From an optimization exercise on the open Yosys and OpenROAD flow, aimed at small area; shortcuts taken in it are not production practice.
RTL that was checked went through simulation tests only; none was proved equivalent to the original.
Some runs may be left out. An edit can pass the tests and still lose a function that they never use.
No functional check of the RTL was part of runs 3 to 6.
The clock port is modelled as an ideal driver; clocking choices that lean on that would not hold on a real chip.

==> design.v <==
module SYS_TOP
(
	input   wire   RX_IN    ,
	input   wire   CLK      ,
	input   wire   RST      ,
	output  reg    TX_OUT   ,
	output  reg    PAR_ERR  ,
	output  reg    STP_ERR
);
localparam IDLE = 3'd0, WA = 3'd1, WD = 3'd2, RA = 3'd3, CA = 3'd4, CB = 3'd5, CF = 3'd6;
reg  [2:0]  ph;               
reg         init;             
reg  [2:0]  cs;               
reg         pend, go;         
reg         rsp;              
reg         tx;               
reg         fr;               
reg  [3:0]  sc;               
reg  [3:0]  tm;               
reg         tp;               
reg         rxa;              
reg  [2:0]  e;                
reg  [3:0]  b;                
reg         u, rp, prev;      
reg  [7:0]  sr;               
reg  [7:0]  S;                
reg         eq;               
reg  [7:0]  r0, r1, r3;
reg         r2p, r2t, r2h;    
reg  [95:0] ring;             
wire dbit   = (b != 4'd0) & ~(b[3] & (b[2:0] != 3'd0));    
wire pbit   = (b == 4'd9) & r2p;
wire sbit   = dbit | pbit;
wire stopb  = r2p ? (b == 4'd10) : (b == 4'd9);
wire rxend  = rxa & stopb & (e == 3'd1);
wire par_ok = ~r2p | ~(rp ^ r2t);
wire vld    = rxend & par_ok & RX_IN;
always @(posedge CLK or negedge RST) begin
	if (!RST)
		rxa <= 1'b0;
	else if (!rxa)
		rxa <= prev & ~RX_IN;
	else if (rxend)
		rxa <= 1'b0;
end
always @(posedge CLK) begin
	prev <= RX_IN;
	if (!rxa) begin
		e  <= 3'd1;
		b  <= 4'd0;
		rp <= 1'b0;
	end
	else begin
		e <= e + 3'd1;
		if (e == 3'd7)
			b <= b + 4'd1;
		if (sbit) begin
			if (e == 3'd2)
				u <= RX_IN;
			if (e == 3'd3) begin
				u <= u ^ RX_IN;
				if (u & RX_IN)
					rp <= ~rp;
			end
			if (e == 3'd4 && u && RX_IN)
				rp <= ~rp;
		end
	end
end
always @(posedge CLK or negedge RST) begin
	if (!RST) begin
		PAR_ERR <= 1'b0;
		STP_ERR <= 1'b0;
	end
	else if (rxend) begin
		if (r2p)
			PAR_ERR <= ~par_ok;
		if (par_ok)
			STP_ERR <= ~RX_IN;
	end
end
wire wwin = go & ~rsp;                 
wire pre  = go &  rsp;                 
wire isrd = (cs == RA);
wire isal = (cs == CF);
wire [3:0] F = sr[3:0];
wire f_add = (F == 4'd0);
wire f_sub = (F == 4'd1);
wire f_mul = (F == 4'd2);
wire f_div = (F == 4'd3);
wire f_shr = (F == 4'd13);
wire f_shl = (F == 4'd14);
wire f_cmp = (F == 4'd10) | (F == 4'd11) | (F == 4'd12);
wire pre_rd  = pre & isrd;
wire pre_div = pre & isal & f_div;
wire pre_cmp = pre & isal & f_cmp;
wire [3:0] N    = r3[3:0];
wire       bnd  = (N[3:1] == 3'd0) | (tm == N - 4'd1);
wire       txs  = tx & bnd & ~sc[3];           
wire       g    = ~fr;
wire [3:0] last = r2p ? 4'd10 : 4'd9;
wire a0 = r0[0];
wire b0 = r1[0];
wire ar = isal & (f_add | f_sub | f_shl | f_cmp);
wire x0 = g ? ((f_shl ? a0 : b0) ^ (f_sub | f_cmp)) : f_sub;
wire [7:0] X = pre_div ? {1'b1, ~r1[7:1]} :
               (isal & (f_mul | f_div)) ? (r1 & {8{g & a0}}) :
               {7'b0, ar & x0};
wire cin = pre_div ? (r0[7] | ~b0) : (ar & g & a0);
wire [8:0] sum = S + X + cin;
wire bnz = |r1;
wire q   = sum[8] & bnz;
reg rbit;
wire rd2 = ((ph == 3'd0) & r2p) | ((ph == 3'd1) & r2t) | (ph == 3'd5) | ((ph == 3'd7) & r2h);
integer k;
always @(*) begin
	case (F)
		4'd0: rbit = r0[0];
		4'd1: rbit = r1[0];
		4'd2: rbit = rd2;
		4'd3: rbit = r3[0];
		default: rbit = ring[8*(F-4)];
	endcase
end
reg ob;
always @(*) begin
	if (isrd)
		ob = sum[0];
	else if (g) begin
		case (F)
			4'd3:  ob = a0;
			4'd4:  ob = a0 & b0;
			4'd5:  ob = a0 | b0;
			4'd6:  ob = ~(a0 & b0);
			4'd7:  ob = ~(a0 | b0);
			4'd8:  ob = a0 ^ b0;
			4'd9:  ob = ~(a0 ^ b0);
			4'd10: ob = (sc == 4'd0) & eq;
			4'd11: ob = (sc == 4'd1) & S[0] & ~eq;
			4'd12: ob = (sc[3:1] == 3'd0) & ~S[0];
			4'd13: ob = (sc != 4'd7) & r0[1];
			4'd15: ob = 1'b0;
			default: ob = sum[0];
		endcase
	end
	else begin
		case (F)
			4'd0, 4'd1, 4'd2, 4'd3, 4'd14: ob = sum[0];
			4'd6, 4'd7, 4'd9: ob = 1'b1;
			default: ob = 1'b0;
		endcase
	end
end
always @(posedge CLK or negedge RST) begin
	if (!RST) begin
		ph   <= 3'd0;
		init <= 1'b1;
		cs   <= IDLE;
		pend <= 1'b0;
		go   <= 1'b0;
		rsp  <= 1'b0;
		tx   <= 1'b0;
	end
	else begin
		ph <= ph + 3'd1;
		if (ph == 3'd7)
			init <= 1'b0;
		if (vld) begin
			case (cs)
				IDLE: begin
					if (sr == 8'hAA)      cs <= WA;
					else if (sr == 8'hBB) cs <= RA;
					else if (sr == 8'hCC) cs <= CA;
					else if (sr == 8'hDD) cs <= CF;
				end
				WA: cs <= WD;
				WD: begin cs <= IDLE; pend <= 1'b1; end
				CA: begin cs <= CB;   pend <= 1'b1; end
				CB: begin cs <= CF;   pend <= 1'b1; end
				default: begin pend <= 1'b1; rsp <= 1'b1; end    
			endcase
		end
		if (pend && ph == 3'd7) begin
			pend <= 1'b0;
			go   <= 1'b1;
		end
		if (go && ph == 3'd7) begin
			go <= 1'b0;
			if (rsp)
				tx <= 1'b1;
		end
		if (tx && bnd && sc == last && !(isal && g)) begin
			tx  <= 1'b0;
			rsp <= 1'b0;
			cs  <= IDLE;
		end
	end
end
wire txstart = pre & (ph == 3'd7);
always @(posedge CLK) begin
	if (vld)
		fr <= 1'b0;
	if (txstart) begin
		TX_OUT <= 1'b0;
		sc <= 4'd0;
		tm <= 4'd0;
		tp <= 1'b0;
	end
	else if (tx) begin
		if (!bnd)
			tm <= tm + 4'd1;
		else begin
			tm <= 4'd0;
			if (!sc[3]) begin
				TX_OUT <= ob;
				tp <= tp ^ ob;
				sc <= sc + 4'd1;
			end
			else if (sc == 4'd8 && r2p) begin
				TX_OUT <= tp ^ r2t;
				sc <= 4'd9;
			end
			else if (sc != last) begin
				TX_OUT <= 1'b1;
				sc <= sc + 4'd1;
			end
			else if (isal && g) begin
				TX_OUT <= 1'b0;
				sc <= 4'd0;
				fr <= 1'b1;
				tp <= 1'b0;
			end
			else
				TX_OUT <= 1'b1;
		end
	end
	else
		TX_OUT <= 1'b1;
end
always @(posedge CLK) begin
	if (vld && cs != WD)
		S <= {4'b0, (cs == WA) ? sr[3:1] : 3'b0,
		      (cs == WA) ? sr[0] : ((cs == CB) | ((cs == CF) & (f_sub | f_cmp)))};
	else if (pre_div)
		S <= q ? {sum[6:0], r0[7] ^ b0} : {S[6:0], r0[7]};
	else if (pre_rd | pre_cmp | (txs & ~(isal & f_cmp)))
		S <= {sum[8] | (pre_rd & rbit), sum[7:1]};
	if (vld)
		eq <= 1'b1;
	else if (pre_cmp && (a0 != b0))
		eq <= 1'b0;
	if (rxa && dbit && e == 3'd2)
		sr <= {RX_IN, sr[7:1]};
	else if (rxa && dbit && e == 3'd4 && u)
		sr[7] <= RX_IN;
	else if (wwin)
		sr <= {sr[0], sr[7:1]};
end
wire [3:0] wa   = S[3:0];
wire       wbit = ~init & sr[0];
always @(posedge CLK) begin
	if (init || (wwin && wa == 4'd0))
		r0 <= {wbit, r0[7:1]};
	else if (pre_div)
		r0 <= {r0[6:0], q};
	else if (pre_rd || pre_cmp || (txs && g && isal))
		r0 <= {(isal & f_div) ? sum[0] : r0[0], r0[7:1]};
	if (init || (wwin && wa == 4'd1))
		r1 <= {wbit, r1[7:1]};
	else if (pre_rd || pre_cmp || (txs && g && isal && !(f_mul || f_div)))
		r1 <= {r1[0], r1[7:1]};
	if (init || (wwin && wa == 4'd3))
		r3 <= {init ? (ph == 3'd3) : sr[0], r3[7:1]};
	else if (pre_rd)
		r3 <= {r3[0], r3[7:1]};
	if (init)
		{r2h, r2t, r2p} <= 3'b0;
	else if (wwin && wa == 4'd2 && ph == 3'd0)
		{r2h, r2t, r2p} <= {sr[7], sr[1], sr[0]};
	for (k = 0; k < 12; k = k + 1)
		ring[8*k +: 8] <= {(init || (wwin && wa == k + 4)) ? wbit : ring[8*k], ring[8*k+1 +: 7]};
end
endmodule
==> run.sh <==
#!/bin/bash
# synth_recipe.tcl (not shown) runs the flow's synth.tcl, then flattens the netlist and writes it again
# the make line also repeats each setting of config.mk as NAME=value (left out here)
make -C /OpenROAD-flow-scripts/flow DESIGN_CONFIG=/design/flow/config.mk WORK_HOME=/design/flow/orfs CLKGATE_MAP_FILE= SYNTH_SCRIPT=/design/flow/synth_recipe.tcl finish
==> config.mk <==
export PLATFORM = sky130hd
export DESIGN_NAME = SYS_TOP
export DESIGN_NICKNAME = SYS_TOP
export VERILOG_FILES = /design/flow/design.v
export SDC_FILE = /design/flow/constraint.sdc
export NUM_CORES = 4
export LEC_CHECK = 0
export CAP_MARGIN = 20
export CORE_MARGIN = 2
export CORE_UTILIZATION = 40
export PLACE_DENSITY = 0.6
export SLEW_MARGIN = 20
==> constraint.sdc <==
create_clock -name core_clock -period 36.0 [get_ports {CLK}]
set_input_delay 7.2000 -clock core_clock [delete_from_list [all_inputs] [get_ports {CLK}]]
set_output_delay 7.2000 -clock core_clock [all_outputs]
set_load 0.01 [all_outputs]
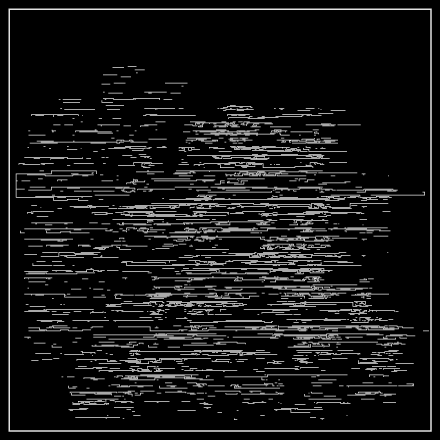
Figure 1: run 1, signal wires on met1.
Scale: 3 px per um.
- longest straight run: 41.4 um
- nets with wire on the layer: 700
- share of all routed wire: 48%
- wire length on this layer: 7170 um
final routed wirelength across all metal layers: 14900 um
GR Util met1: 21.8%
Via Count: 5044

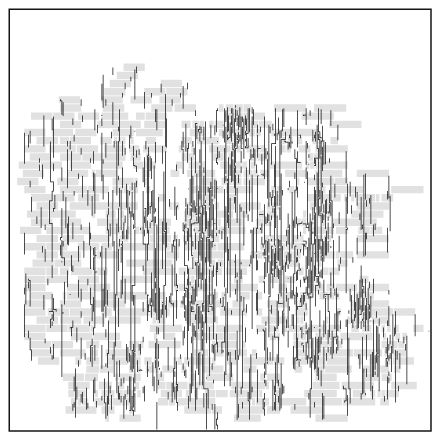
Figure 2: run 1, signal wires on met2.
Scale: 3 px per um.
- nets with wire on the layer: 615
- longest straight run: 50.3 um

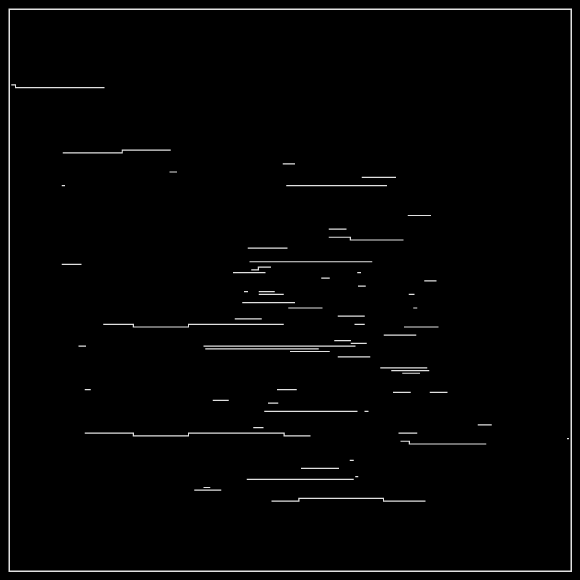
Figure 3: run 1, M3 wires.
Scale: 4 px per um.
- main direction: horizontal
- share of all routed wire: 4.2%
GR Layer Usage met3: 3.73%

==> run notes, run 1 <==
- In this run, post-CTS repair resized a total of 0 instances.
* Unrepaired setup endpoints after global routing: false
- Commonest non-fill, non-tap cell in the layout: dfxtp_1
- The region available for standard cell placement spans between 0.015 and 0.02 sq mm.
- Including well taps, the total number of placed cells is roughly 900.
- The clock arrives with ~13 ps of skew.
* Primary FF master, synth: dfxtp_1
* Nets: between 700 and 800
* Status: timing/DRC/antenna clean
- The min-delay analysis places its worst path in the category flip-flop to flip-flop.
- Once detail routing completed, the nets flagged for antenna violations numbered 0.
- Flip-flop and latch count after synthesis: 175
- Worst setup path category: primary input to flip-flop
- For this design, the CTS-stage hold fixing added 0 buffers.
- For this design the top-level I/O count stands at 6.
- Counting along the longest clock path gives a buffer depth of 2.
- Gr busiest metal: met2
* Time the final worst path needs with I/O delays and setup: between 8000 and 9000 ps
- Max-cap viol count: 0
- Routed wire per std cell: about 16 um
- Part of the Yosys area used for sequential elements: a little over half
- Crit Path Max Fanout: 8
* Cell types with the largest area share after synthesis: dfxtp_1, edfxtp_1, ha_1, dfrtp_1, mux2i_1
- Count leader, synth: dfxtp_1
- Max Clock Freq: roughly 120 MHz
- Startpoint of the lowest-slack register-to-register path: sr[2]$_DFFE_PP_
- 0 antenna diodes ended up in the layout.
* Global-route wire length before repair: 25100 um
- At the end of routability-driven placement, the weighted congestion stood at between 0.9 and 1.
- Die H: between 100 and 150 um
- Setup violators final: 0
- The number of nets handed over by synthesis was between 700 and 800.
* Async SR Flop Fraction: under 10%
- Num Clock Sinks: between 150 and 200
- After clock tree synthesis, the clock-pin slew on the worst setup and hold paths is 70 ps.
* Buffers added on ports: 5
* Worst slew pin tran: about 920 ps
- STA classifies the critical path endpoint as a flip-flop.
* Initial standard-cell utilization of the core: 41.0%
- Starting DRC count in detailed routing: between 500 and 600
* Hold path endpoint: ring[88]$_DFF_P_
* Number of hold violations in the final report: 0
- The via count of the first global-routing pass came to between 4k and 5k.
* Inserted Clock Buffers: 17
- Top library cells by usage in the layout, fill and taps aside: dfxtp_1, nor2_1, nand2_1
- Startpoint of the lowest-slack hold path: ring[89]$_DFF_P_
[run 1: state kept, by name (all words and copies together), names as in the netlist, 4 cells and up]
name,cells
r1,8
tm,4
sr,8
sc,4
ring,96
b,4
S,8
r3,8
r0,8
[run 1: worst max-delay path: stages]
cell and delay (ps):
clkdlybuf4s50_1 620, nand3_1 330, nor2_1 370, nand3_1 120, o21ai_0 180
[run 1: through the flow]
| stage | instance area [sq um] | setup slack [ps] | hold slack, ps |
|---|---|---|---|
| floorplan | 7410 | 27960 | 310 |
| global placement | 7670 | 27100 | 310 |
| detailed placement | 7670 | 27040 | 312 |
| CTS | 8260 | 27470 | 329 |
| global route | 8260 | 27260 | 335 |
| finish | 8260 | 27440 | 327 |
[run 1: area by class of cell]
cell class              instances  area share (%)
repair buffers                  7           0.788
clock inverters                14            1.97
flip-flops and latches        175            47.8
clock buffers                  18            5.20
inverters                      36            1.64
multi-input cells             461            39.2
well taps                     229            3.47
[run 1: cell families (layout without fill, tap and decap cells)]
| group | count (synthesis) | after routing | synth area share [%] |
|---|---|---|---|
| AO/OA/AOI/OAI | 129 | 129 | 11.6 |
| AND/OR/NAND/NOR | 236 | 236 | 16.8 |
| flip-flops | 175 | 175 | 53.2 |
| XOR/XNOR | 17 | 17 | 2.21 |
| adder cells (fa/ha/maj) | 39 | 39 | 6.79 |
| buffers and inverters | 58 | 75 | 3.09 |
| multiplexers | 40 | 40 | 6.25 |
[run 1: worst max-delay path by stage]
stage	from	endpoint	slack, ps
6_report	RX_IN	S[2]$_DFFE_PP_	27440
5_1_grt	RX_IN	S[2]$_DFFE_PP_	27260
4_1_cts	STP_ERR$_DFFE_PN0P_	STP_ERR	27470
3_5_place_dp	RX_IN	S[2]$_DFFE_PP_	27040
3_3_place_gp	RX_IN	S[1]$_DFFE_PP_	27100
2_1_floorplan	RX_IN	cs[1]$_DFFE_PN0P_	27960
[run 1: layer usage]
metal,wire length [um],vias to the layer above
li1,-,2491
met1,7170,2419
met2,6720,111
met3,628,23
met4,353,0
met5,0,-
==> run 1 -> run 2 <==
--- a/config.mk
+++ b/config.mk
@@ -5,8 +5,9 @@
 export SDC_FILE = /design/flow/constraint.sdc
 export NUM_CORES = 4
 export LEC_CHECK = 0
+export ABC_AREA = 1
 export CAP_MARGIN = 20
 export CORE_MARGIN = 2
-export CORE_UTILIZATION = 40
-export PLACE_DENSITY = 0.6
+export CORE_UTILIZATION = 60
+export PLACE_DENSITY = 0.75
 export SLEW_MARGIN = 20
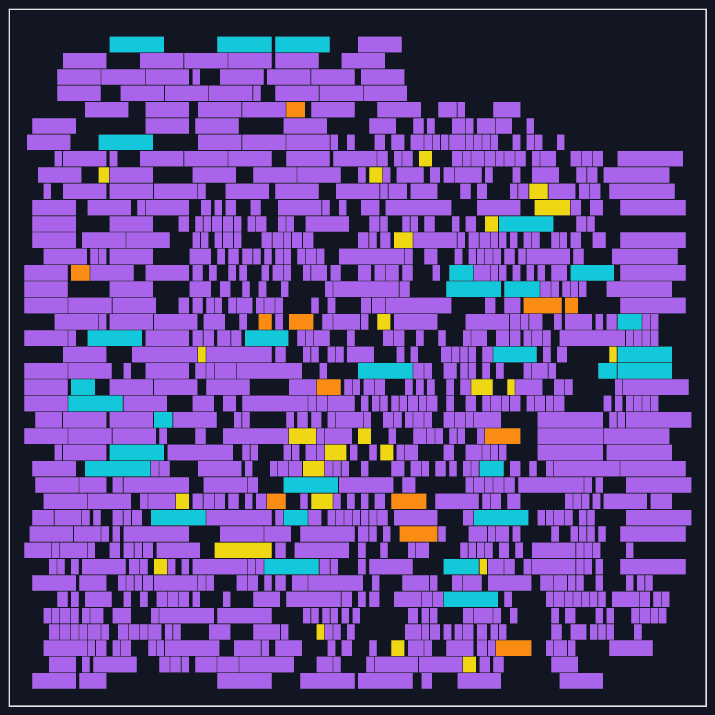
Figure 4: run 2, cells by drive strength.
Scale: 6 px per um.
- cyan: _6 and larger (cells 30; share 3.4%)
- purple: _0 and _1 cells (cells 816; share 92%)
- orange: _3 and _4 cells (cells 12; share 1.4%)
- yellow: _2 cells (cells 25; share 2.8%)
cell area after layout: 0.00831 sq mm
final worst slack: 27390 ps
area growth from synthesis to layout: 10.7%
buffer count excluding the clock tree in the final layout: 5

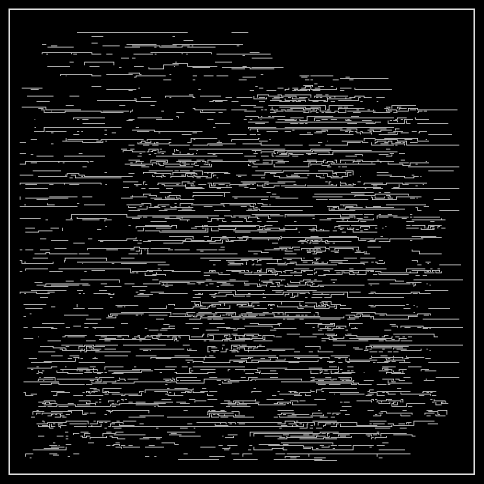
Figure 5: run 2, signal wires on met1.
Scale: 4 px per um.
- nets with wire on the layer: 868
- share of all routed wire: 44%
- main direction: horizontal
- wire length on this layer: 6940 um
GR Util met1: 31.2%
final routed wirelength across all metal layers: 15700 um
Via Count: 5709

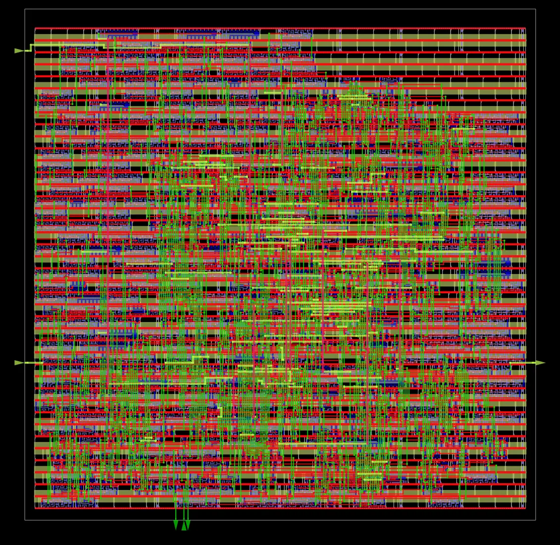
Figure 6: run 2, the routed nets.
routed length on met2: 7620 um
top routing layer in use: met4
Routed wire per std cell: 14.9 um
met3 WL: 777 um
met1 wire length: 6940 um

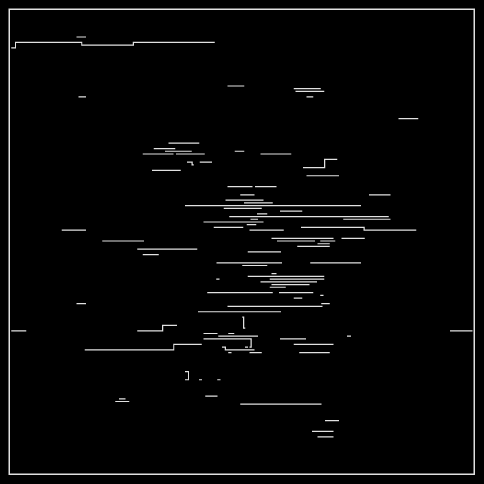
Figure 7: run 2, M3 wires.
Scale: 4 px per um.
- main direction: horizontal
- wire length on this layer: 777 um
- nets with wire on the layer: 69
GR Layer Usage met3: 5.44%

==> run 2 against run 1 <==
Maximum frequency fell by 0.60%. Routed wire length up 5.4%. Critical path depth stayed put. Flip-flop and latch count unchanged. Area after synthesis rose by 1.4%. Non-clock buffer count shrank 2. Largest cell class unchanged. First-iteration DRC count fell by 1.3%.
==> run notes, run 2 <==
- The run finished with no timing, DRC or antenna violations.
- Primary FF master, synth: dfxtp_1
- Crit Path Max Fanout: 10
* Number of global-route vias before repair: ~5.6k
* Part of the Yosys area used for sequential elements: around 53%
- Cell type of the slowest stage on the worst timing path: clkdlybuf4s50_1
- For this run, asynchronously set or reset flops after synthesis account for around 8.0%.
- Worst slew pin tran: 1000 ps
- The first routing iteration left around 510 violations.
- ANT cells: 0
* Number of search-and-repair iterations in the first detailed-routing pass: 6
* Flip-flop and latch count after synthesis: 175
* Nets: about 910
- Synthesis warning total: 1
- Top library cells by usage in the layout, fill and taps aside: nand2_1, dfxtp_1, inv_1
- Mean instance size in the synthesized netlist: roughly 9 sq um
* Unrepaired setup endpoints after global routing: false
- Commonest non-fill, non-tap cell in the layout: nand2_1
- By area the synthesized netlist is led by dfxtp_1, edfxtp_1, nand2_1, ha_1, inv_1.
- IO Pins: 6
- STA classifies the critical path endpoint as a flip-flop.
* Buffers added on ports: 5
- By instance count, the leading cell after synthesis is nand2_1.
- Inserted Clock Buffers: 17
- The largest single stage delay on the critical path is roughly 570 ps.
* Num Clock Sinks: between 150 and 200
- The congestion estimate from routability-driven global placement came to 0.909.
- Final core area utilization: around two thirds
- Count of instances resized after the clock tree is built: 0
- Max Clock Freq: roughly 120 MHz
- Using the TritonRoute via totals, the vias-per-cell ratio works out to about 5.4.
- The tightest min-delay check is of the flip-flop to flip-flop type.
* Cells along the critical path: clkdlybuf4s50_1 > inv_1 > nor2_2 > nand2_2 > nand2_1
- Family with the most delay on the worst path: simple AND/OR/NAND/NOR gates
- The worst setup path is of the primary input to flip-flop kind.
- Measured along the y axis, the die boundary spans 116 um.
- Max-cap viol count: 0
- Time the final worst path needs with I/O delays and setup: around 8600 ps
- Layout Skew: 13.0 ps
- Clock buffer depth: 2
- Number of hold violations in the final report: 0
- The number of buffers and inverters on the critical path is 2.
- The initial utilization of the core area, before any placement, comes to approximately 62%.
* Register with the most flip-flops: ring
- Setup violations remaining at the end of the flow were counted as 0.
- For this design, the CTS-stage hold fixing added 0 buffers.
-- run 2: area by class of cell --
type                       instances  area, sq um  area share [%]
multi-input combinational        547         3040            36.6
clock inverter                    14          168            2.02
sequential                       175         3950            47.5
inverter                         124          470            5.66
timing repair buffer               5         50.0           0.602
tap                              168          210            2.53
clock buffer                      18          429            5.16
-- run 2: kinds of logic (layout without fill, tap and decap cells) --
logic type | Yosys count | after routing | synth area share, %
muxes | 5 | 5 | 0.666
AOI/OAI and AO/OA | 124 | 124 | 9.43
buffers and inverters | 131 | 161 | 7.01
and+or+nand+nor | 371 | 371 | 22.8
adders and majority gates | 39 | 39 | 6.70
xor gates and xnor gates | 8 | 8 | 0.933
DFF | 175 | 175 | 52.5
-- run 2: worst paths after layout --
| check | start | end | depth (start not counted) | slack, ps |
|---|---|---|---|---|
| worst max-delay path | RX_IN | S[0]$_DFFE_PP_ | 5 | 27390 |
| worst min-delay path | ring[93]$_DFF_P_ | ring[92]$_DFF_P_ | 0 | 330 |
| worst max register to register | sr[2]$_DFFE_PP_ | S[0]$_DFFE_PP_ | 19 | 31700 |
| worst min register to register | ring[93]$_DFF_P_ | ring[92]$_DFF_P_ | 0 | 330 |
| max in group asynchronous | RST | rsp$_DFFE_PN0P_ | 1 | 28450 |
| min in group asynchronous | RST | ph[0]$_DFF_PN0_ | 1 | 7150 |
-- run 2: metrics by stage --
step	hold WS [ps]	cell area (sq um)	std cells	worst slack, ps
after CTS	327	8310	1051	27430
final	326	8310	1051	27390
after global routing	329	8310	1051	27310
after floorplan	310	7510	853	27900
after global placement	310	7720	1019	27050
after detailed placement	312	7720	1019	27000
-- run 2: per-layer routing --
metal,GRT usage (%),wire [um],vias to the layer above
li1,-,-,2833
met1,31.2,6940,2674
met2,41.9,7620,174
met3,5.44,777,28
met4,10.4,336,0
met5,0,0,-
==> run 2 -> run 3 <==
--- a/design.v
+++ b/design.v
@@ -13,21 +13,24 @@
 reg  [2:0]  cs;               
 reg         pend, go;         
 reg         rsp;              
-reg         tx;               
 reg         fr;               
-reg  [3:0]  sc;               
-reg  [3:0]  tm;               
-reg         tp;               
 reg         rxa;              
-reg  [2:0]  e;                
-reg  [3:0]  b;                
-reg         u, rp, prev;      
+reg  [3:0]  lo, hi;
+reg         u;                
+reg         rp;               
+reg         prev;             
 reg  [7:0]  sr;               
 reg  [7:0]  S;                
-reg         eq;               
 reg  [7:0]  r0, r1, r3;
 reg         r2p, r2t, r2h;    
 reg  [95:0] ring;             
+wire [2:0] e = lo[2:0];
+wire [3:0] b = hi;
+wire [3:0] tm = lo;
+wire [3:0] sc = hi;
+wire eq = u;
+wire tx = rsp & ~pend & ~go;          
+wire rxst = ~rxa & prev & ~RX_IN;    
 wire dbit   = (b != 4'd0) & ~(b[3] & (b[2:0] != 3'd0));    
 wire pbit   = (b == 4'd9) & r2p;
 wire sbit   = dbit | pbit;
@@ -39,33 +42,20 @@
 	if (!RST)
 		rxa <= 1'b0;
 	else if (!rxa)
-		rxa <= prev & ~RX_IN;
+		rxa <= rxst;
 	else if (rxend)
 		rxa <= 1'b0;
 end
 always @(posedge CLK) begin
 	prev <= RX_IN;
-	if (!rxa) begin
-		e  <= 3'd1;
-		b  <= 4'd0;
-		rp <= 1'b0;
-	end
-	else begin
-		e <= e + 3'd1;
-		if (e == 3'd7)
-			b <= b + 4'd1;
-		if (sbit) begin
-			if (e == 3'd2)
-				u <= RX_IN;
-			if (e == 3'd3) begin
-				u <= u ^ RX_IN;
-				if (u & RX_IN)
-					rp <= ~rp;
-			end
-			if (e == 3'd4 && u && RX_IN)
-				rp <= ~rp;
-		end
-	end
+	if (rxa && sbit && e == 3'd2)
+		u <= RX_IN;
+	else if (rxa && sbit && e == 3'd3)
+		u <= u ^ RX_IN;
+	else if (vld)
+		u <= 1'b1;                    
+	else if (pre_cmp && (a0 != b0))
+		u <= 1'b0;
 end
 always @(posedge CLK or negedge RST) begin
 	if (!RST) begin
@@ -159,7 +149,6 @@
 		pend <= 1'b0;
 		go   <= 1'b0;
 		rsp  <= 1'b0;
-		tx   <= 1'b0;
 	end
 	else begin
 		ph <= ph + 3'd1;
@@ -184,13 +173,9 @@
 			pend <= 1'b0;
 			go   <= 1'b1;
 		end
-		if (go && ph == 3'd7) begin
+		if (go && ph == 3'd7)
 			go <= 1'b0;
-			if (rsp)
-				tx <= 1'b1;
-		end
 		if (tx && bnd && sc == last && !(isal && g)) begin
-			tx  <= 1'b0;
 			rsp <= 1'b0;
 			cs  <= IDLE;
 		end
@@ -200,35 +185,47 @@
 always @(posedge CLK) begin
 	if (vld)
 		fr <= 1'b0;
+	if (rxst) begin
+		lo <= 4'd1;
+		hi <= 4'd0;
+		rp <= 1'b0;
+	end
+	else if (rxa) begin
+		lo[2:0] <= lo[2:0] + 3'd1;
+		if (lo[2:0] == 3'd7)
+			hi <= hi + 4'd1;
+		if (sbit && RX_IN && u && (e == 3'd3 || e == 3'd4))
+			rp <= ~rp;
+	end
 	if (txstart) begin
 		TX_OUT <= 1'b0;
-		sc <= 4'd0;
-		tm <= 4'd0;
-		tp <= 1'b0;
+		hi <= 4'd0;
+		lo <= 4'd0;
+		rp <= 1'b0;
 	end
 	else if (tx) begin
 		if (!bnd)
-			tm <= tm + 4'd1;
+			lo <= lo + 4'd1;
 		else begin
-			tm <= 4'd0;
+			lo <= 4'd0;
 			if (!sc[3]) begin
 				TX_OUT <= ob;
-				tp <= tp ^ ob;
-				sc <= sc + 4'd1;
+				rp <= rp ^ ob;
+				hi <= hi + 4'd1;
 			end
 			else if (sc == 4'd8 && r2p) begin
-				TX_OUT <= tp ^ r2t;
-				sc <= 4'd9;
+				TX_OUT <= rp ^ r2t;
+				hi <= 4'd9;
 			end
 			else if (sc != last) begin
 				TX_OUT <= 1'b1;
-				sc <= sc + 4'd1;
+				hi <= hi + 4'd1;
 			end
 			else if (isal && g) begin
 				TX_OUT <= 1'b0;
-				sc <= 4'd0;
+				hi <= 4'd0;
 				fr <= 1'b1;
-				tp <= 1'b0;
+				rp <= 1'b0;
 			end
 			else
 				TX_OUT <= 1'b1;
@@ -245,10 +242,6 @@
 		S <= q ? {sum[6:0], r0[7] ^ b0} : {S[6:0], r0[7]};
 	else if (pre_rd | pre_cmp | (txs & ~(isal & f_cmp)))
 		S <= {sum[8] | (pre_rd & rbit), sum[7:1]};
-	if (vld)
-		eq <= 1'b1;
-	else if (pre_cmp && (a0 != b0))
-		eq <= 1'b0;
 	if (rxa && dbit && e == 3'd2)
 		sr <= {RX_IN, sr[7:1]};
 	else if (rxa && dbit && e == 3'd4 && u)
==> config.mk (replaced) <==
export PLATFORM = sky130hd
export DESIGN_NAME = SYS_TOP
export DESIGN_NICKNAME = SYS_TOP
export VERILOG_FILES = /design/flow/design.v
export SDC_FILE = /design/flow/constraint.sdc
export NUM_CORES = 4
export LEC_CHECK = 0
export CAP_MARGIN = 20
export CORE_MARGIN = 2
export CORE_UTILIZATION = 40
export CTS_BUF_LIST = sky130_fd_sc_hd__clkbuf_8
export CTS_CLUSTER_DIAMETER = 300
export CTS_CLUSTER_SIZE = 50
export PLACE_DENSITY = 0.6
export SLEW_MARGIN = 20
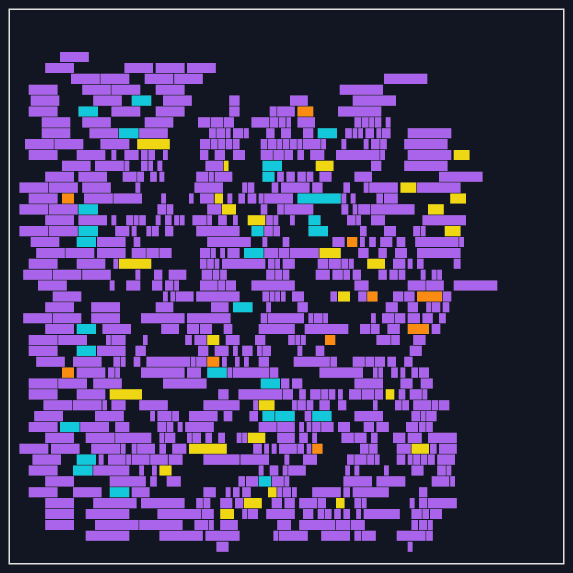
Figure 8: run 3, cells by drive strength.
Scale: 4 px per um.
- orange: _3 and _4 cells (cells 10; share 1.4%)
- yellow: _2 cells (cells 27; share 3.9%)
- purple: _0 and _1 cells (cells 634; share 91%)
- cyan: _6 and larger (cells 27; share 3.9%)
final worst slack: 27230 ps
buffer count excluding the clock tree in the final layout: 8

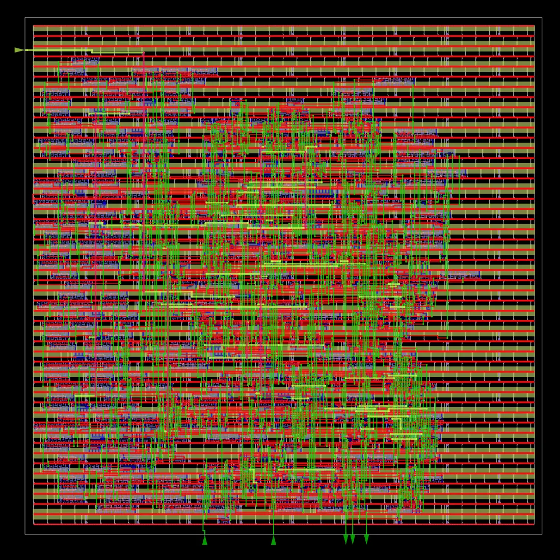
Figure 9: run 3, the routed nets.
routed length on met2: 7370 um
final routed wirelength across all metal layers: 15700 um

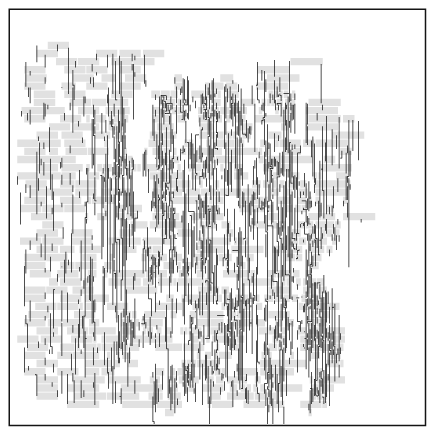
Figure 10: run 3, signal wires on met2.
Scale: 3 px per um.
- main direction: vertical
- wire length on this layer: 7370 um
- share of all routed wire: 47%

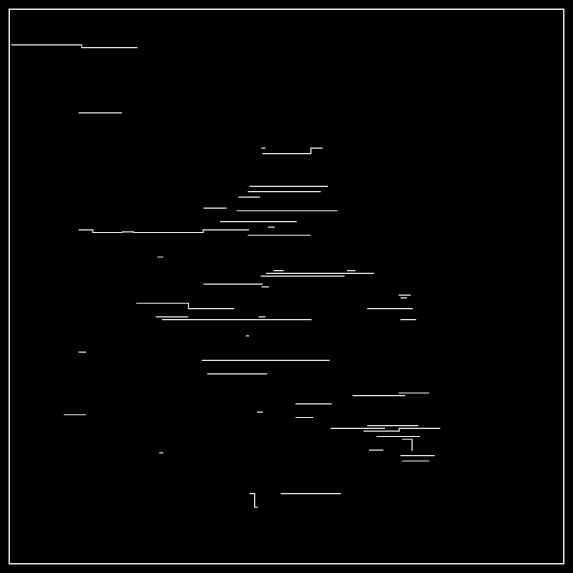
Figure 11: run 3, M3 wires.
Scale: 4 px per um.
- wire length on this layer: 558 um
- longest straight run: 37.0 um
- main direction: horizontal
GR Layer Usage met3: 2.91%
Via Count: 5093

==> run 3 against run 2 <==
Still clean on timing, DRC and antenna. Setup slack worse by 160 ps. Critical path depth down 1. Area after synthesis down 4.0%. Global-route usage down 8.2 points. Die area up 42%. Routed wire length about the same. Synthesized cell count down 19%. Critical path type unchanged. Largest cell class unchanged.
==> run notes, run 3 <==
- Part of the Yosys area used for sequential elements: between 50% and 60%
- The flow ran to the end and the layout has no timing, DRC or antenna violations.
* Max Clock Freq: 114 MHz
- Clock buffer depth: 2
* Fraction of the mapped netlist area in compound gates: 14.3%
* Die H: ~140 um
* Family with the most delay on the worst path: simple AND/OR/NAND/NOR gates
* Synth Net Count: a little over 700
- Cell area reported after detailed placement: approximately 0.0074 sq mm
- Hold-fix buffers at CTS: 0
- Num Clock Sinks: around 170
* Primary FF master, synth: dfxtp_1
- ANT cells: 0
- Top library cells by usage in the layout, fill and taps aside: dfxtp_1, nor2_1, nand2_1
* Count leader, synth: dfxtp_1
- Synthesis inferred approximately 170 register bits.
- Initial standard-cell utilization of the core: between 40 and 50%
- Post-Synth Adder-Cell Area: just over 6%
* Core Region: around 0.018 sq mm
- Across the run, the number of max-cap violations was 0.
- Final Wtd Congestion: between 0.8 and 0.9
* Starting DRC count in detailed routing: 356
- IO Pins: 6
- Global-route wire length before repair: around 25000 um
- Cell area after layout: just under 0.008 sq mm
- Clock skew on the completed layout was measured at 11.5 ps.
* Setup violators final: 0
- Register with the most flip-flops: ring
- The via count of the first global-routing pass is approximately 4.9k.
- Unrepaired setup endpoints after global routing: false
- Worst slew pin tran: 828 ps
* Antenna Violating Nets Remaining: 0
- Final hold analysis gives a worst-case slack of about 330 ps.
* Clock transition at path regs: 90 ps
* Synthesis warning total: 1
- Clock tree synthesis inserted a total of 17 buffers.
- The first TritonRoute pass finished after 5 iterations.
run 3: layout make-up:
type,count,area share (%)
sequential,165,47.9
multi-input combinational,466,41.1
clock buffer,21,3.70
tap,229,3.67
clock inverter,11,1.43
inverter,27,1.30
timing repair buffer,8,0.929
run 3: final timing paths:
check | from | to | slack [ps] | depth (start not counted)
max | RX_IN | S[0]$_DFFE_PP_ | 27230 | 4
min | ring[1]$_DFF_P_ | ring[0]$_DFF_P_ | 330 | 0
max reg2reg | sr[2]$_DFFE_PP_ | S[1]$_DFFE_PP_ | 31330 | 17
min reg2reg | ring[1]$_DFF_P_ | ring[0]$_DFF_P_ | 330 | 0
max in group asynchronous | RST | pend$_DFFE_PN0P_ | 28410 | 1
min in group asynchronous | RST | rxa$_DFF_PN0_ | 7150 | 1
run 3: routing by layer:
| layer | GRT usage (%) | part of all wire, % | up-vias |
|---|---|---|---|
| met5 | 0 | 0 | - |
| met4 | 6.87 | 1.8 | 0 |
| met1 | 22.7 | 48 | 2488 |
| met3 | 2.91 | 3.6 | 17 |
| met2 | 26.4 | 47 | 91 |
| li1 | - | - | 2497 |
run 3: kinds of logic (layout without fill, tap and decap cells):
group | count (synthesis) | in the layout
multiplexers | 30 | 30
flip-flops | 165 | 165
buffers and inverters | 59 | 67
adder cells (fa/ha/maj) | 34 | 34
AND/OR/NAND/NOR | 236 | 236
AO/OA/AOI/OAI | 152 | 152
XOR/XNOR | 14 | 14
run 3: metrics by stage:
step,setup WS (ps),std cells
2_1_floorplan,27770,690
3_3_place_gp,26860,895
3_5_place_dp,26780,895
4_1_cts,27260,927
5_1_grt,27070,927
6_report,27230,927
==> run 3 -> run 4 <==
==> flow/run.sh (new file) <==
#!/bin/bash
# Standard layout, unchanged.
bash standard.sh > standard.log 2>&1
==> standard.sh (new file) <==
#!/bin/bash
# synth_recipe.tcl (not shown) runs the flow's synth.tcl, then flattens the netlist and writes it again
# the make line also repeats each setting of config.mk as NAME=value (left out here)
make -C /OpenROAD-flow-scripts/flow DESIGN_CONFIG=/design/flow/config.mk WORK_HOME=/design/flow/orfs CLKGATE_MAP_FILE= SYNTH_SCRIPT=/design/flow/synth_recipe.tcl "${@:-finish}"
--- a/config.mk
+++ b/config.mk
@@ -8,8 +8,5 @@
 export CAP_MARGIN = 20
 export CORE_MARGIN = 2
 export CORE_UTILIZATION = 40
-export CTS_BUF_LIST = sky130_fd_sc_hd__clkbuf_8
-export CTS_CLUSTER_DIAMETER = 300
-export CTS_CLUSTER_SIZE = 50
 export PLACE_DENSITY = 0.6
 export SLEW_MARGIN = 20
removed: run.sh
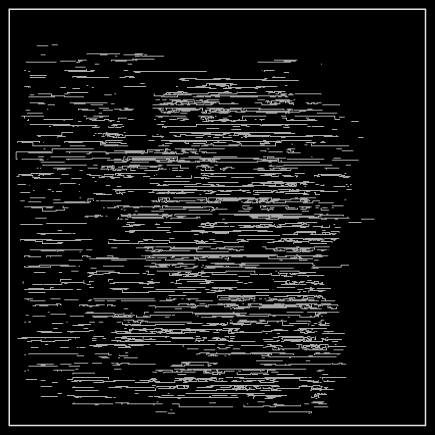
Figure 12: run 4, signal wires on met1.
Scale: 3 px per um.
- wire length on this layer: 7500 um
- share of all routed wire: 47%
- nets with wire on the layer: 686

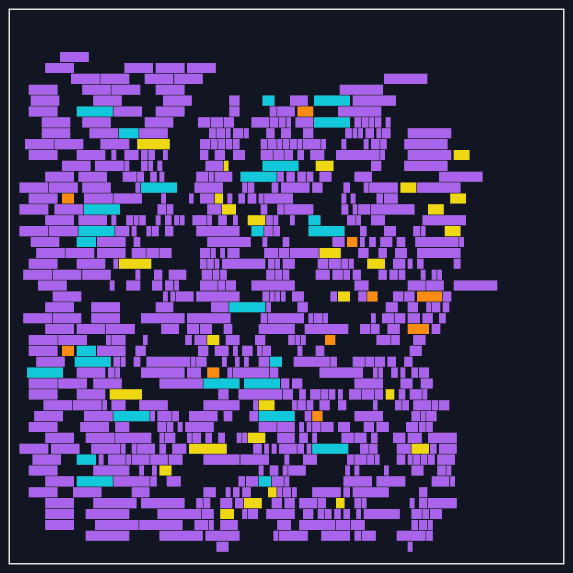
Figure 13: run 4, cells by drive strength.
Scale: 4 px per um.
- yellow: _2 cells (cells 27; share 3.9%)
- cyan: _6 and larger (cells 27; share 3.9%)
- orange: _3 and _4 cells (cells 10; share 1.4%)
- purple: _0 and _1 cells (cells 634; share 91%)

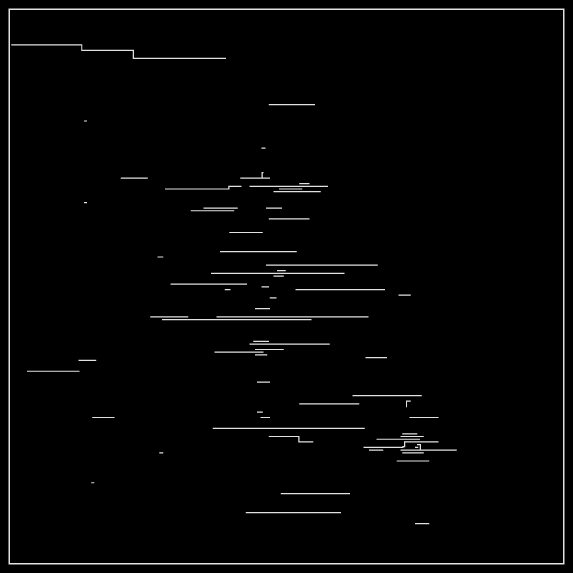
Figure 14: run 4, M3 wires.
Scale: 4 px per um.
- share of all routed wire: 4.4%
- main direction: horizontal
- nets with wire on the layer: 39
- longest straight run: 37.7 um

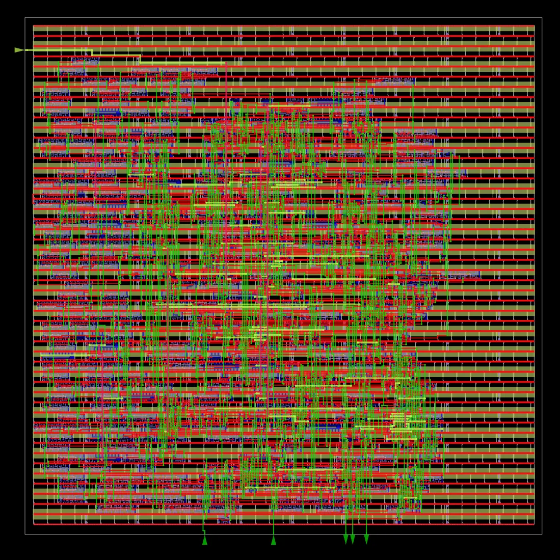
Figure 15: run 4, the routed nets.
final routed wirelength across all metal layers: 15800 um
met1 wire length: 7500 um
total global-route track usage: 16.7%

==> run 4 against run 3 <==
Still clean on timing, DRC and antenna. Maximum frequency down 0.82%. Routed wire length is 1.0% higher. Register-to-register slack is essentially flat. Die area unchanged. Synthesized cell count unchanged. Via count grew 1.2%. Sequential share of layout area is 1.1 points lower. Clock skew is 2.2 ps higher. Critical path depth did not move. Critical endpoint unchanged. Highest routed layer unchanged.
==> run notes, run 4 <==
* Count of instances resized after the clock tree is built: 0
- The startpoint identified for the worst hold timing path is ring[47]$_DFF_P_.
* Initial standard-cell utilization of the core: around two fifths
- The register with the most flip-flops in the layout has 96 of them.
- Top library cells by usage in the layout, fill and taps aside: dfxtp_1, nor2_1, nand2_1
- Worst slew pin tran: 867 ps
- Clock transition at path regs: 60 ps
* Synth Net Count: slightly above 700
- Area growth from synthesis to layout: 10.9%
* Crit Path Max Fanout: 9
- Endpoint of the lowest-slack register-to-register path: S[1]$_DFFE_PP_
- Die H: around 140 um
* Hold path endpoint: ring[46]$_DFF_P_
- Primary FF master, synth: dfxtp_1
* Antenna Violating Nets Remaining: 0
- Commonest non-fill, non-tap cell in the layout: dfxtp_1
- The worst hold path passes through 0 cells.
- Flip-flop and latch count after synthesis: between 150 and 200
- Sort of element at the end of the critical path: flip-flop
- Final core area utilization: ~45%
- Worst setup path category: primary input to flip-flop
- Inserted Clock Buffers: 17
* Status: timing/DRC/antenna clean
==> run 4: cell counts after synthesis <==
Identical to the previous run, type by type.
==> run 4: worst max path at each step <==
stage	start	end	slack (ps)
floorplan	RX_IN	S[0]$_DFFE_PP_	27770
global placement	RX_IN	S[1]$_DFFE_PP_	26860
finish	RX_IN	S[0]$_DFFE_PP_	27150
CTS	RX_IN	S[0]$_DFFE_PP_	27220
global route	RX_IN	S[0]$_DFFE_PP_	27030
detailed placement	RX_IN	S[3]$_DFFE_PP_	26780
==> run 4: final cells by class <==
class                           count  area [sq um]  share of cell area [%]
Timing Repair Buffer                8          72.6                   0.907
Clock buffer                       23           509                    6.37
Inverter                           27           101                    1.27
Sequential cell                   165          3740                    46.8
Tap cell                          229           287                    3.58
Multi-Input combinational cell    466          3210                    40.1
Clock inverter                      9          77.6                   0.970
==> run 4: per-stage QoR <==
| stage | setup slack [ps] | std cells | hold slack, ps |
|---|---|---|---|
| after global placement | 26860 | 895 | 312 |
| after CTS | 27220 | 927 | 325 |
| after floorplan | 27770 | 690 | 310 |
| after detailed placement | 26780 | 895 | 312 |
| final | 27150 | 927 | 325 |
| after global routing | 27030 | 927 | 328 |
==> run 4: worst register-to-register path, cell delays in order, from the launching register on <==
cell	delay (ps)
edfxtp_1	460
inv_1	150
ha_1	320
mux2_4	310
a22o_4	290
a21oi_1	310
a221oi_1	140
a32oi_1	230
mux2i_1	120
fa_1	510
inv_1	100
fa_1	200
nor2b_1	70
o31a_1	330
o211a_1	380
and3_1	240
o32ai_1	210
nand2_1	80
==> run 4: kinds of logic after synthesis <==
family | Yosys count | synth area share [%]
flip-flops | 165 | 51.9
multiplexers | 30 | 4.86
adder cells (fa/ha/maj) | 34 | 6.11
AO/OA/AOI/OAI | 152 | 14.3
XOR/XNOR | 14 | 1.91
buffers and inverters | 59 | 3.59
AND/OR/NAND/NOR | 236 | 17.3
==> run 4: metal layers <==
| metal | global-route usage (%) | up-vias |
|---|---|---|
| li1 | - | 2501 |
| met1 | 22.6 | 2512 |
| met2 | 26.5 | 116 |
| met3 | 2.81 | 23 |
| met4 | 7.09 | 0 |
| met5 | 0 | - |
==> run 4 -> run 5 <==
==> flow/run.sh (replaced) <==
#!/bin/bash
# Own layout flow: the standard flow (standard.sh) with two changes:
#  * synthesis maps the combinational logic with an area-oriented ABC script
#    (flow/area.abc) and without the full/half-adder extraction; registers
#    are mapped exactly as in the standard synthesis (dfflibmap runs before abc);
#  * CTS builds the clock tree from clkbuf_8 cells without dummy loads.
# Every tool's output goes to standard.log (make) and ORFS's own logs under orfs/logs.
set -euo pipefail
W=$PWD
{
  echo "proc abc {args} { set i \[lsearch -exact \$args -script\]; if {\$i >= 0} { lset args \[expr {\$i+1}\] $W/flow/area.abc }; puts \"area abc: \$args\"; yosys abc {*}\$args }"
  cat synth_recipe.tcl
} > my_synth.tcl
bash standard.sh SYNTH_SCRIPT=$W/my_synth.tcl ADDER_MAP_FILE= \
  "CTS_ARGS=-sink_clustering_enable -repair_clock_nets -dont_use_dummy_load -buf_list sky130_fd_sc_hd__clkbuf_8 -sink_clustering_size 30 -sink_clustering_max_diameter 300" \
  finish > standard.log 2>&1
==> flow/area.abc (new file) <==
strash
dch
map -a
strash
dch
map -a
strash
dch
map -a
strash
dch
map -a
topo
==> run 5 against run 4 <==
The run now fails in 1_2_yosys.
==> run notes, run 5 <==
- Status: aborted with a tool error
- Synthesis warning total: 1
- The tool reported: "ERROR: TCL interpreter returned an error: wrong # args: should be ”set varName ?newValue?”".
* Last flow stage reached: 1_2_yosys
==> run 5 -> run 6 <==
==> flow/run.sh (replaced) <==
#!/bin/bash
# Own layout flow: the standard flow (standard.sh) with two changes:
#  * synthesis maps the combinational logic with an area-oriented ABC script
#    (flow/area.abc) and without the full/half-adder extraction; registers
#    are mapped exactly as in the standard synthesis (dfflibmap runs before abc);
#  * CTS builds the clock tree from clkbuf_8 cells without dummy loads.
# make's output goes to standard.log; ORFS keeps each step's log under orfs/logs.
set -euo pipefail
W=$PWD
sed "s#__ABC__#$W/flow/area.abc#" flow/abc_override.tcl > my_synth.tcl
cat synth_recipe.tcl >> my_synth.tcl
bash standard.sh SYNTH_SCRIPT=$W/my_synth.tcl ADDER_MAP_FILE= \
  "CTS_ARGS=-sink_clustering_enable -repair_clock_nets -dont_use_dummy_load -buf_list sky130_fd_sc_hd__clkbuf_8 -sink_clustering_size 30 -sink_clustering_max_diameter 300" \
  finish > standard.log 2>&1
==> flow/abc_override.tcl (new file) <==
# Prepended to synth_recipe.tcl by run.sh: ORFS's synthesis calls abc once for
# the combinational logic; this runs it with the area script flow/area.abc.
proc abc {args} {
  set i [lsearch -exact $args -script]
  if {$i >= 0} { lset args [expr {$i + 1}] __ABC__ }
  puts "area abc: $args"
  yosys abc {*}$args
}
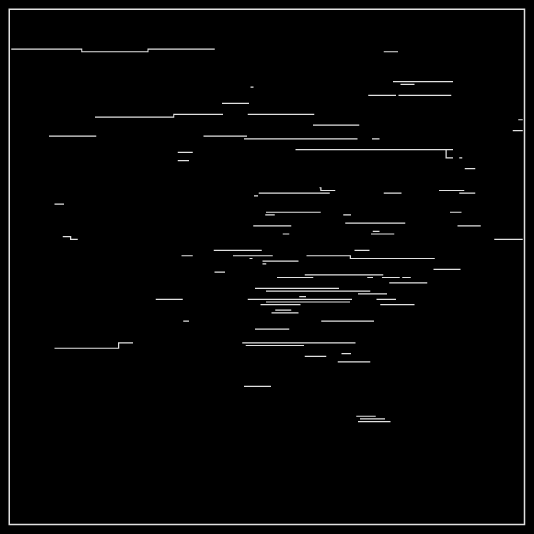
Figure 16: run 6, M3 wires.
Scale: 4 px per um.
- share of all routed wire: 5.3%
- wire length on this layer: 760 um
- longest straight run: 39.1 um
final routed wirelength across all metal layers: 14400 um
GR Layer Usage met3: 5.24%
Via Count: 4767

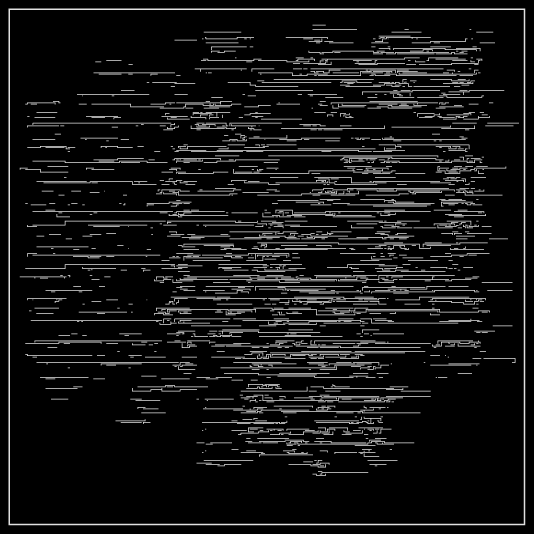
Figure 17: run 6, signal wires on met1.
Scale: 4 px per um.
- wire length on this layer: 7060 um
- longest straight run: 42.3 um

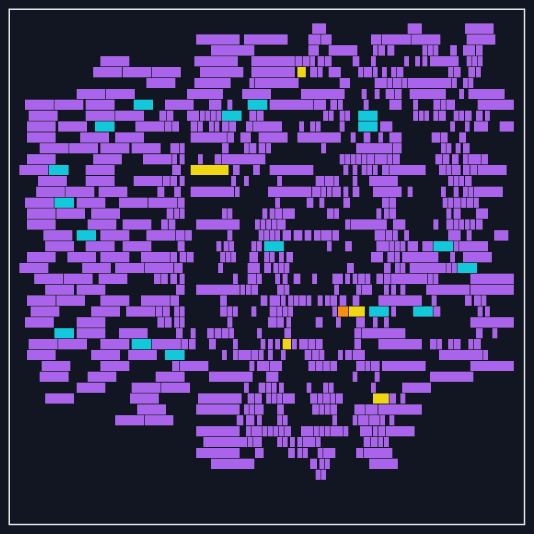
Figure 18: run 6, cells by drive strength.
Scale: 4 px per um.
- yellow: _2 cells (cells 5; share 0.71%)
- orange: _3 and _4 cells (cells 1; share 0.14%)
- cyan: _6 and larger (cells 17; share 2.4%)
- purple: _0 and _1 cells (cells 683; share 97%)
buffer count excluding the clock tree in the final layout: 6
area growth from synthesis to layout: 8.51%
final worst slack: 26740 ps
cell area after layout: 0.00672 sq mm

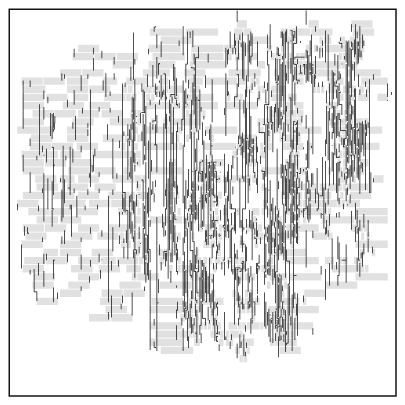
Figure 19: run 6, signal wires on met2.
Scale: 3 px per um.
- main direction: vertical
- longest straight run: 44.5 um
- wire length on this layer: 6150 um
- nets with wire on the layer: 603
- share of all routed wire: 43%

==> run 6 against run 5 <==
Now clean on timing, DRC and antenna.
==> run notes, run 6 <==
- Antenna Violating Nets Remaining: 0
- Clock-pin slew was measured on the worst setup and hold paths at about 70 ps.
- Number of flip-flops in the largest register: 96
- Async SR Flop Fraction: 7.88%
* Hold WS: between 300 and 400 ps
- By instance count, the leading cell after synthesis is dfxtp_1.
- Setup violations remaining at the end of the flow were counted as 0.
* Top library cells by usage in the layout, fill and taps aside: dfxtp_1, nor2_1, clkinv_1
* Sort of element at the end of the critical path: flip-flop
- Dividing the detail-routed wire length by the instance count gives roughly 16 um.
* Post-route insts no fill: 894
* Layout Skew: ~28 ps
* Max Clock Freq: 108 MHz
- In this run the deepest clock path goes through 2 buffers.
- The repair_antennas step left the layout with diodes totalling 0.
- The first detailed-routing pass ran for 4 iterations.
* Nets: 711
- Global-route wire length before repair: roughly 24000 um
- In the post-synthesis netlist, the biggest area contributors are dfxtp_1, edfxtp_1, nor2_1, clkinv_1, nand2_1.
- Global-route met2 utilization: a little over a quarter
- Status: timing/DRC/antenna clean
* Inserted Clock Buffers: 17
- For this run, the share of the core covered by cells in the final layout is between 40 and 50%.
- The hold violation count in the final report came to 0.
- Primary FF master, synth: dfxtp_1
- Subtracting the final worst setup slack from the clock period gives 9260 ps.
- GR Util met1: around a quarter
- The via count of the first global-routing pass was 4558.
* Count of instances resized after the clock tree is built: 0
* Worst slew pin tran: approximately 840 ps
- By startpoint and endpoint, the worst setup path is classified as primary input to flip-flop.
* Gr busiest metal: met2
* Via-to-Cell Ratio: ~5.3
- More flip-flops sit in one register than any other, and that register is ring.
- Dpl ws: between 20000 and 30000 ps
- Counting tap cells, the placed design contains a total of ~880 instances.
- Num Clock Sinks: around 170
- Hold-fix buffers at CTS: 0
- Unrepaired setup endpoints after global routing: false
* Mean instance size in the synthesized netlist: between 9 and 10 sq um
- Routability-driven placement finished with a final weighted congestion of 0.906.
- Part of the Yosys area used for sequential elements: 60.4%
- IO Pins: 6
* Core Region: around 0.015 sq mm
[run 6: final timing paths]
path / endpoint / from / cells past startpoint / slack [ps]
setup / recovery: S[2]$_DFFE_PP_ / RX_IN / 7 / 26740
hold / removal: ring[4]$_DFF_P_ / ring[5]$_DFF_P_ / 0 / 320
setup reg to reg: S[2]$_DFFE_PP_ / sr[2]$_DFFE_PP_ / 30 / 30520
hold reg to reg: ring[4]$_DFF_P_ / ring[5]$_DFF_P_ / 0 / 320
max in group asynchronous: cs[0]$_DFFE_PN0P_ / RST / 1 / 28330
min in group asynchronous: ph[0]$_DFF_PN0_ / RST / 1 / 7190
[run 6: routing by layer]
layer	wire length (um)	share of wire, %
met1	7060	49
met2	6150	43
met3	760	5.3
met4	412	2.9
met5	0	0
[run 6: worst max-delay path, cell delays in order]
cell and delay, ps:
clkdlybuf4s50_1 550, clkinv_1 170, nor2_1 360, clkinv_1 160, a21oi_1 400, clkinv_1 310, nand2_1 240
[run 6: cells by family (layout without fill, tap and decap cells)]
| kind of cell | Yosys count | in the layout | synth area share (%) |
|---|---|---|---|
| simple gates | 252 | 252 | 16.9 |
| compound gates | 156 | 156 | 14.7 |
| flops | 165 | 165 | 60.4 |
| xor+xnor | 17 | 17 | 2.40 |
| buf+inv | 93 | 116 | 5.64 |
[run 6: area by class of cell]
class / instances / area [sq um]
Clock buffer: 17 / 234
Inverter: 93 / 349
Multi-Input combinational cell: 425 / 2100
Timing Repair Buffer: 6 / 57.6
Tap cell: 188 / 235
Sequential cell: 165 / 3740
Fill cell: 1465 / 8430
[run 6: stage by stage]
| step | area [sq um] |
|---|---|
| floorplan | 6190 |
| global placement | 6480 |
| detailed placement | 6480 |
| CTS | 6720 |
| global route | 6720 |
| finish | 6720 |
==> run 6 -> run 7 <==
--- a/design.v
+++ b/design.v
@@ -7,9 +7,8 @@
 	output  reg    PAR_ERR  ,
 	output  reg    STP_ERR
 );
-localparam IDLE = 3'd0, WA = 3'd1, WD = 3'd2, RA = 3'd3, CA = 3'd4, CB = 3'd5, CF = 3'd6;
+localparam IDLE = 3'd0, WA = 3'd1, WD = 3'd2, RA = 3'd3, CA = 3'd4, CB = 3'd5, CF = 3'd6, INIT = 3'd7;
 reg  [2:0]  ph;               
-reg         init;             
 reg  [2:0]  cs;               
 reg         pend, go;         
 reg         rsp;              
@@ -18,7 +17,6 @@
 reg  [3:0]  lo, hi;
 reg         u;                
 reg         rp;               
-reg         prev;             
 reg  [7:0]  sr;               
 reg  [7:0]  S;                
 reg  [7:0]  r0, r1, r3;
@@ -30,7 +28,8 @@
 wire [3:0] sc = hi;
 wire eq = u;
 wire tx = rsp & ~pend & ~go;          
-wire rxst = ~rxa & prev & ~RX_IN;    
+wire init = (cs == INIT);
+wire rxst = ~rxa & ~RX_IN;           
 wire dbit   = (b != 4'd0) & ~(b[3] & (b[2:0] != 3'd0));    
 wire pbit   = (b == 4'd9) & r2p;
 wire sbit   = dbit | pbit;
@@ -43,11 +42,10 @@
 		rxa <= 1'b0;
 	else if (!rxa)
 		rxa <= rxst;
-	else if (rxend)
-		rxa <= 1'b0;
-end
-always @(posedge CLK) begin
-	prev <= RX_IN;
+	else if (stopb && ((e == 3'd1 && RX_IN) || e == 3'd7))
+		rxa <= 1'b0;                  
+end
+always @(posedge CLK) begin
 	if (rxa && sbit && e == 3'd2)
 		u <= RX_IN;
 	else if (rxa && sbit && e == 3'd3)
@@ -85,7 +83,8 @@
 wire pre_div = pre & isal & f_div;
 wire pre_cmp = pre & isal & f_cmp;
 wire [3:0] N    = r3[3:0];
-wire       bnd  = (N[3:1] == 3'd0) | (tm == N - 4'd1);
+wire [3:0] lo1  = lo + 4'd1;
+wire       bnd  = (N[3:1] == 3'd0) | (lo1 == N);
 wire       txs  = tx & bnd & ~sc[3];           
 wire       g    = ~fr;
 wire [3:0] last = r2p ? 4'd10 : 4'd9;
@@ -144,16 +143,15 @@
 always @(posedge CLK or negedge RST) begin
 	if (!RST) begin
 		ph   <= 3'd0;
-		init <= 1'b1;
-		cs   <= IDLE;
+		cs   <= INIT;
 		pend <= 1'b0;
 		go   <= 1'b0;
 		rsp  <= 1'b0;
 	end
 	else begin
 		ph <= ph + 3'd1;
-		if (ph == 3'd7)
-			init <= 1'b0;
+		if (init && ph == 3'd7)
+			cs <= IDLE;
 		if (vld) begin
 			case (cs)
 				IDLE: begin
@@ -205,7 +203,7 @@
 	end
 	else if (tx) begin
 		if (!bnd)
-			lo <= lo + 4'd1;
+			lo <= lo1;
 		else begin
 			lo <= 4'd0;
 			if (!sc[3]) begin
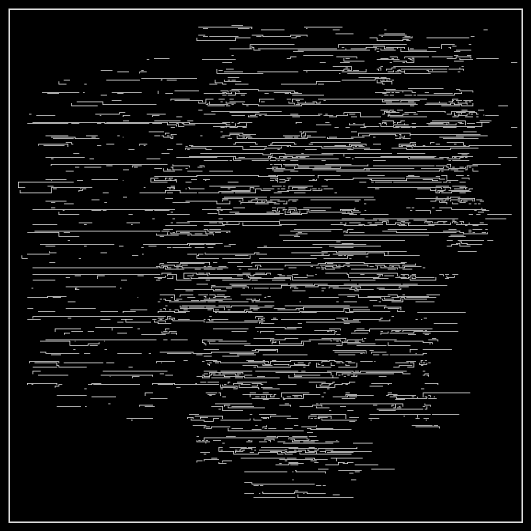
Figure 20: run 7, signal wires on met1.
Scale: 4 px per um.
- wire length on this layer: 6750 um
- main direction: horizontal
- longest straight run: 35.5 um
Via Count: 4713
final routed wirelength across all metal layers: 14000 um

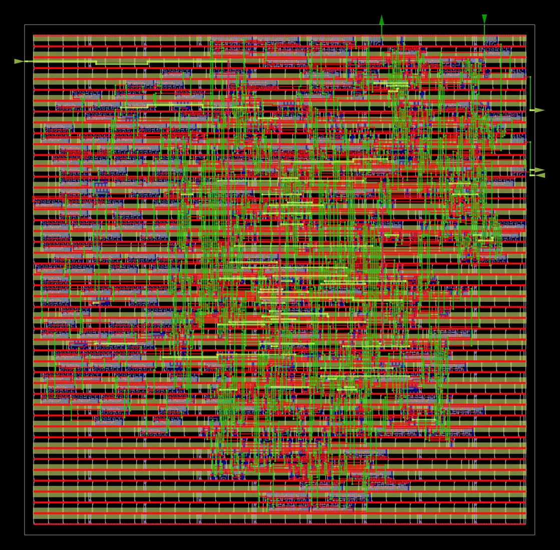
Figure 21: run 7, the routed nets.
Routed wire per std cell: 15.6 um
met1 wire length: 6750 um
total global-route track usage: 17.8%
routed length on met2: 6400 um

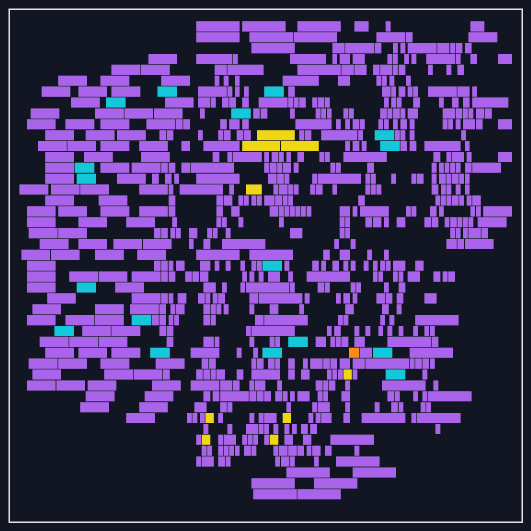
Figure 22: run 7, cells by drive strength.
Scale: 4 px per um.
- purple: _0 and _1 cells (cells 680; share 96%)
- yellow: _2 cells (cells 9; share 1.3%)
- orange: _3 and _4 cells (cells 1; share 0.14%)
- cyan: _6 and larger (cells 17; share 2.4%)
final worst slack: 26470 ps
cell area after layout: 0.00666 sq mm
area growth from synthesis to layout: 8.58%

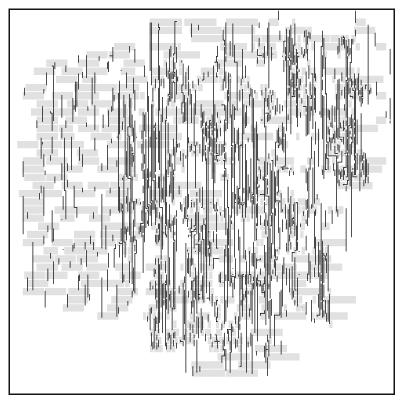
Figure 23: run 7, signal wires on met2.
Scale: 3 px per um.
- share of all routed wire: 46%
- main direction: vertical
- wire length on this layer: 6400 um
- longest straight run: 47.6 um
- nets with wire on the layer: 591

==> run 7 against run 6 <==
Sequential share of layout area decreased by 0.17 points. Clock skew grew 0.86 ps. Global-route usage decreased by 0.86 points. Die area is 0.88% lower. Via count shrank 1.1%. Hold slack got worse by 18 ps. Routed wire length decreased by 2.8%. Final area shrank 0.84%. Flip-flop and latch count shrank 2. Area after synthesis decreased by 0.91%. Non-clock buffer count is the same.
==> run notes, run 7 <==
- Total buffers and inverters traversed by the critical path: 4
* Sort of element at the end of the critical path: flip-flop
- Count of cells along the worst register-to-register path: 35
- Placed cell count: approximately 880
* Top library cells by usage in the layout, fill and taps aside: dfxtp_1, nor2_1, nand2_1
- The largest single stage delay on the critical path is around 560 ps.
* Initial standard-cell utilization of the core: between 40 and 50%
* Hold WS: about 300 ps
- Among the stages of the critical path, the cell type that occurs most often is clkinv_1.
* Die H: roughly 130 um
- Max Clock Freq: around 100 MHz
* Synth Net Count: between 600 and 700
- Status: timing/DRC/antenna clean
- Buffers added on ports: 5
- The number of antenna diodes in the final layout is 0.
- Final Wtd Congestion: 0.926
* Commonest non-fill, non-tap cell in the layout: dfxtp_1
- Global-route wire length before repair: around 22000 um
- The worst hold path was traced through 0 stages.
- Counting buffers and inverters, the worst setup path is 7 cells deep.
- The net count of the finished layout is slightly above 700.
- Cell area reported after detailed placement: 0.00643 sq mm
- Core Region: 0.0151 sq mm
- Inserted Clock Buffers: 17
- Number of hold violations in the final report: 0
- Max-cap violations in this run came to 0.
* Final core area utilization: between 40% and 50%
- The detail route stage leaves a number of antenna-violating nets equal to 0.
- Synthesis warning total: 1
run 7: cell types whose count changed in the layout (fill, tap and decap cells not counted), sizes merged, moves of 3 or more:
cell / delta
nand2: +8
xnor2: -3
xor2: +3
nor2: +11
a21oi: +5
o211ai: +3
o22ai: +4
o21ai: -21
dfrtp: -3
or2: +3
o31ai: -3
run 7: path summary, 6_finish.rpt:
kind / to / slack, ps / startpoint
setup / recovery: S[0]$_DFFE_PP_ / 26470 / RX_IN
hold / removal: ring[65]$_DFF_P_ / 300 / ring[66]$_DFF_P_
min in group asynchronous: PAR_ERR$_DFFE_PN0P_ / 7140 / RST
hold reg to reg: ring[65]$_DFF_P_ / 300 / ring[66]$_DFF_P_
max in group asynchronous: STP_ERR$_DFFE_PN0P_ / 28450 / RST
setup reg to reg: S[1]$_DFFE_PP_ / 29480 / sr[1]$_DFFE_PP_
run 7: kinds of logic after synthesis:
group	synth area share, %
AO/OA/AOI/OAI	13.3
buffers and inverters	5.69
XOR/XNOR	2.43
flip-flops	60.3
AND/OR/NAND/NOR	18.3
run 7: metal layers:
metal | vias up | wire [um] | global-route usage (%)
li1 | 2365 | - | -
met1 | 2230 | 6750 | 24.7
met2 | 108 | 6400 | 27.9
met3 | 10 | 666 | 4.09
met4 | 0 | 153 | 5.24
met5 | - | 0 | 0
run 7: area by class of cell:
cell class	count	area, sq um	area share [%]
sequential	163	3700	55.5
multi-input combinational	428	2090	31.4
inverter	93	349	5.24
tap	188	235	3.53
clock buffer	17	234	3.51
timing repair buffer	6	57.6	0.864
==> run 7 -> run 8 <==
--- a/design.v
+++ b/design.v
@@ -17,8 +17,9 @@
 reg  [3:0]  lo, hi;
 reg         u;                
 reg         rp;               
-reg  [7:0]  sr;               
-reg  [7:0]  S;                
+reg  [11:0] Z;
+wire [7:0]  sr = Z[7:0];
+wire [7:0]  S  = Z[11:4];
 reg  [7:0]  r0, r1, r3;
 reg         r2p, r2t, r2h;    
 reg  [95:0] ring;             
@@ -92,10 +93,11 @@
 wire b0 = r1[0];
 wire ar = isal & (f_add | f_sub | f_shl | f_cmp);
 wire x0 = g ? ((f_shl ? a0 : b0) ^ (f_sub | f_cmp)) : f_sub;
-wire [7:0] X = pre_div ? {1'b1, ~r1[7:1]} :
-               (isal & (f_mul | f_div)) ? (r1 & {8{g & a0}}) :
+wire dsub = (ph == 3'd0) | a0;
+wire [7:0] X = pre_div ? {dsub, r1[7:1] ^ {7{dsub}}} :
+               (isal & (f_mul | f_div)) ? (r1 & {8{g & (a0 | (f_div & (sc == 4'd0)))}}) :
                {7'b0, ar & x0};
-wire cin = pre_div ? (r0[7] | ~b0) : (ar & g & a0);
+wire cin = pre_div ? (dsub ? (r0[7] | ~b0) : (r0[7] & b0)) : (ar & g & a0);
 wire [8:0] sum = S + X + cin;
 wire bnz = |r1;
 wire q   = sum[8] & bnz;
@@ -134,7 +136,7 @@
 	end
 	else begin
 		case (F)
-			4'd0, 4'd1, 4'd2, 4'd3, 4'd14: ob = sum[0];
+			4'd0, 4'd1, 4'd2, 4'd14: ob = sum[0];
 			4'd6, 4'd7, 4'd9: ob = 1'b1;
 			default: ob = 1'b0;
 		endcase
@@ -233,21 +235,22 @@
 		TX_OUT <= 1'b1;
 end
 always @(posedge CLK) begin
-	if (vld && cs != WD)
-		S <= {4'b0, (cs == WA) ? sr[3:1] : 3'b0,
-		      (cs == WA) ? sr[0] : ((cs == CB) | ((cs == CF) & (f_sub | f_cmp)))};
+	if (vld && (cs == WA || cs == CA || cs == CB))
+		Z[11:8] <= (cs == WA) ? sr[3:0] : {3'b0, cs == CB};      
+	else if (vld && (cs == RA || cs == CF))
+		Z[11:4] <= {7'b0, (cs == CF) & (f_sub | f_cmp)};
 	else if (pre_div)
-		S <= q ? {sum[6:0], r0[7] ^ b0} : {S[6:0], r0[7]};
+		Z[11:4] <= {sum[6:0], r0[7] ^ b0};
 	else if (pre_rd | pre_cmp | (txs & ~(isal & f_cmp)))
-		S <= {sum[8] | (pre_rd & rbit), sum[7:1]};
-	if (rxa && dbit && e == 3'd2)
-		sr <= {RX_IN, sr[7:1]};
+		Z[11:4] <= {sum[8] | (pre_rd & rbit), sum[7:1]};
+	else if (rxa && dbit && e == 3'd2)
+		Z[7:0] <= {RX_IN, sr[7:1]};
 	else if (rxa && dbit && e == 3'd4 && u)
-		sr[7] <= RX_IN;
+		Z[7] <= RX_IN;
 	else if (wwin)
-		sr <= {sr[0], sr[7:1]};
-end
-wire [3:0] wa   = S[3:0];
+		Z[7:0] <= {sr[0], sr[7:1]};
+end
+wire [3:0] wa   = Z[11:8];
 wire       wbit = ~init & sr[0];
 always @(posedge CLK) begin
 	if (init || (wwin && wa == 4'd0))
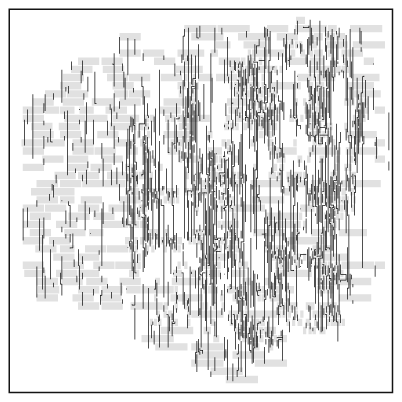
Figure 24: run 8, signal wires on met2.
Scale: 3 px per um.
- wire length on this layer: 6500 um
- longest straight run: 41.3 um
final routed wirelength across all metal layers: 14400 um
global-route met2 utilization: 28.3%
Via Count: 4837

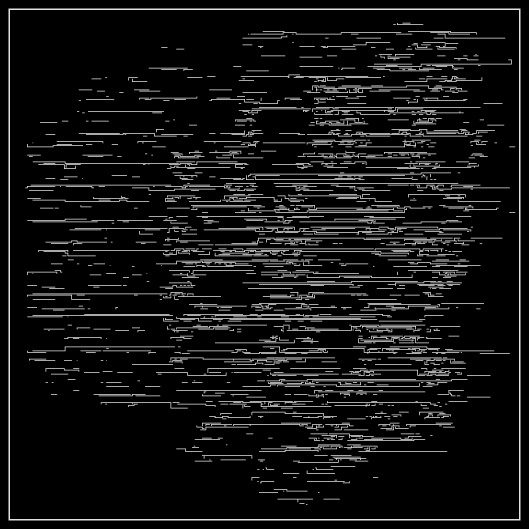
Figure 25: run 8, signal wires on met1.
Scale: 4 px per um.
- wire length on this layer: 6800 um
- main direction: horizontal
- longest straight run: 46.0 um
- share of all routed wire: 47%
- nets with wire on the layer: 674
GR Util met1: 25.4%

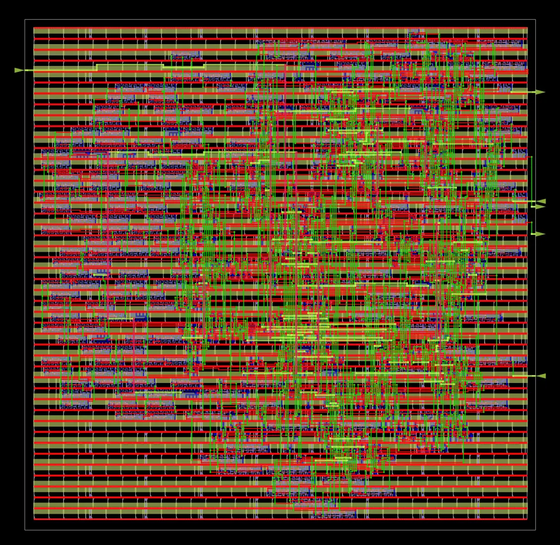
Figure 26: run 8, the routed nets.
routed length on met2: 6500 um
total global-route track usage: 18.6%
met3 WL: 704 um

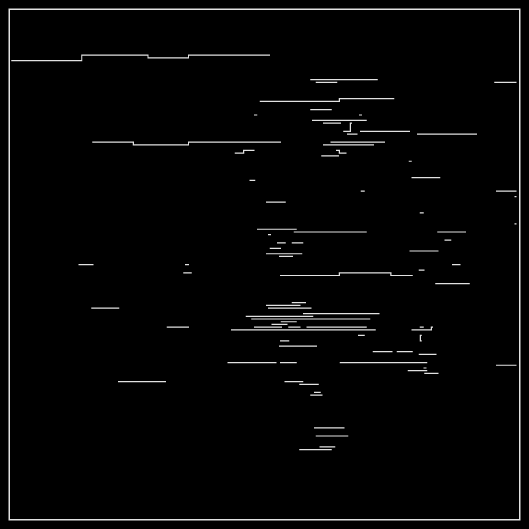
Figure 27: run 8, M3 wires.
Scale: 4 px per um.
- wire length on this layer: 705 um
- main direction: horizontal
GR Layer Usage met3: 4.23%

==> run 8 against run 7 <==
Still clean. Hold slack hardly changed. Register-to-register slack better by 490 ps. Clock skew is 5.6 ps lower. Global-route usage is 0.79 points higher. Final cell count is 0.67% lower.
==> run notes, run 8 <==
* Register with the most flip-flops: ring
* Antenna Violating Nets Remaining: 0
* Worst setup path category: primary input to flip-flop
- Measured on the finished design, the core utilization comes to between 40 and 50%.
* Number of search-and-repair iterations in the first detailed-routing pass: 5
- The run finished with no timing, DRC or antenna violations.
- Based on the critical path, the design can be clocked at up to 107 MHz.
- The via count of the first global-routing pass was between 4k and 5k.
- Num Clock Sinks: roughly 160
- Count of instances resized after the clock tree is built: 0
* Hold WS: 298 ps
* Worst slew pin tran: 826 ps
* IO Pins: 6
- After routing the design area is between 0.006 and 0.007 sq mm.
- Unrepaired setup endpoints after global routing: false
- Initial standard-cell utilization of the core: 40.4%
- The path class of the tightest hold or removal check is flip-flop to flip-flop.
* Setup violators final: 0
- Nets: just over 700
* Number of flip-flops in the largest register: 96
* Cell area reported after detailed placement: 0.00638 sq mm
* Buffers added on ports: 5
- Layout Skew: 23.0 ps
- Starting DRC count in detailed routing: 440
* Time the final worst path needs with I/O delays and setup: ~9400 ps
- OpenSTA, run right after detailed placement, puts the worst setup slack at between 20000 and 30000 ps.
* Synth Net Count: ~680
- For this run, the number of Yosys warnings is 1.
- In the post-route analysis, the smallest setup slack over all paths is approximately 27000 ps.
* Async SR Flop Fraction: 7.55%
run 8: cell types whose count changed after synthesis, moves of 3 or more:
cell	previous run	this run
o22ai_1	19	6
o21ai_0	39	48
xor2_1	14	7
a22oi_1	2	8
nor3_1	20	26
clkinv_1	93	88
nand2_1	100	95
a221oi_1	3	7
dfxtp_1	114	110
nor2_1	106	102
xnor2_1	3	7
a2111oi_0	1	4
a32o_1	0	3
o221ai_1	4	1
run 8: area by class of cell:
cell class	instances	area, sq um	area share, %
inverter	88	330	4.99
multi-input combinational	429	2130	32.1
timing repair buffer	8	72.6	1.10
clock buffer	17	234	3.54
sequential	159	3620	54.7
tap	188	235	3.56
run 8: cell families (layout without fill, tap and decap cells):
logic type	Yosys count	after routing	share of synthesized area [%]
DFF	159	159	59.5
adders and majority gates	1	1	0.165
buffers and inverters	88	113	5.44
and+or+nand+nor	268	268	18.4
xor gates and xnor gates	14	14	2.02
AOI/OAI and AO/OA	146	146	14.5
run 8: final timing paths:
path	end	startpoint	cells after the start	slack [ps]
worst max-delay path	Z[2]$_DFFE_PP_	RX_IN	8	26620
worst min-delay path	ring[6]$_DFF_P_	ring[7]$_DFF_P_	0	300
worst max register to register	Z[11]$_DFFE_PP_	Z[1]$_DFFE_PP_	29	29970
worst min register to register	ring[6]$_DFF_P_	ring[7]$_DFF_P_	0	300
max in group asynchronous	ph[1]$_DFF_PN0_	RST	1	28420
min in group asynchronous	rsp$_DFFE_PN0P_	RST	1	7160
run 8: worst max-delay path: stages:
cell             delay [ps]
clkdlybuf4s50_1         570
clkinv_1                160
nor2_1                  350
clkinv_1                330
a21oi_1                 390
nor2_1                  170
nand2_1                 230
nor2_1                  150
run 8: routing by layer:
metal / up-vias / track usage (%) / wire length (um)
li1: 2362 / - / -
met1: 2298 / 25.4 / 6800
met2: 148 / 28.3 / 6500
met3: 29 / 4.23 / 704
met4: 0 / 8.53 / 352
met5: - / 0 / 0
==> run 8 -> run 9 <==
--- a/flow/run.sh
+++ b/flow/run.sh
@@ -1,6 +1,7 @@
 #!/bin/bash
 # Own layout flow: the standard flow (standard.sh) with two changes:
 #  * synthesis maps the combinational logic with an area-oriented ABC script
+#    (deep AIG resynthesis, then repeated area mapping)
 #    (flow/area.abc) and without the full/half-adder extraction; registers
 #    are mapped exactly as in the standard synthesis (dfflibmap runs before abc);
 #  * CTS builds the clock tree from clkbuf_8 cells without dummy loads.
==> flow/area.abc (replaced) <==
strash
&get -n
&deepsyn -T 20
&put
dch
map -a
strash
dch
map -a
topo
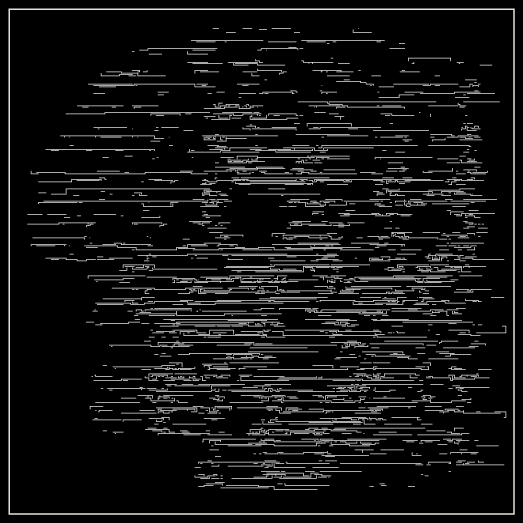
Figure 28: run 9, signal wires on met1.
Scale: 4 px per um.
- wire length on this layer: 6580 um
- longest straight run: 41.0 um
- main direction: horizontal
- share of all routed wire: 46%
- nets with wire on the layer: 650
Via Count: 4521
GR Util met1: 24.5%
final routed wirelength across all metal layers: 14300 um

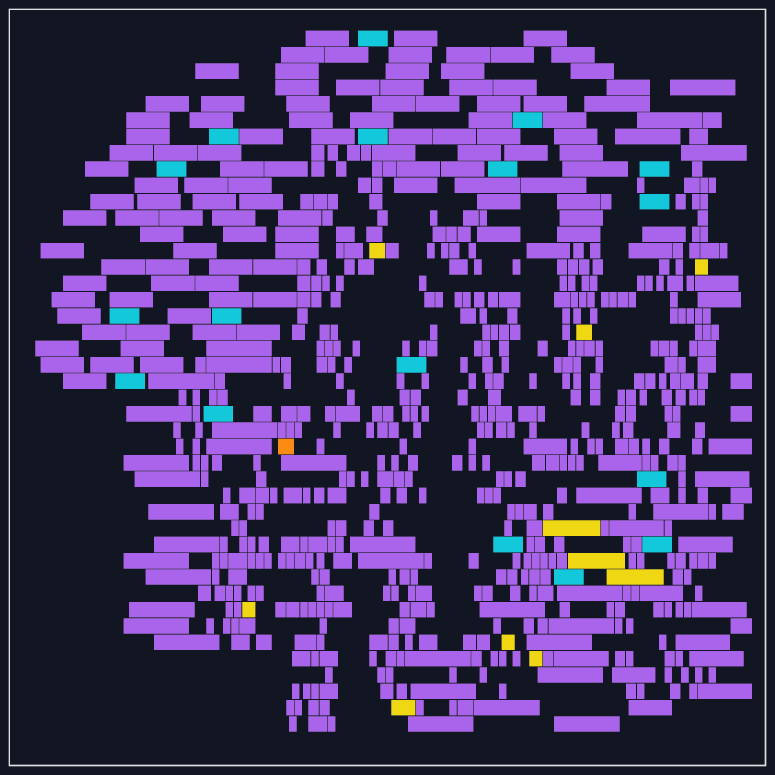
Figure 29: run 9, cells by drive strength.
Scale: 6 px per um.
- purple: _0 and _1 cells (cells 639; share 96%)
- yellow: _2 cells (cells 10; share 1.5%)
- cyan: _6 and larger (cells 17; share 2.5%)
- orange: _3 and _4 cells (cells 1; share 0.15%)

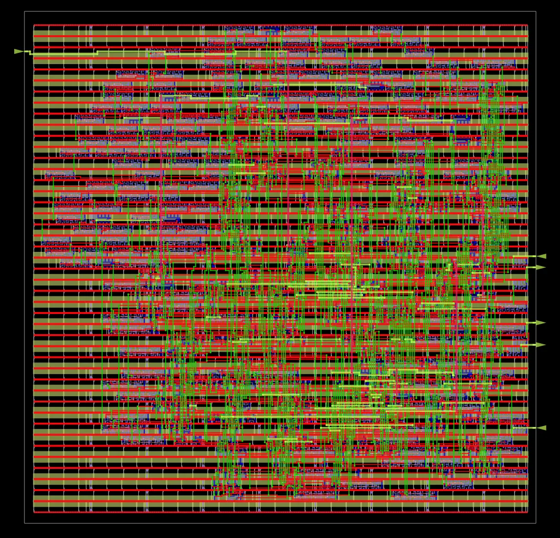
Figure 30: run 9, the routed nets.
met3 WL: 706 um
Routed wire per std cell: 16.8 um
routed length on met2: 6760 um
met1 wire length: 6580 um
total global-route track usage: 18.7%

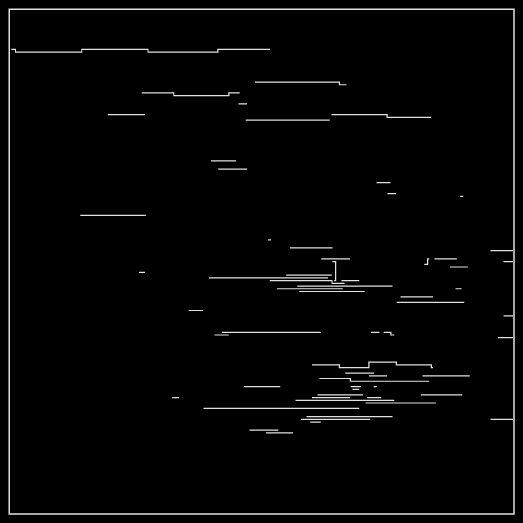
Figure 31: run 9, M3 wires.
Scale: 4 px per um.
- main direction: horizontal
- wire length on this layer: 707 um
- share of all routed wire: 5.0%
- nets with wire on the layer: 49
GR Layer Usage met3: 4.21%

==> run 9 against run 8 <==
Register-to-register slack gained 970 ps. Die area fell by 2.3%. Clock skew increased by 1.5 ps. Flip-flop and latch count unchanged. Setup slack got worse by 90 ps. Critical path type unchanged. Critical endpoint is now Z[9]$_DFFE_PP_.
==> run notes, run 9 <==
* Cell types with the largest area share after synthesis: dfxtp_1, edfxtp_1, clkinv_1, nand2_1, nor2_1
- Setup violators final: 0
* Part of the Yosys area used for sequential elements: 61.0%
* Max-cap viol count: 0
- The hold violation count in the final report came to 0.
* Leading cell category by total area: sequential cells
- STA classifies the critical path endpoint as a flip-flop.
- 6 I/O pins were placed.
- Counting flops per register, the top entry is ring.
- After layout, the buffer instance count without clock buffers stands at 6.
* FF+latch area: 0.00362 sq mm
- Of all the cell area in the finished design, non-clock buffers hold 0.892%.
* Number of global-route vias before repair: between 4k and 5k
* Global-route wire length before repair: between 20000 and 25000 um
- In this run, post-CTS repair resized a total of 0 instances.
* Startpoint of the lowest-slack hold path: ring[1]$_DFF_P_
- Hold WC Path Type: flip-flop to flip-flop
* Synth Net Count: between 600 and 700
* Worst slew pin tran: between 900 and 1000 ps
- The worst register-to-register path begins at cs[2]$_DFF_PN1_.
- For this run, asynchronously set or reset flops after synthesis account for 7.55%.
- In this run the register-to-register setup slack is a little over 30000 ps.
* Status: timing/DRC/antenna clean
* Final Wtd Congestion: around 0.91
- For this design, the sink count on the clock tree is 159.
* Hold path endpoint: ring[0]$_DFF_P_
- For this design, the CTS-stage hold fixing added 0 buffers.
- Among all flip-flop cells after synthesis, the most frequent one is dfxtp_1.
- The critical path is of the primary input to flip-flop type.
- Number of search-and-repair iterations in the first detailed-routing pass: 5
- Fillcell total: between 1k and 1.5k
- Core Region: 0.0145 sq mm
* Starting DRC count in detailed routing: about 380
* Placed cell count: 834
## run 9: changes by cell type after synthesis, sizes merged, moves of 9 or more
cell and change:
a21oi +13, a31oi +10, nand3 -11, nor2 -16, nor3 -13, o21ai -9
## run 9: metrics by stage
| step | area, sq um | worst slack [ps] | util, % | hold slack, ps |
|---|---|---|---|---|
| 6_report | 6450 | 26530 | 44.4 | 310 |
| 5_1_grt | 6450 | 26260 | 44.4 | 326 |
| 4_1_cts | 6450 | 26570 | 44.4 | 307 |
| 3_5_place_dp | 6220 | 26100 | 42.8 | 312 |
| 3_3_place_gp | 6220 | 26210 | 42.8 | 310 |
| 2_1_floorplan | 5930 | 27180 | - | 310 |
## run 9: how the worst max path moves through the flow
stage,from,end,cells after the start
final,RX_IN,Z[9]$_DFFE_PP_,10
after global routing,RX_IN,Z[10]$_DFFE_PP_,10
after CTS,RX_IN,Z[10]$_DFFE_PP_,10
after detailed placement,RX_IN,Z[10]$_DFFE_PP_,10
after global placement,RX_IN,Z[10]$_DFFE_PP_,10
after floorplan,RX_IN,Z[10]$_DFFE_PP_,9
## run 9: critical path, cell delays in order
cell and delay (ps):
clkdlybuf4s50_1 530, clkinv_1 190, nor2_1 380, clkinv_1 170, a21oi_1 270, nand2_1 130
nor2_1 360, nor2_1 130, clkinv_1 80, or2_2 170
## run 9: per-layer routing
metal  wire length (um)  track usage (%)  up-vias  part of all wire, %
li1                   -                -     2254                    -
met1               6580             24.5     2140                   46
met2               6760             30.7      112                   47
met3                706             4.21       15                  4.9
met4                220             6.59        0                  1.5
met5                  0                0        -                    0
## run 9: kinds of logic after synthesis
group | Yosys count | share of synthesized area (%)
AOI/OAI and AO/OA | 155 | 15.5
xor gates and xnor gates | 13 | 1.92
adders and majority gates | 1 | 0.169
buffers and inverters | 92 | 5.82
DFF | 159 | 61.0
and+or+nand+nor | 224 | 15.6
==> run 9 -> run 10 <==
--- a/design.v
+++ b/design.v
@@ -10,7 +10,7 @@
 localparam IDLE = 3'd0, WA = 3'd1, WD = 3'd2, RA = 3'd3, CA = 3'd4, CB = 3'd5, CF = 3'd6, INIT = 3'd7;
 reg  [2:0]  ph;               
 reg  [2:0]  cs;               
-reg         pend, go;         
+reg         go;               
 reg         rsp;              
 reg         fr;               
 reg         rxa;              
@@ -28,14 +28,14 @@
 wire [3:0] tm = lo;
 wire [3:0] sc = hi;
 wire eq = u;
-wire tx = rsp & ~pend & ~go;          
+wire tx = rsp & ~go;                  
 wire init = (cs == INIT);
 wire rxst = ~rxa & ~RX_IN;           
 wire dbit   = (b != 4'd0) & ~(b[3] & (b[2:0] != 3'd0));    
 wire pbit   = (b == 4'd9) & r2p;
 wire sbit   = dbit | pbit;
 wire stopb  = r2p ? (b == 4'd10) : (b == 4'd9);
-wire rxend  = rxa & stopb & (e == 3'd1);
+wire rxend  = rxa & stopb & (ph == 3'd7);
 wire par_ok = ~r2p | ~(rp ^ r2t);
 wire vld    = rxend & par_ok & RX_IN;
 always @(posedge CLK or negedge RST) begin
@@ -43,7 +43,7 @@
 		rxa <= 1'b0;
 	else if (!rxa)
 		rxa <= rxst;
-	else if (stopb && ((e == 3'd1 && RX_IN) || e == 3'd7))
+	else if ((rxend && RX_IN) || (stopb && e == 3'd7))
 		rxa <= 1'b0;                  
 end
 always @(posedge CLK) begin
@@ -146,7 +146,6 @@
 	if (!RST) begin
 		ph   <= 3'd0;
 		cs   <= INIT;
-		pend <= 1'b0;
 		go   <= 1'b0;
 		rsp  <= 1'b0;
 	end
@@ -163,15 +162,11 @@
 					else if (sr == 8'hDD) cs <= CF;
 				end
 				WA: cs <= WD;
-				WD: begin cs <= IDLE; pend <= 1'b1; end
-				CA: begin cs <= CB;   pend <= 1'b1; end
-				CB: begin cs <= CF;   pend <= 1'b1; end
-				default: begin pend <= 1'b1; rsp <= 1'b1; end    
+				WD: begin cs <= IDLE; go <= 1'b1; end
+				CA: begin cs <= CB;   go <= 1'b1; end
+				CB: begin cs <= CF;   go <= 1'b1; end
+				default: begin go <= 1'b1; rsp <= 1'b1; end    
 			endcase
-		end
-		if (pend && ph == 3'd7) begin
-			pend <= 1'b0;
-			go   <= 1'b1;
 		end
 		if (go && ph == 3'd7)
 			go <= 1'b0;
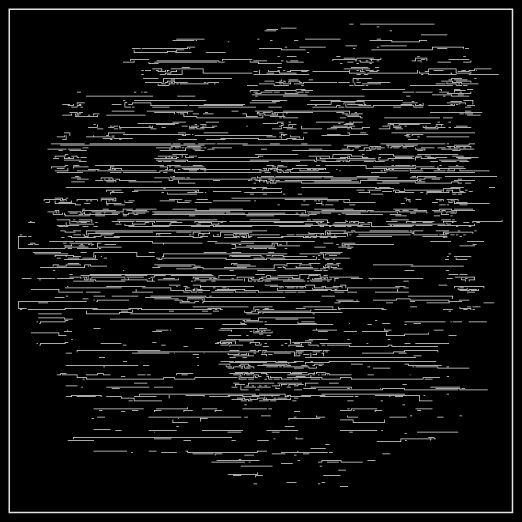
Figure 32: run 10, signal wires on met1.
Scale: 4 px per um.
- main direction: horizontal
- longest straight run: 50.1 um
- wire length on this layer: 7070 um
final routed wirelength across all metal layers: 14900 um
GR Util met1: 27.3%
Via Count: 4667

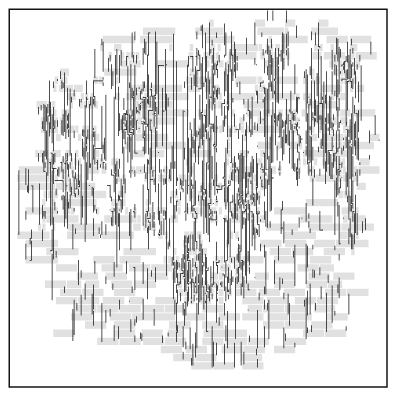
Figure 33: run 10, signal wires on met2.
Scale: 3 px per um.
- share of all routed wire: 43%
- main direction: vertical

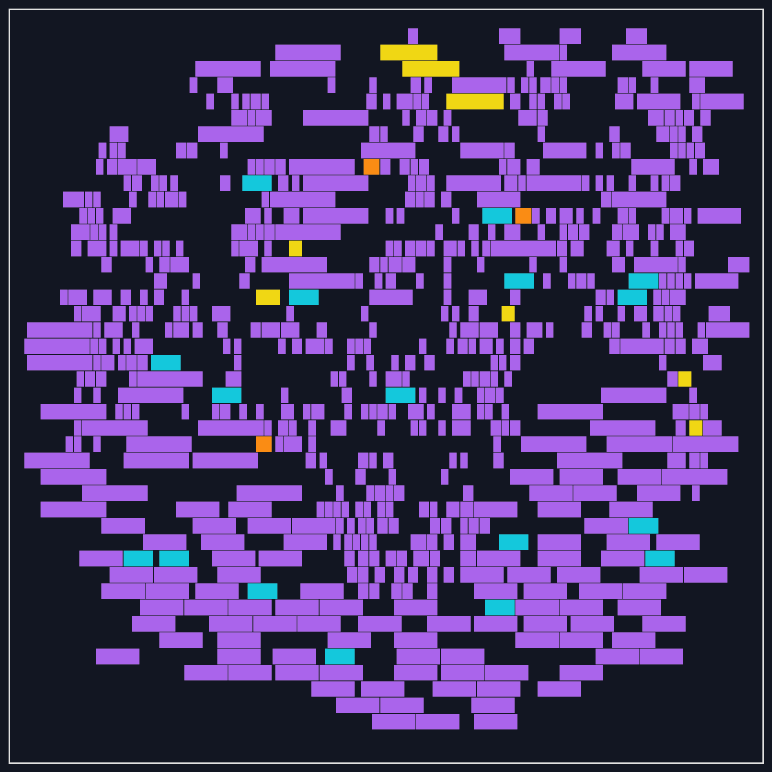
Figure 34: run 10, cells by drive strength.
Scale: 6 px per um.
- cyan: _6 and larger (cells 17; share 2.5%)
- purple: _0 and _1 cells (cells 640; share 96%)
- yellow: _2 cells (cells 8; share 1.2%)
- orange: _3 and _4 cells (cells 3; share 0.45%)

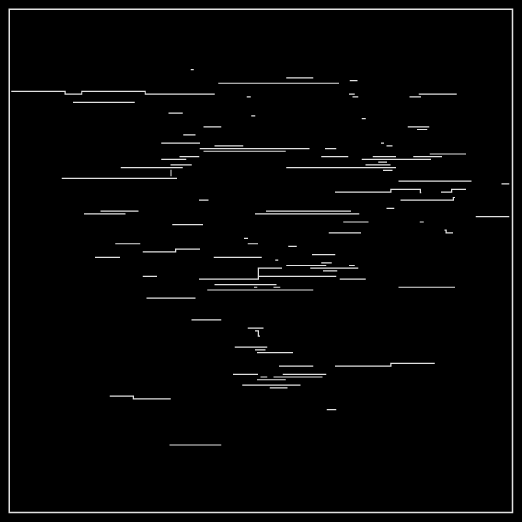
Figure 35: run 10, M3 wires.
Scale: 4 px per um.
- longest straight run: 29.9 um
- share of all routed wire: 5.8%
GR Layer Usage met3: 4.54%

==> run 10 against run 9 <==
Synthesized cell count fell by 0.16%. Setup slack got worse by 300 ps. Critical path type unchanged. Count of clock-buffer cells in the layout did not move. Area after synthesis fell by 0.61%.
==> run notes, run 10 <==
- Status: timing/DRC/antenna clean
- STA classifies the critical path endpoint as a flip-flop.
* Area growth from synthesis to layout: 9.10%
- Buffers inserted to repair hold after CTS numbered 0.
- Total global-route track usage: 19.7%
- Max Clock Freq: 102 MHz
* Minimum setup slack among reg-to-reg paths: ~30000 ps
- Synthesis inferred between 150 and 200 register bits.
- The first detailed-routing pass took 5 iterations.
* Startpoint of the lowest-slack register-to-register path: Z[0]$_DFFE_PP_
* Cell area reported after detailed placement: between 0.006 and 0.007 sq mm
* Cell types with the largest area share after synthesis: dfxtp_1, edfxtp_1, clkinv_1, nor2_1, nand2_1
* Placed cell count: 835
- Global-route wire length before repair: between 20000 and 25000 um
- The number of clock buffers added by TritonCTS is 17.
- Clock skew on the completed layout was measured at approximately 29 ps.
* Cells along the critical path: clkdlybuf4s50_1 > clkinv_1 > nor2_1 > buf_4 > nor2_1 > nor3_1 > clkinv_1 > o21ai_0 > clkinv_1 > o21ai_0 > or2_2
- Number of flip-flops in the largest register: between 90 and 100
- For the pin with the worst max-slew slack, the measured transition is 592 ps.
- Averaged over all synthesized cells, the footprint is 9.17 sq um.
- Most numerous cell on the critical path: clkinv_1
* Count of instances resized after the clock tree is built: 0
- The endpoint identified for the worst register-to-register timing path is Z[11]$_DFFE_PP_.
[run 10: worst max-delay path by stage]
| stage | to | slack [ps] | from | cells past startpoint |
|---|---|---|---|---|
| after floorplan | Z[7]$_SDFFCE_PP0P_ | 26780 | RX_IN | 9 |
| after detailed placement | Z[7]$_SDFFCE_PP0P_ | 25920 | RX_IN | 11 |
| after CTS | Z[7]$_SDFFCE_PP0P_ | 26340 | RX_IN | 11 |
| after global routing | Z[7]$_SDFFCE_PP0P_ | 26070 | RX_IN | 11 |
| after global placement | Z[7]$_SDFFCE_PP0P_ | 26050 | RX_IN | 11 |
| final | Z[7]$_SDFFCE_PP0P_ | 26220 | RX_IN | 11 |
[run 10: cell type report]
class	instances	area, sq um	area share [%]
clock buffer	17	234	3.64
inverter	93	349	5.43
multi-input combinational	392	1960	30.4
sequential	158	3590	55.8
tap	184	230	3.58
timing repair buffer	8	72.6	1.13
[run 10: logic make-up after synthesis]
family	synth area share, %
AO/OA/AOI/OAI	13.5
XOR/XNOR	1.93
adder cells (fa/ha/maj)	0.170
buffers and inverters	5.92
flip-flops	60.9
AND/OR/NAND/NOR	17.6
[run 10: worst reg2reg max path: cells and delay by family, from the launching register on]
| family | cells | cell delay [ps] |
|---|---|---|
| adder cells (fa/ha/maj) | 1 | 370 |
| AO/OA/AOI/OAI | 8 | 1720 |
| buffers and inverters | 6 | 1170 |
| flip-flops | 1 | 570 |
| XOR/XNOR | 1 | 120 |
| AND/OR/NAND/NOR | 11 | 1610 |
[run 10: routing by layer]
layer	track usage (%)	share of wire, %	vias up
met5	0	0	-
met4	9.48	3.7	0
met1	27.3	48	2227
met2	29.3	43	169
met3	4.54	5.8	37
li1	-	-	2234
==> run 10 -> run 11 <==
--- a/flow/run.sh
+++ b/flow/run.sh
@@ -4,12 +4,14 @@
 #    (deep AIG resynthesis, then repeated area mapping)
 #    (flow/area.abc) and without the full/half-adder extraction; registers
 #    are mapped exactly as in the standard synthesis (dfflibmap runs before abc);
-#  * CTS builds the clock tree from clkbuf_8 cells without dummy loads.
+#  * CTS builds the clock tree from clkbuf_8 cells without dummy loads;
+#  * the port buffers are buf_1 cells.
 # make's output goes to standard.log; ORFS keeps each step's log under orfs/logs.
 set -euo pipefail
 W=$PWD
 sed "s#__ABC__#$W/flow/area.abc#" flow/abc_override.tcl > my_synth.tcl
 cat synth_recipe.tcl >> my_synth.tcl
 bash standard.sh SYNTH_SCRIPT=$W/my_synth.tcl ADDER_MAP_FILE= \
+  "BUFFER_PORTS_ARGS=-buffer_cell sky130_fd_sc_hd__buf_1" \
   "CTS_ARGS=-sink_clustering_enable -repair_clock_nets -dont_use_dummy_load -buf_list sky130_fd_sc_hd__clkbuf_8 -sink_clustering_size 30 -sink_clustering_max_diameter 300" \
   finish > standard.log 2>&1
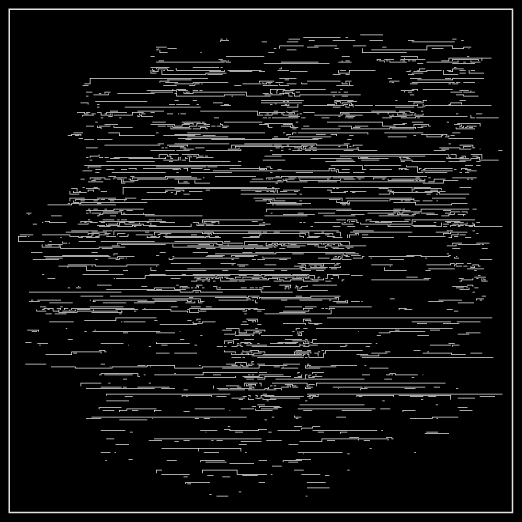
Figure 36: run 11, signal wires on met1.
Scale: 4 px per um.
- main direction: horizontal
- share of all routed wire: 45%
- longest straight run: 56.1 um
- nets with wire on the layer: 652
- wire length on this layer: 6630 um

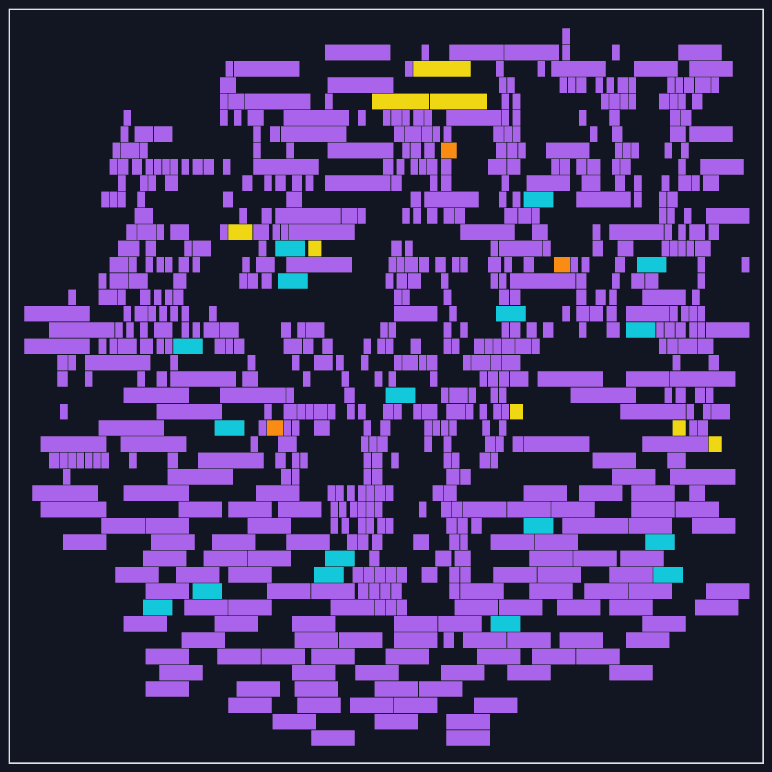
Figure 37: run 11, cells by drive strength.
Scale: 6 px per um.
- yellow: _2 cells (cells 8; share 1.2%)
- cyan: _6 and larger (cells 17; share 2.5%)
- orange: _3 and _4 cells (cells 3; share 0.45%)
- purple: _0 and _1 cells (cells 640; share 96%)
cell area after layout: 0.00640 sq mm
buffer count excluding the clock tree in the final layout: 8

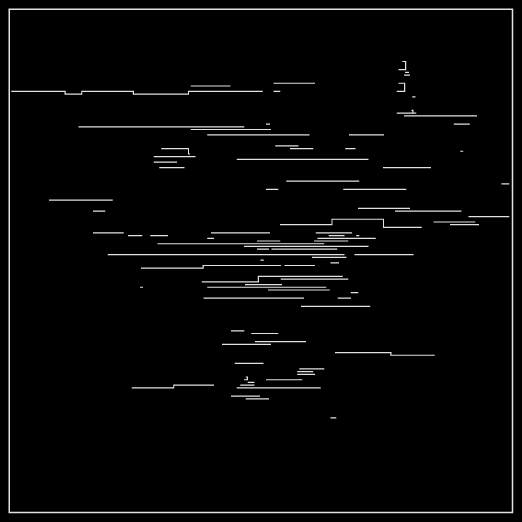
Figure 38: run 11, M3 wires.
Scale: 4 px per um.
- share of all routed wire: 7.1%
- nets with wire on the layer: 64
- wire length on this layer: 1050 um
- longest straight run: 58.9 um

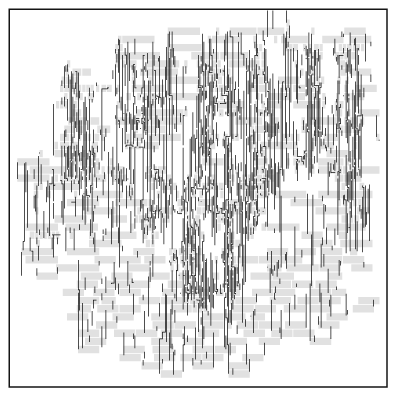
Figure 39: run 11, signal wires on met2.
Scale: 3 px per um.
- nets with wire on the layer: 585
- share of all routed wire: 45%
Via Count: 4626
global-route met2 utilization: 31.1%
final routed wirelength across all metal layers: 14800 um

==> run 11 against run 10 <==
Still clean. Non-clock buffer count stayed put. First-iteration DRC count is 5.6% higher. Count of clock-buffer cells in the layout unchanged. Critical path depth did not move. Via count decreased by 0.88%. Setup slack gained 390 ps. Critical path type unchanged.
==> run notes, run 11 <==
- Largest family of logic cells by synthesized area: simple AND/OR/NAND/NOR gates
* Register with the most flip-flops: ring
- Of the synthesized area, sequential elements account for 60.9%.
- Dividing the detail-routed via count by the number of cells gives 5.43.
- Antenna Violating Nets Remaining: 0
- Crit Path Max Fanout: 11
* Count of cells along the worst register-to-register path: 27
* Total global-route track usage: 19.7%
- Startpoint of the lowest-slack hold path: ring[63]$_DFF_P_
* Startpoint of the lowest-slack register-to-register path: Z[1]$_DFFE_PP_
- Clock transition at path regs: about 90 ps
- Hold-fix buffers at CTS: 0
- Post-Synth Adder-Cell Area: less than 1%
- Commonest non-fill, non-tap cell in the layout: dfxtp_1
- The layout has ~1.4k filler cells.
* Number of hold violations in the final report: 0
- Async SR Flop Fraction: 6.96%
* Unrepaired setup endpoints after global routing: false
- Layout Skew: between 30 and 40 ps
- The worst register-to-register path has a setup slack of between 30000 and 40000 ps.
- The worst hold path terminates at ring[62]$_DFF_P_.
* Synthesis warning total: 1
* Worst slew pin tran: 613 ps
* Area growth from synthesis to layout: 8.57%
- The multi-input combinational cells in the finished layout cover a total of approximately 0.0020 sq mm.
- IO Pins: 6
- Number of flip-flops in the largest register: 96
- Number of global-route vias before repair: 4509
- Status: timing/DRC/antenna clean
- The first TritonRoute pass finished after 5 iterations.
* Top library cells by usage in the layout, fill and taps aside: dfxtp_1, clkinv_1, nor2_1
- Global-route wire length before repair: approximately 24000 um
- Regs by FF count: ring (96), Z (12)
* Setup violators final: 0
* Routed wire per std cell: around 17 um
- Counting the buffers created by CTS gives 17.
* Max-cap viol count: 0
- The worst setup path is of the primary input to flip-flop kind.
- Clock buffer depth: 2
- For this configuration, the core starts out at a cell density of 40.7%.
* Synth Net Count: between 600 and 700
* Num Clock Sinks: about 160
* Die H: around 130 um
* Placed cell count: 835
* Sort of element at the end of the critical path: flip-flop
==> run 11: cell counts after synthesis <==
Identical to the previous run, type by type.
==> run 11: cells by family (layout without fill, tap and decap cells) <==
family	count (synthesis)	in the layout
flip-flops	158	158
AO/OA/AOI/OAI	131	131
XOR/XNOR	13	13
adder cells (fa/ha/maj)	1	1
AND/OR/NAND/NOR	247	247
buffers and inverters	93	118
==> run 11: worst max path at each step <==
stage | to | slack, ps | start
after CTS | Z[7]$_SDFFCE_PP0P_ | 26680 | RX_IN
after global placement | Z[7]$_SDFFCE_PP0P_ | 26400 | RX_IN
after floorplan | Z[7]$_SDFFCE_PP0P_ | 26780 | RX_IN
after global routing | Z[7]$_SDFFCE_PP0P_ | 26300 | RX_IN
after detailed placement | Z[7]$_SDFFCE_PP0P_ | 26240 | RX_IN
final | Z[7]$_SDFFCE_PP0P_ | 26620 | RX_IN
==> run 11: layout make-up <==
class | count | share of cell area, %
inverter | 93 | 5.45
clock buffer | 17 | 3.65
tap | 184 | 3.60
multi-input combinational | 392 | 30.5
timing repair buffer | 8 | 0.645
sequential | 158 | 56.1
==> run 11: metal layers <==
layer | GRT usage, % | wire (um) | up-vias
met5 | 0 | 0 | -
met4 | 8.37 | 432 | 0
met3 | 5.39 | 1050 | 30
met2 | 31.1 | 6690 | 172
met1 | 25.6 | 6630 | 2186
li1 | - | - | 2238
==> run 11: metrics by stage <==
step	area (sq um)	hold WS [ps]	utilization, %	worst slack, ps
floorplan	5900	310	-	26780
global placement	6170	310	42.6	26400
detailed placement	6170	312	42.6	26240
CTS	6400	300	44.2	26680
global route	6400	305	44.2	26300
finish	6400	299	44.2	26620
==> run 11: critical path, stage by stage <==
cell and delay [ps]:
buf_1 230, clkinv_1 210, nor2_1 140, buf_4 190
nor2_1 70, nor3_1 220, clkinv_1 190, o21ai_0 470
clkinv_1 170, o21ai_0 230, or2_2 200
==> run 11 -> run 12 <==
==> flow/run.sh (replaced) <==
#!/bin/bash
# Own layout flow: the standard flow (standard.sh) with these changes:
#  * synthesis maps the combinational logic with an area-oriented ABC script
#    (flow/area.abc: deep AIG resynthesis, then repeated area mapping) and
#    without the full/half-adder extraction; registers
#    are mapped exactly as in the standard synthesis (dfflibmap runs before abc);
#  * the port buffers are buf_1 cells.
# make's output goes to standard.log; ORFS keeps each step's log under orfs/logs.
set -euo pipefail
W=$PWD
sed "s#__ABC__#$W/flow/area.abc#" flow/abc_override.tcl > my_synth.tcl
cat synth_recipe.tcl >> my_synth.tcl
bash standard.sh SYNTH_SCRIPT=$W/my_synth.tcl ADDER_MAP_FILE= \
  POST_CTS_TCL=$W/flow/shrink_clk.tcl CLK_LEAF_SLEW=0.105 \
  "BUFFER_PORTS_ARGS=-buffer_cell sky130_fd_sc_hd__buf_1" \
  "CTS_ARGS=-sink_clustering_enable -repair_clock_nets -dont_use_dummy_load -buf_list sky130_fd_sc_hd__clkbuf_8 -sink_clustering_size 30 -sink_clustering_max_diameter 300" \
  finish > standard.log 2>&1
==> flow/shrink_clk.tcl (new file) <==
# POST_CTS_TCL hook: the clock tree's leaf buffers are built as clkbuf_8.
# Each leaf is tried as the smaller clkbuf_4 and kept so only if the slew at
# every flip-flop clock pin it drives stays under CLK_LEAF_SLEW (ns).
set db [ord::get_db]
set block [ord::get_db_block]
set small [$db findMaster sky130_fd_sc_hd__clkbuf_4]
set limit [expr {[info exists ::env(CLK_LEAF_SLEW)] ? $::env(CLK_LEAF_SLEW) : 0.105}]
set clk_net [$block findNet CLK]
set root ""
foreach it [$clk_net getITerms] {
  if {[string match "*clkbuf*" [[$it getInst] getName]]} { set root [$it getInst] }
}
if {$root eq ""} { error "shrink_clk: no root clock buffer" }
set leaves {}
foreach it [[[$root findITerm X] getNet] getITerms] {
  set inst [$it getInst]
  if {$inst ne $root && [string match "sky130_fd_sc_hd__clkbuf*" [[$inst getMaster] getName]]} {
    lappend leaves [list $inst [$inst getMaster]]
  }
}
proc leaf_slew {inst} {
  set mx 0
  foreach it [[[$inst findITerm X] getNet] getITerms] {
    if {[$it getInst] eq $inst} { continue }
    set pin [get_pins -quiet "[[$it getInst] getName]/[[$it getMTerm] getName]"]
    if {$pin eq ""} { continue }
    set s [get_property $pin slew_max]
    if {$s > $mx} { set mx $s }
  }
  return $mx
}
foreach l $leaves { [lindex $l 0] swapMaster $small }
estimate_parasitics -placement
set kept 0
foreach l $leaves {
  lassign $l inst master
  set s [leaf_slew $inst]
  if {$s > $limit} {
    $inst swapMaster $master
  } else {
    incr kept
  }
  puts "shrink_clk: [$inst getName] slew [format %.3f $s] -> [[$inst getMaster] getName]"
}
puts "shrink_clk: $kept of [llength $leaves] leaves are clkbuf_4"
estimate_parasitics -placement
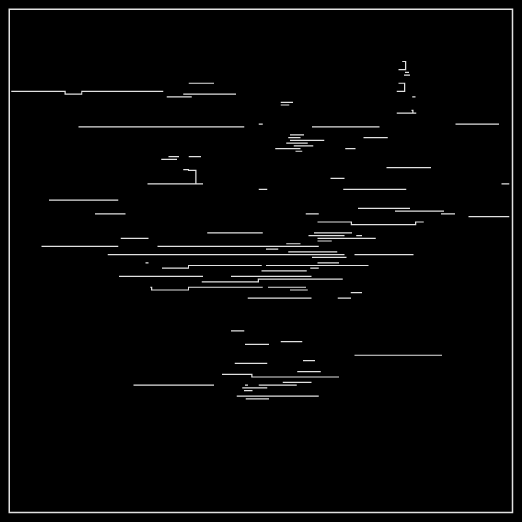
Figure 40: run 12, M3 wires.
Scale: 4 px per um.
- longest straight run: 58.9 um
- main direction: horizontal
- wire length on this layer: 923 um
Via Count: 4637
GR Layer Usage met3: 6.03%
final routed wirelength across all metal layers: 14800 um

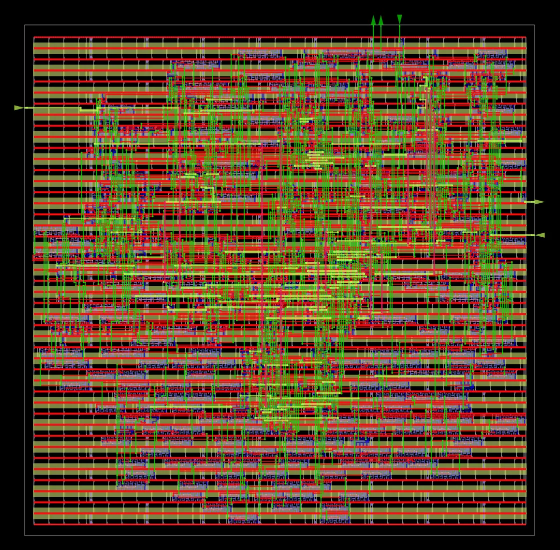
Figure 41: run 12, the routed nets.
met1 wire length: 6710 um
met3 WL: 922 um
total global-route track usage: 19.7%

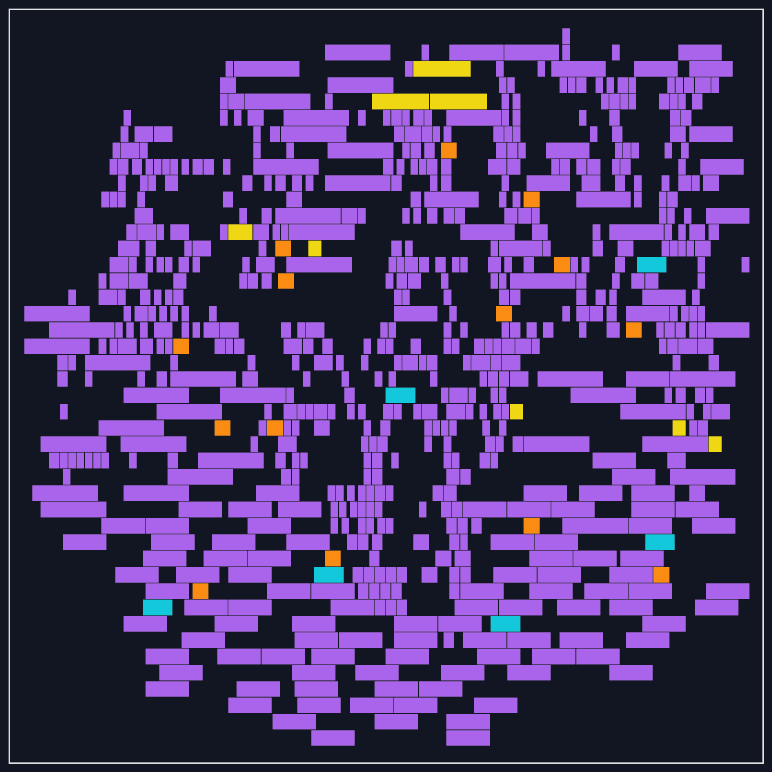
Figure 42: run 12, cells by drive strength.
Scale: 6 px per um.
- orange: _3 and _4 cells (cells 14; share 2.1%)
- cyan: _6 and larger (cells 6; share 0.90%)
- yellow: _2 cells (cells 8; share 1.2%)
- purple: _0 and _1 cells (cells 640; share 96%)

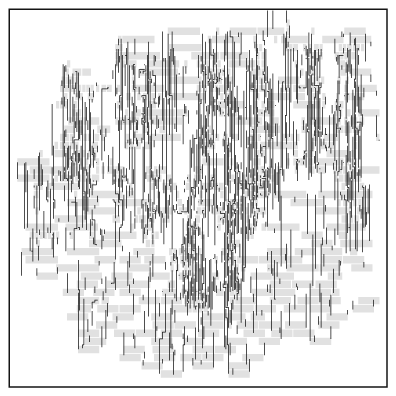
Figure 43: run 12, signal wires on met2.
Scale: 3 px per um.
- wire length on this layer: 6750 um
- share of all routed wire: 46%
- longest straight run: 51.2 um
- nets with wire on the layer: 582
global-route met2 utilization: 31.1%

==> run 12 against run 11 <==
Hold slack improved by 8.2 ps. Routed wire length fell by 0.26%. Utilization decreased by 0.48 points. Synthesized cell count unchanged.
==> run notes, run 12 <==
- Hold WC Path Type: flip-flop to flip-flop
- Worst setup path category: primary input to flip-flop
* IO Pins: 6
- For this design, the slowest cell found on the critical path is o21ai_0.
- The critical path goes through buf_1 > clkinv_1 > nor2_1 > buf_4 > nor2_1 > nor3_1 > clkinv_1 > o21ai_0 > clkinv_1 > o21ai_0 > or2_2.
- The worst setup path is captured at a flip-flop.
* Part of the Yosys area used for sequential elements: about 61%
- Starting DRC count in detailed routing: between 300 and 400
* Synth top cells by count: dfxtp_1, clkinv_1, nor2_1
- Static timing analysis puts the maximum clock frequency at 106 MHz.
- Along the worst path, the maximum fanout reaches 11.
- The largest registers in the layout are ring (96), Z (12).
- Broken down by cell family, the worst path's largest delay share belongs to buffers and inverters.
- Antenna Violating Nets Remaining: 0
- Most numerous cell on the critical path: clkinv_1
* Number of global-route vias before repair: between 4k and 5k
* Status: timing/DRC/antenna clean
- The synthesized design contains approximately 160 register bits.
* Buffers added on ports: 5
* Worst path max stage delay: between 400 and 500 ps
* Xor-xnor portion of the synthesized cell area: under 10%
- Routed wire per std cell: about 17 um
* Post-Synth Adder-Cell Area: less than 1%
- Final Wtd Congestion: around 0.93
- In the routed layout, each cell is associated on average with a via count of 5.44.
- Hold WS: about 310 ps
- A synthesized cell averages about 9.2 sq um.
- Fraction of the mapped netlist area in compound gates: ~13%
* Primary FF master, synth: dfxtp_1
- Max-cap viol count: 0
- For this run, the number of Yosys warnings is 1.
- After synthesis, the largest family of logic cells by area is simple AND/OR/NAND/NOR gates.
- Total buffers and inverters traversed by the critical path: 5
* Global-route wire length before repair: about 24000 um
* ANT cells: 0
* Cell types with the largest area share after synthesis: dfxtp_1, edfxtp_1, clkinv_1, nor2_1, nand2_1
- Initial standard-cell utilization of the core: 40.7%
* Worst slew pin tran: 609 ps
- GR Util met1: roughly a quarter
- Register with the most flip-flops: ring
- Number of flip-flops in the largest register: 96
* Gr busiest metal: met2
- Clock tree from TritonCTS: done
- After clock tree synthesis, the clock-pin slew on the worst setup and hold paths is 90 ps.
* Die H: 125 um
- In the synthesized netlist the async set-or-reset flop fraction comes to 6.96%.
* Multiplexer area fraction after synthesis: 0%
* Time the final worst path needs with I/O delays and setup: ~9400 ps
* Top library cells by usage in the layout, fill and taps aside: dfxtp_1, clkinv_1, nor2_1
- Compared with the post-synthesis result, the final layout area differs by 7.40%.
- Basic-gate share of the synthesized area counting and, or, nand and nor cells: between 10% and 20%
* Count leader, synth: dfxtp_1
- Setup repair after global routing left no endpoint under its margin.
- Layout Skew: a little under 30 ps
* Commonest non-fill, non-tap cell in the layout: dfxtp_1
- Setup violators final: 0
- Nets: 673
run 12: cell types whose count changed in the layout (fill, tap and decap cells not counted):
| cell | before | now |
|---|---|---|
| clkbuf_4 | 0 | 11 |
| clkbuf_8 | 17 | 6 |
run 12: layer usage:
layer / up-vias / share of wire [%]
met5: - / 0
met4: 0 / 2.6
met3: 31 / 6.2
met2: 164 / 46
met1: 2201 / 45
li1: 2241 / -
run 12: final timing paths:
kind / endpoint / cells past startpoint / from / slack [ps]
worst max-delay path: Z[7]$_SDFFCE_PP0P_ / 11 / RX_IN / 26590
worst min-delay path: ring[36]$_DFF_P_ / 0 / ring[37]$_DFF_P_ / 310
worst max register to register: Z[11]$_DFFE_PP_ / 27 / Z[1]$_DFFE_PP_ / 30210
worst min register to register: ring[36]$_DFF_P_ / 0 / ring[37]$_DFF_P_ / 310
max in group asynchronous: rxa$_DFF_PN0_ / 1 / RST / 28850
min in group asynchronous: ph[1]$_DFF_PN0_ / 1 / RST / 6730
run 12: area by class of cell:
type | instances | area [sq um]
clock buffers | 17 | 165
fillers | 1445 | 8150
inverters | 93 | 349
multi-input cells | 392 | 1960
flip-flops and latches | 158 | 3590
well taps | 184 | 230
repair buffers | 8 | 41.3
run 12: kinds of logic after synthesis:
| group | Yosys count |
|---|---|
| and+or+nand+nor | 247 |
| xor gates and xnor gates | 13 |
| DFF | 158 |
| buffers and inverters | 93 |
| adders and majority gates | 1 |
| AOI/OAI and AO/OA | 131 |
run 12: metrics by stage:
stage | util, % | area [sq um] | worst slack [ps] | std cells
after floorplan | - | 5900 | 26780 | 643
final | 43.7 | 6330 | 26590 | 852
after global placement | 42.6 | 6170 | 26400 | 835
after detailed placement | 42.6 | 6170 | 26240 | 835
after global routing | 43.7 | 6330 | 26300 | 852
==> run 12 -> run 13 <==
--- a/flow/run.sh
+++ b/flow/run.sh
@@ -1,7 +1,7 @@
 #!/bin/bash
 # Own layout flow: the standard flow (standard.sh) with these changes:
 #  * synthesis maps the combinational logic with an area-oriented ABC script
-#    (flow/area.abc: deep AIG resynthesis, then repeated area mapping) and
+#    (flow/area.abc: deep AIG resynthesis, structural choices, area mapping) and
 #    without the full/half-adder extraction; registers
 #    are mapped exactly as in the standard synthesis (dfflibmap runs before abc);
 #  * the port buffers are buf_1 cells.
==> flow/area.abc (replaced) <==
strash
&get -n
&deepsyn -T 20
&dch
&nf -a -R 1000
&put
topo
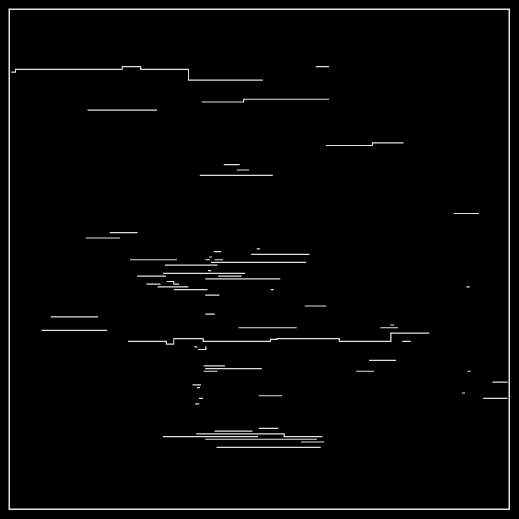
Figure 44: run 13, M3 wires.
Scale: 4 px per um.
- wire length on this layer: 647 um
- nets with wire on the layer: 44
- share of all routed wire: 4.9%
- main direction: horizontal
Via Count: 4202
GR Layer Usage met3: 5.07%

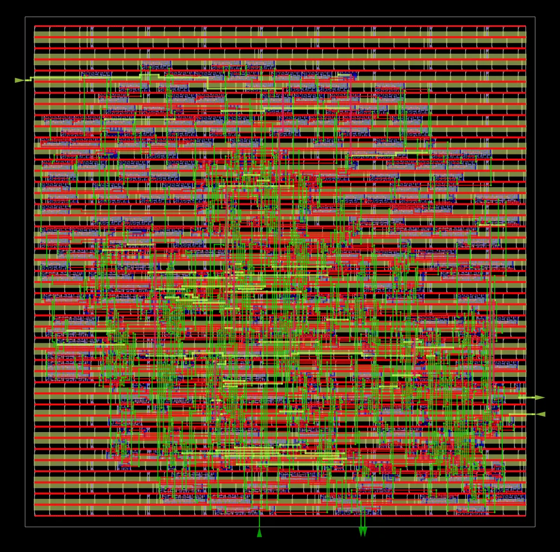
Figure 45: run 13, the routed nets.
final routed wirelength across all metal layers: 13300 um
met1 wire length: 6550 um
routed length on met2: 5860 um

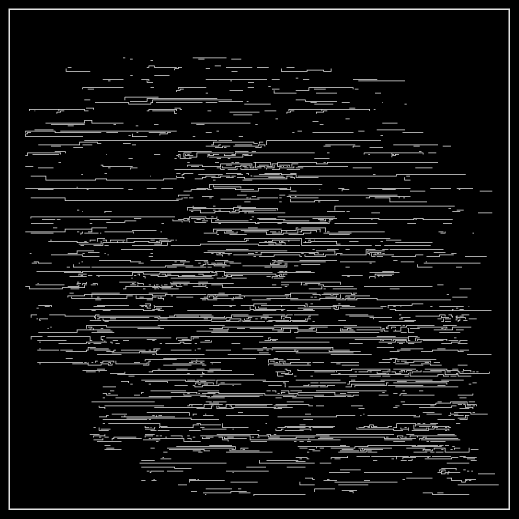
Figure 46: run 13, signal wires on met1.
Scale: 4 px per um.
- wire length on this layer: 6550 um
- longest straight run: 36.0 um
- main direction: horizontal
- nets with wire on the layer: 556
- share of all routed wire: 49%

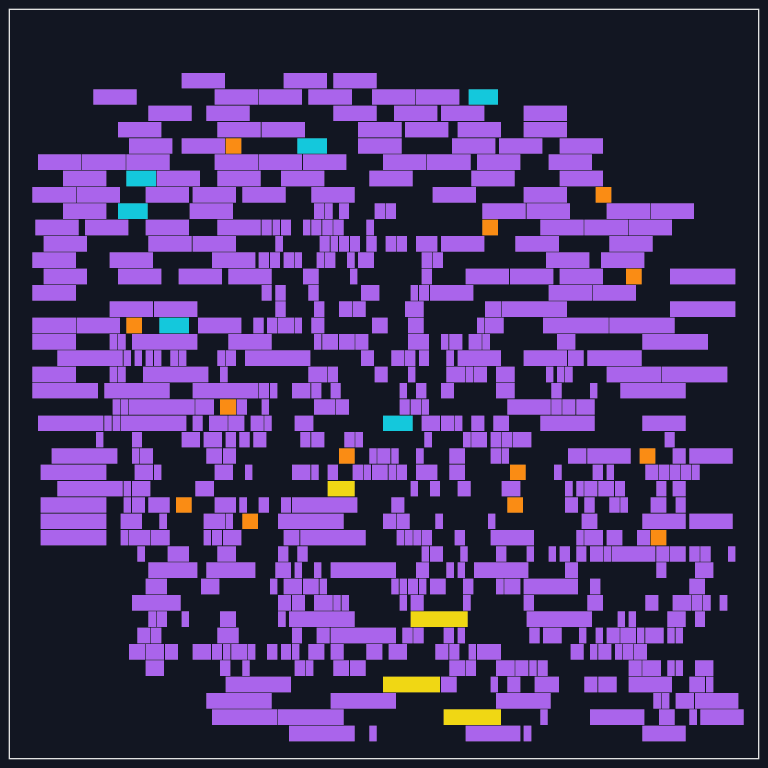
Figure 47: run 13, cells by drive strength.
Scale: 6 px per um.
- cyan: _6 and larger (cells 6; share 1.1%)
- purple: _0 and _1 cells (cells 544; share 96%)
- yellow: _2 cells (cells 4; share 0.71%)
- orange: _3 and _4 cells (cells 13; share 2.3%)

==> run 13 against run 12 <==
Register-to-register slack worse by 100 ps. Maximum frequency rose by 3.2%. First-iteration DRC count rose by 38%. Via count fell by 9.4%. Setup slack better by 290 ps. Area after synthesis fell by 1.3%. Count of clock-buffer cells in the layout stayed put. Non-clock buffer count decreased by 1. Highest routed layer unchanged. Global-route usage shrank 2.1 points. Still clean on timing, DRC and antenna. Routed wire length is 9.9% lower. Largest cell class unchanged. Utilization is 0.19 points lower.
==> run notes, run 13 <==
- Startpoint of the lowest-slack register-to-register path: Z[2]$_DFFE_PP_
- Max Clock Freq: between 100 and 150 MHz
- After clock tree synthesis, the clock-pin slew on the worst setup and hold paths is roughly 100 ps.
* Routed wire per std cell: around 18 um
- The hold violation count in the final report is 0.
- Nets: approximately 570
- Buffers added on ports: 5
- The area growth from synthesis to layout is 7.48%.
* Time the final worst path needs with I/O delays and setup: ~9000 ps
- Synth top cells by count: dfxtp_1, nand2_1, nor2_1
- Initial standard-cell utilization of the core: roughly 41%
- For the pin with the worst max-slew slack, the measured transition is around 870 ps.
* Fillcell total: approximately 1.4k
* Commonest non-fill, non-tap cell in the layout: dfxtp_1
- Along the worst hold path, the cell count comes to 0.
- The worst hold path begins at ring[65]$_DFF_P_.
- Num Clock Sinks: 158
- For this run, the register share of the synthesized area comes to between 60% and 70%.
- Unrepaired setup endpoints after global routing: false
- Status: timing/DRC/antenna clean
- The number of cells on the worst reg-to-reg path is 18.
- Antenna Violating Nets Remaining: 0
* Number of search-and-repair iterations in the first detailed-routing pass: 5
- The worst register-to-register path ends at Z[11]$_DFFE_PP_.
- Routability-driven placement finished with a final weighted congestion of 0.868.
- After detailed routing, the number of vias per cell comes to 5.60.
- Starting DRC count in detailed routing: around 490
- For hold timing, the worst endpoint is ring[64]$_DFF_P_.
run 13: area by class of cell:
type                    count  area [sq um]  share of cell area, %
flip-flops and latches    158          3590                   57.4
multi-input cells         372          2190                   35.0
well taps                 184           230                   3.68
clock buffers              17           165                   2.64
inverters                  13          48.8                  0.780
repair buffers              7          33.8                  0.540
run 13: worst max path at each step:
stage / depth (start not counted) / from / end / slack, ps
5_1_grt: 6 / RX_IN / Z[1]$_DFFE_PP_ / 26630
3_3_place_gp: 6 / RX_IN / Z[4]$_DFFE_PP_ / 26560
6_report: 6 / RX_IN / Z[1]$_DFFE_PP_ / 26890
2_1_floorplan: 5 / RX_IN / Z[4]$_DFFE_PP_ / 27240
3_5_place_dp: 6 / RX_IN / Z[4]$_DFFE_PP_ / 26460
run 13: through the flow:
stage	instances	area [sq um]	util (%)	worst slack, ps
global placement	734	6090	42.4	26560
floorplan	543	5820	-	27240
global route	751	6260	43.6	26630
detailed placement	734	6090	42.4	26460
finish	751	6260	43.6	26890
run 13: cells by family after synthesis:
logic type | synth area share, %
AND/OR/NAND/NOR | 17.4
adder cells (fa/ha/maj) | 0.688
XOR/XNOR | 4.17
AO/OA/AOI/OAI | 14.9
buffers and inverters | 0.838
flip-flops | 61.7
multiplexers | 0.387
run 13: per-layer routing:
layer | global-route usage [%] | vias up | wire length (um)
li1 | - | 2046 | -
met1 | 25.1 | 2019 | 6550
met2 | 26.1 | 112 | 5860
met3 | 5.07 | 25 | 647
met4 | 5.62 | 0 | 243
met5 | 0 | - | 0
run 13: critical path: stages:
cell and delay (ps):
buf_1 310, nand4_1 480, a211oi_1 580, or2_0 370, a21o_1 170, clkinv_1 160

==> static timing again, ports no longer ideal <==
In the flow no input, the clock included, has a driving cell. The finished layouts below were timed again as built, in two steps.
Step 1, drivers: a clkbuf_16 drives CLK and a buf_2 each remaining input, both assumed.
Step 2 times the ports against the registers' clock, not the clock port: input delays grow and output delays shrink by t, the midpoint of the rising clock arrivals with the driver on.
Three values: ideal, step 1, step 2; two values: the first two.
run | t, ns | slack for setup (ns) | worst data-port slew with drivers (ns)
run 1 | 0.466 | 27.439 / 27.456 / 26.990 | 0.03
run 2 | 0.467 | 27.388 / 27.403 / 26.937 | 0.03
run 3 | 0.483 | 27.226 / 27.239 / 26.756 | 0.03
run 4 | 0.459 | 27.154 / 27.168 / 26.709 | 0.03
run 6 | 0.464 | 26.744 / 26.758 / 26.294 | 0.03
run 7 | 0.461 | 26.470 / 26.484 / 26.023 | 0.03
run 8 | 0.469 | 26.616 / 26.625 / 26.156 | 0.03
run 9 | 0.466 | 26.526 / 26.537 / 26.071 | 0.03
run 10 | 0.476 | 26.223 / 26.232 / 25.756 | 0.03
run 11 | 0.478 | 26.617 / 26.626 / 26.149 | 0.03
run 12 | 0.456 | 26.594 / 26.602 / 26.147 | 0.03
run 13 | 0.449 | 26.885 / 26.898 / 26.449 | 0.03
After both steps every run listed still meets setup and hold. For run 3, which loses most, drivers alone change the setup slack by +0.013 ns; drivers and shift together by -0.470 ns.
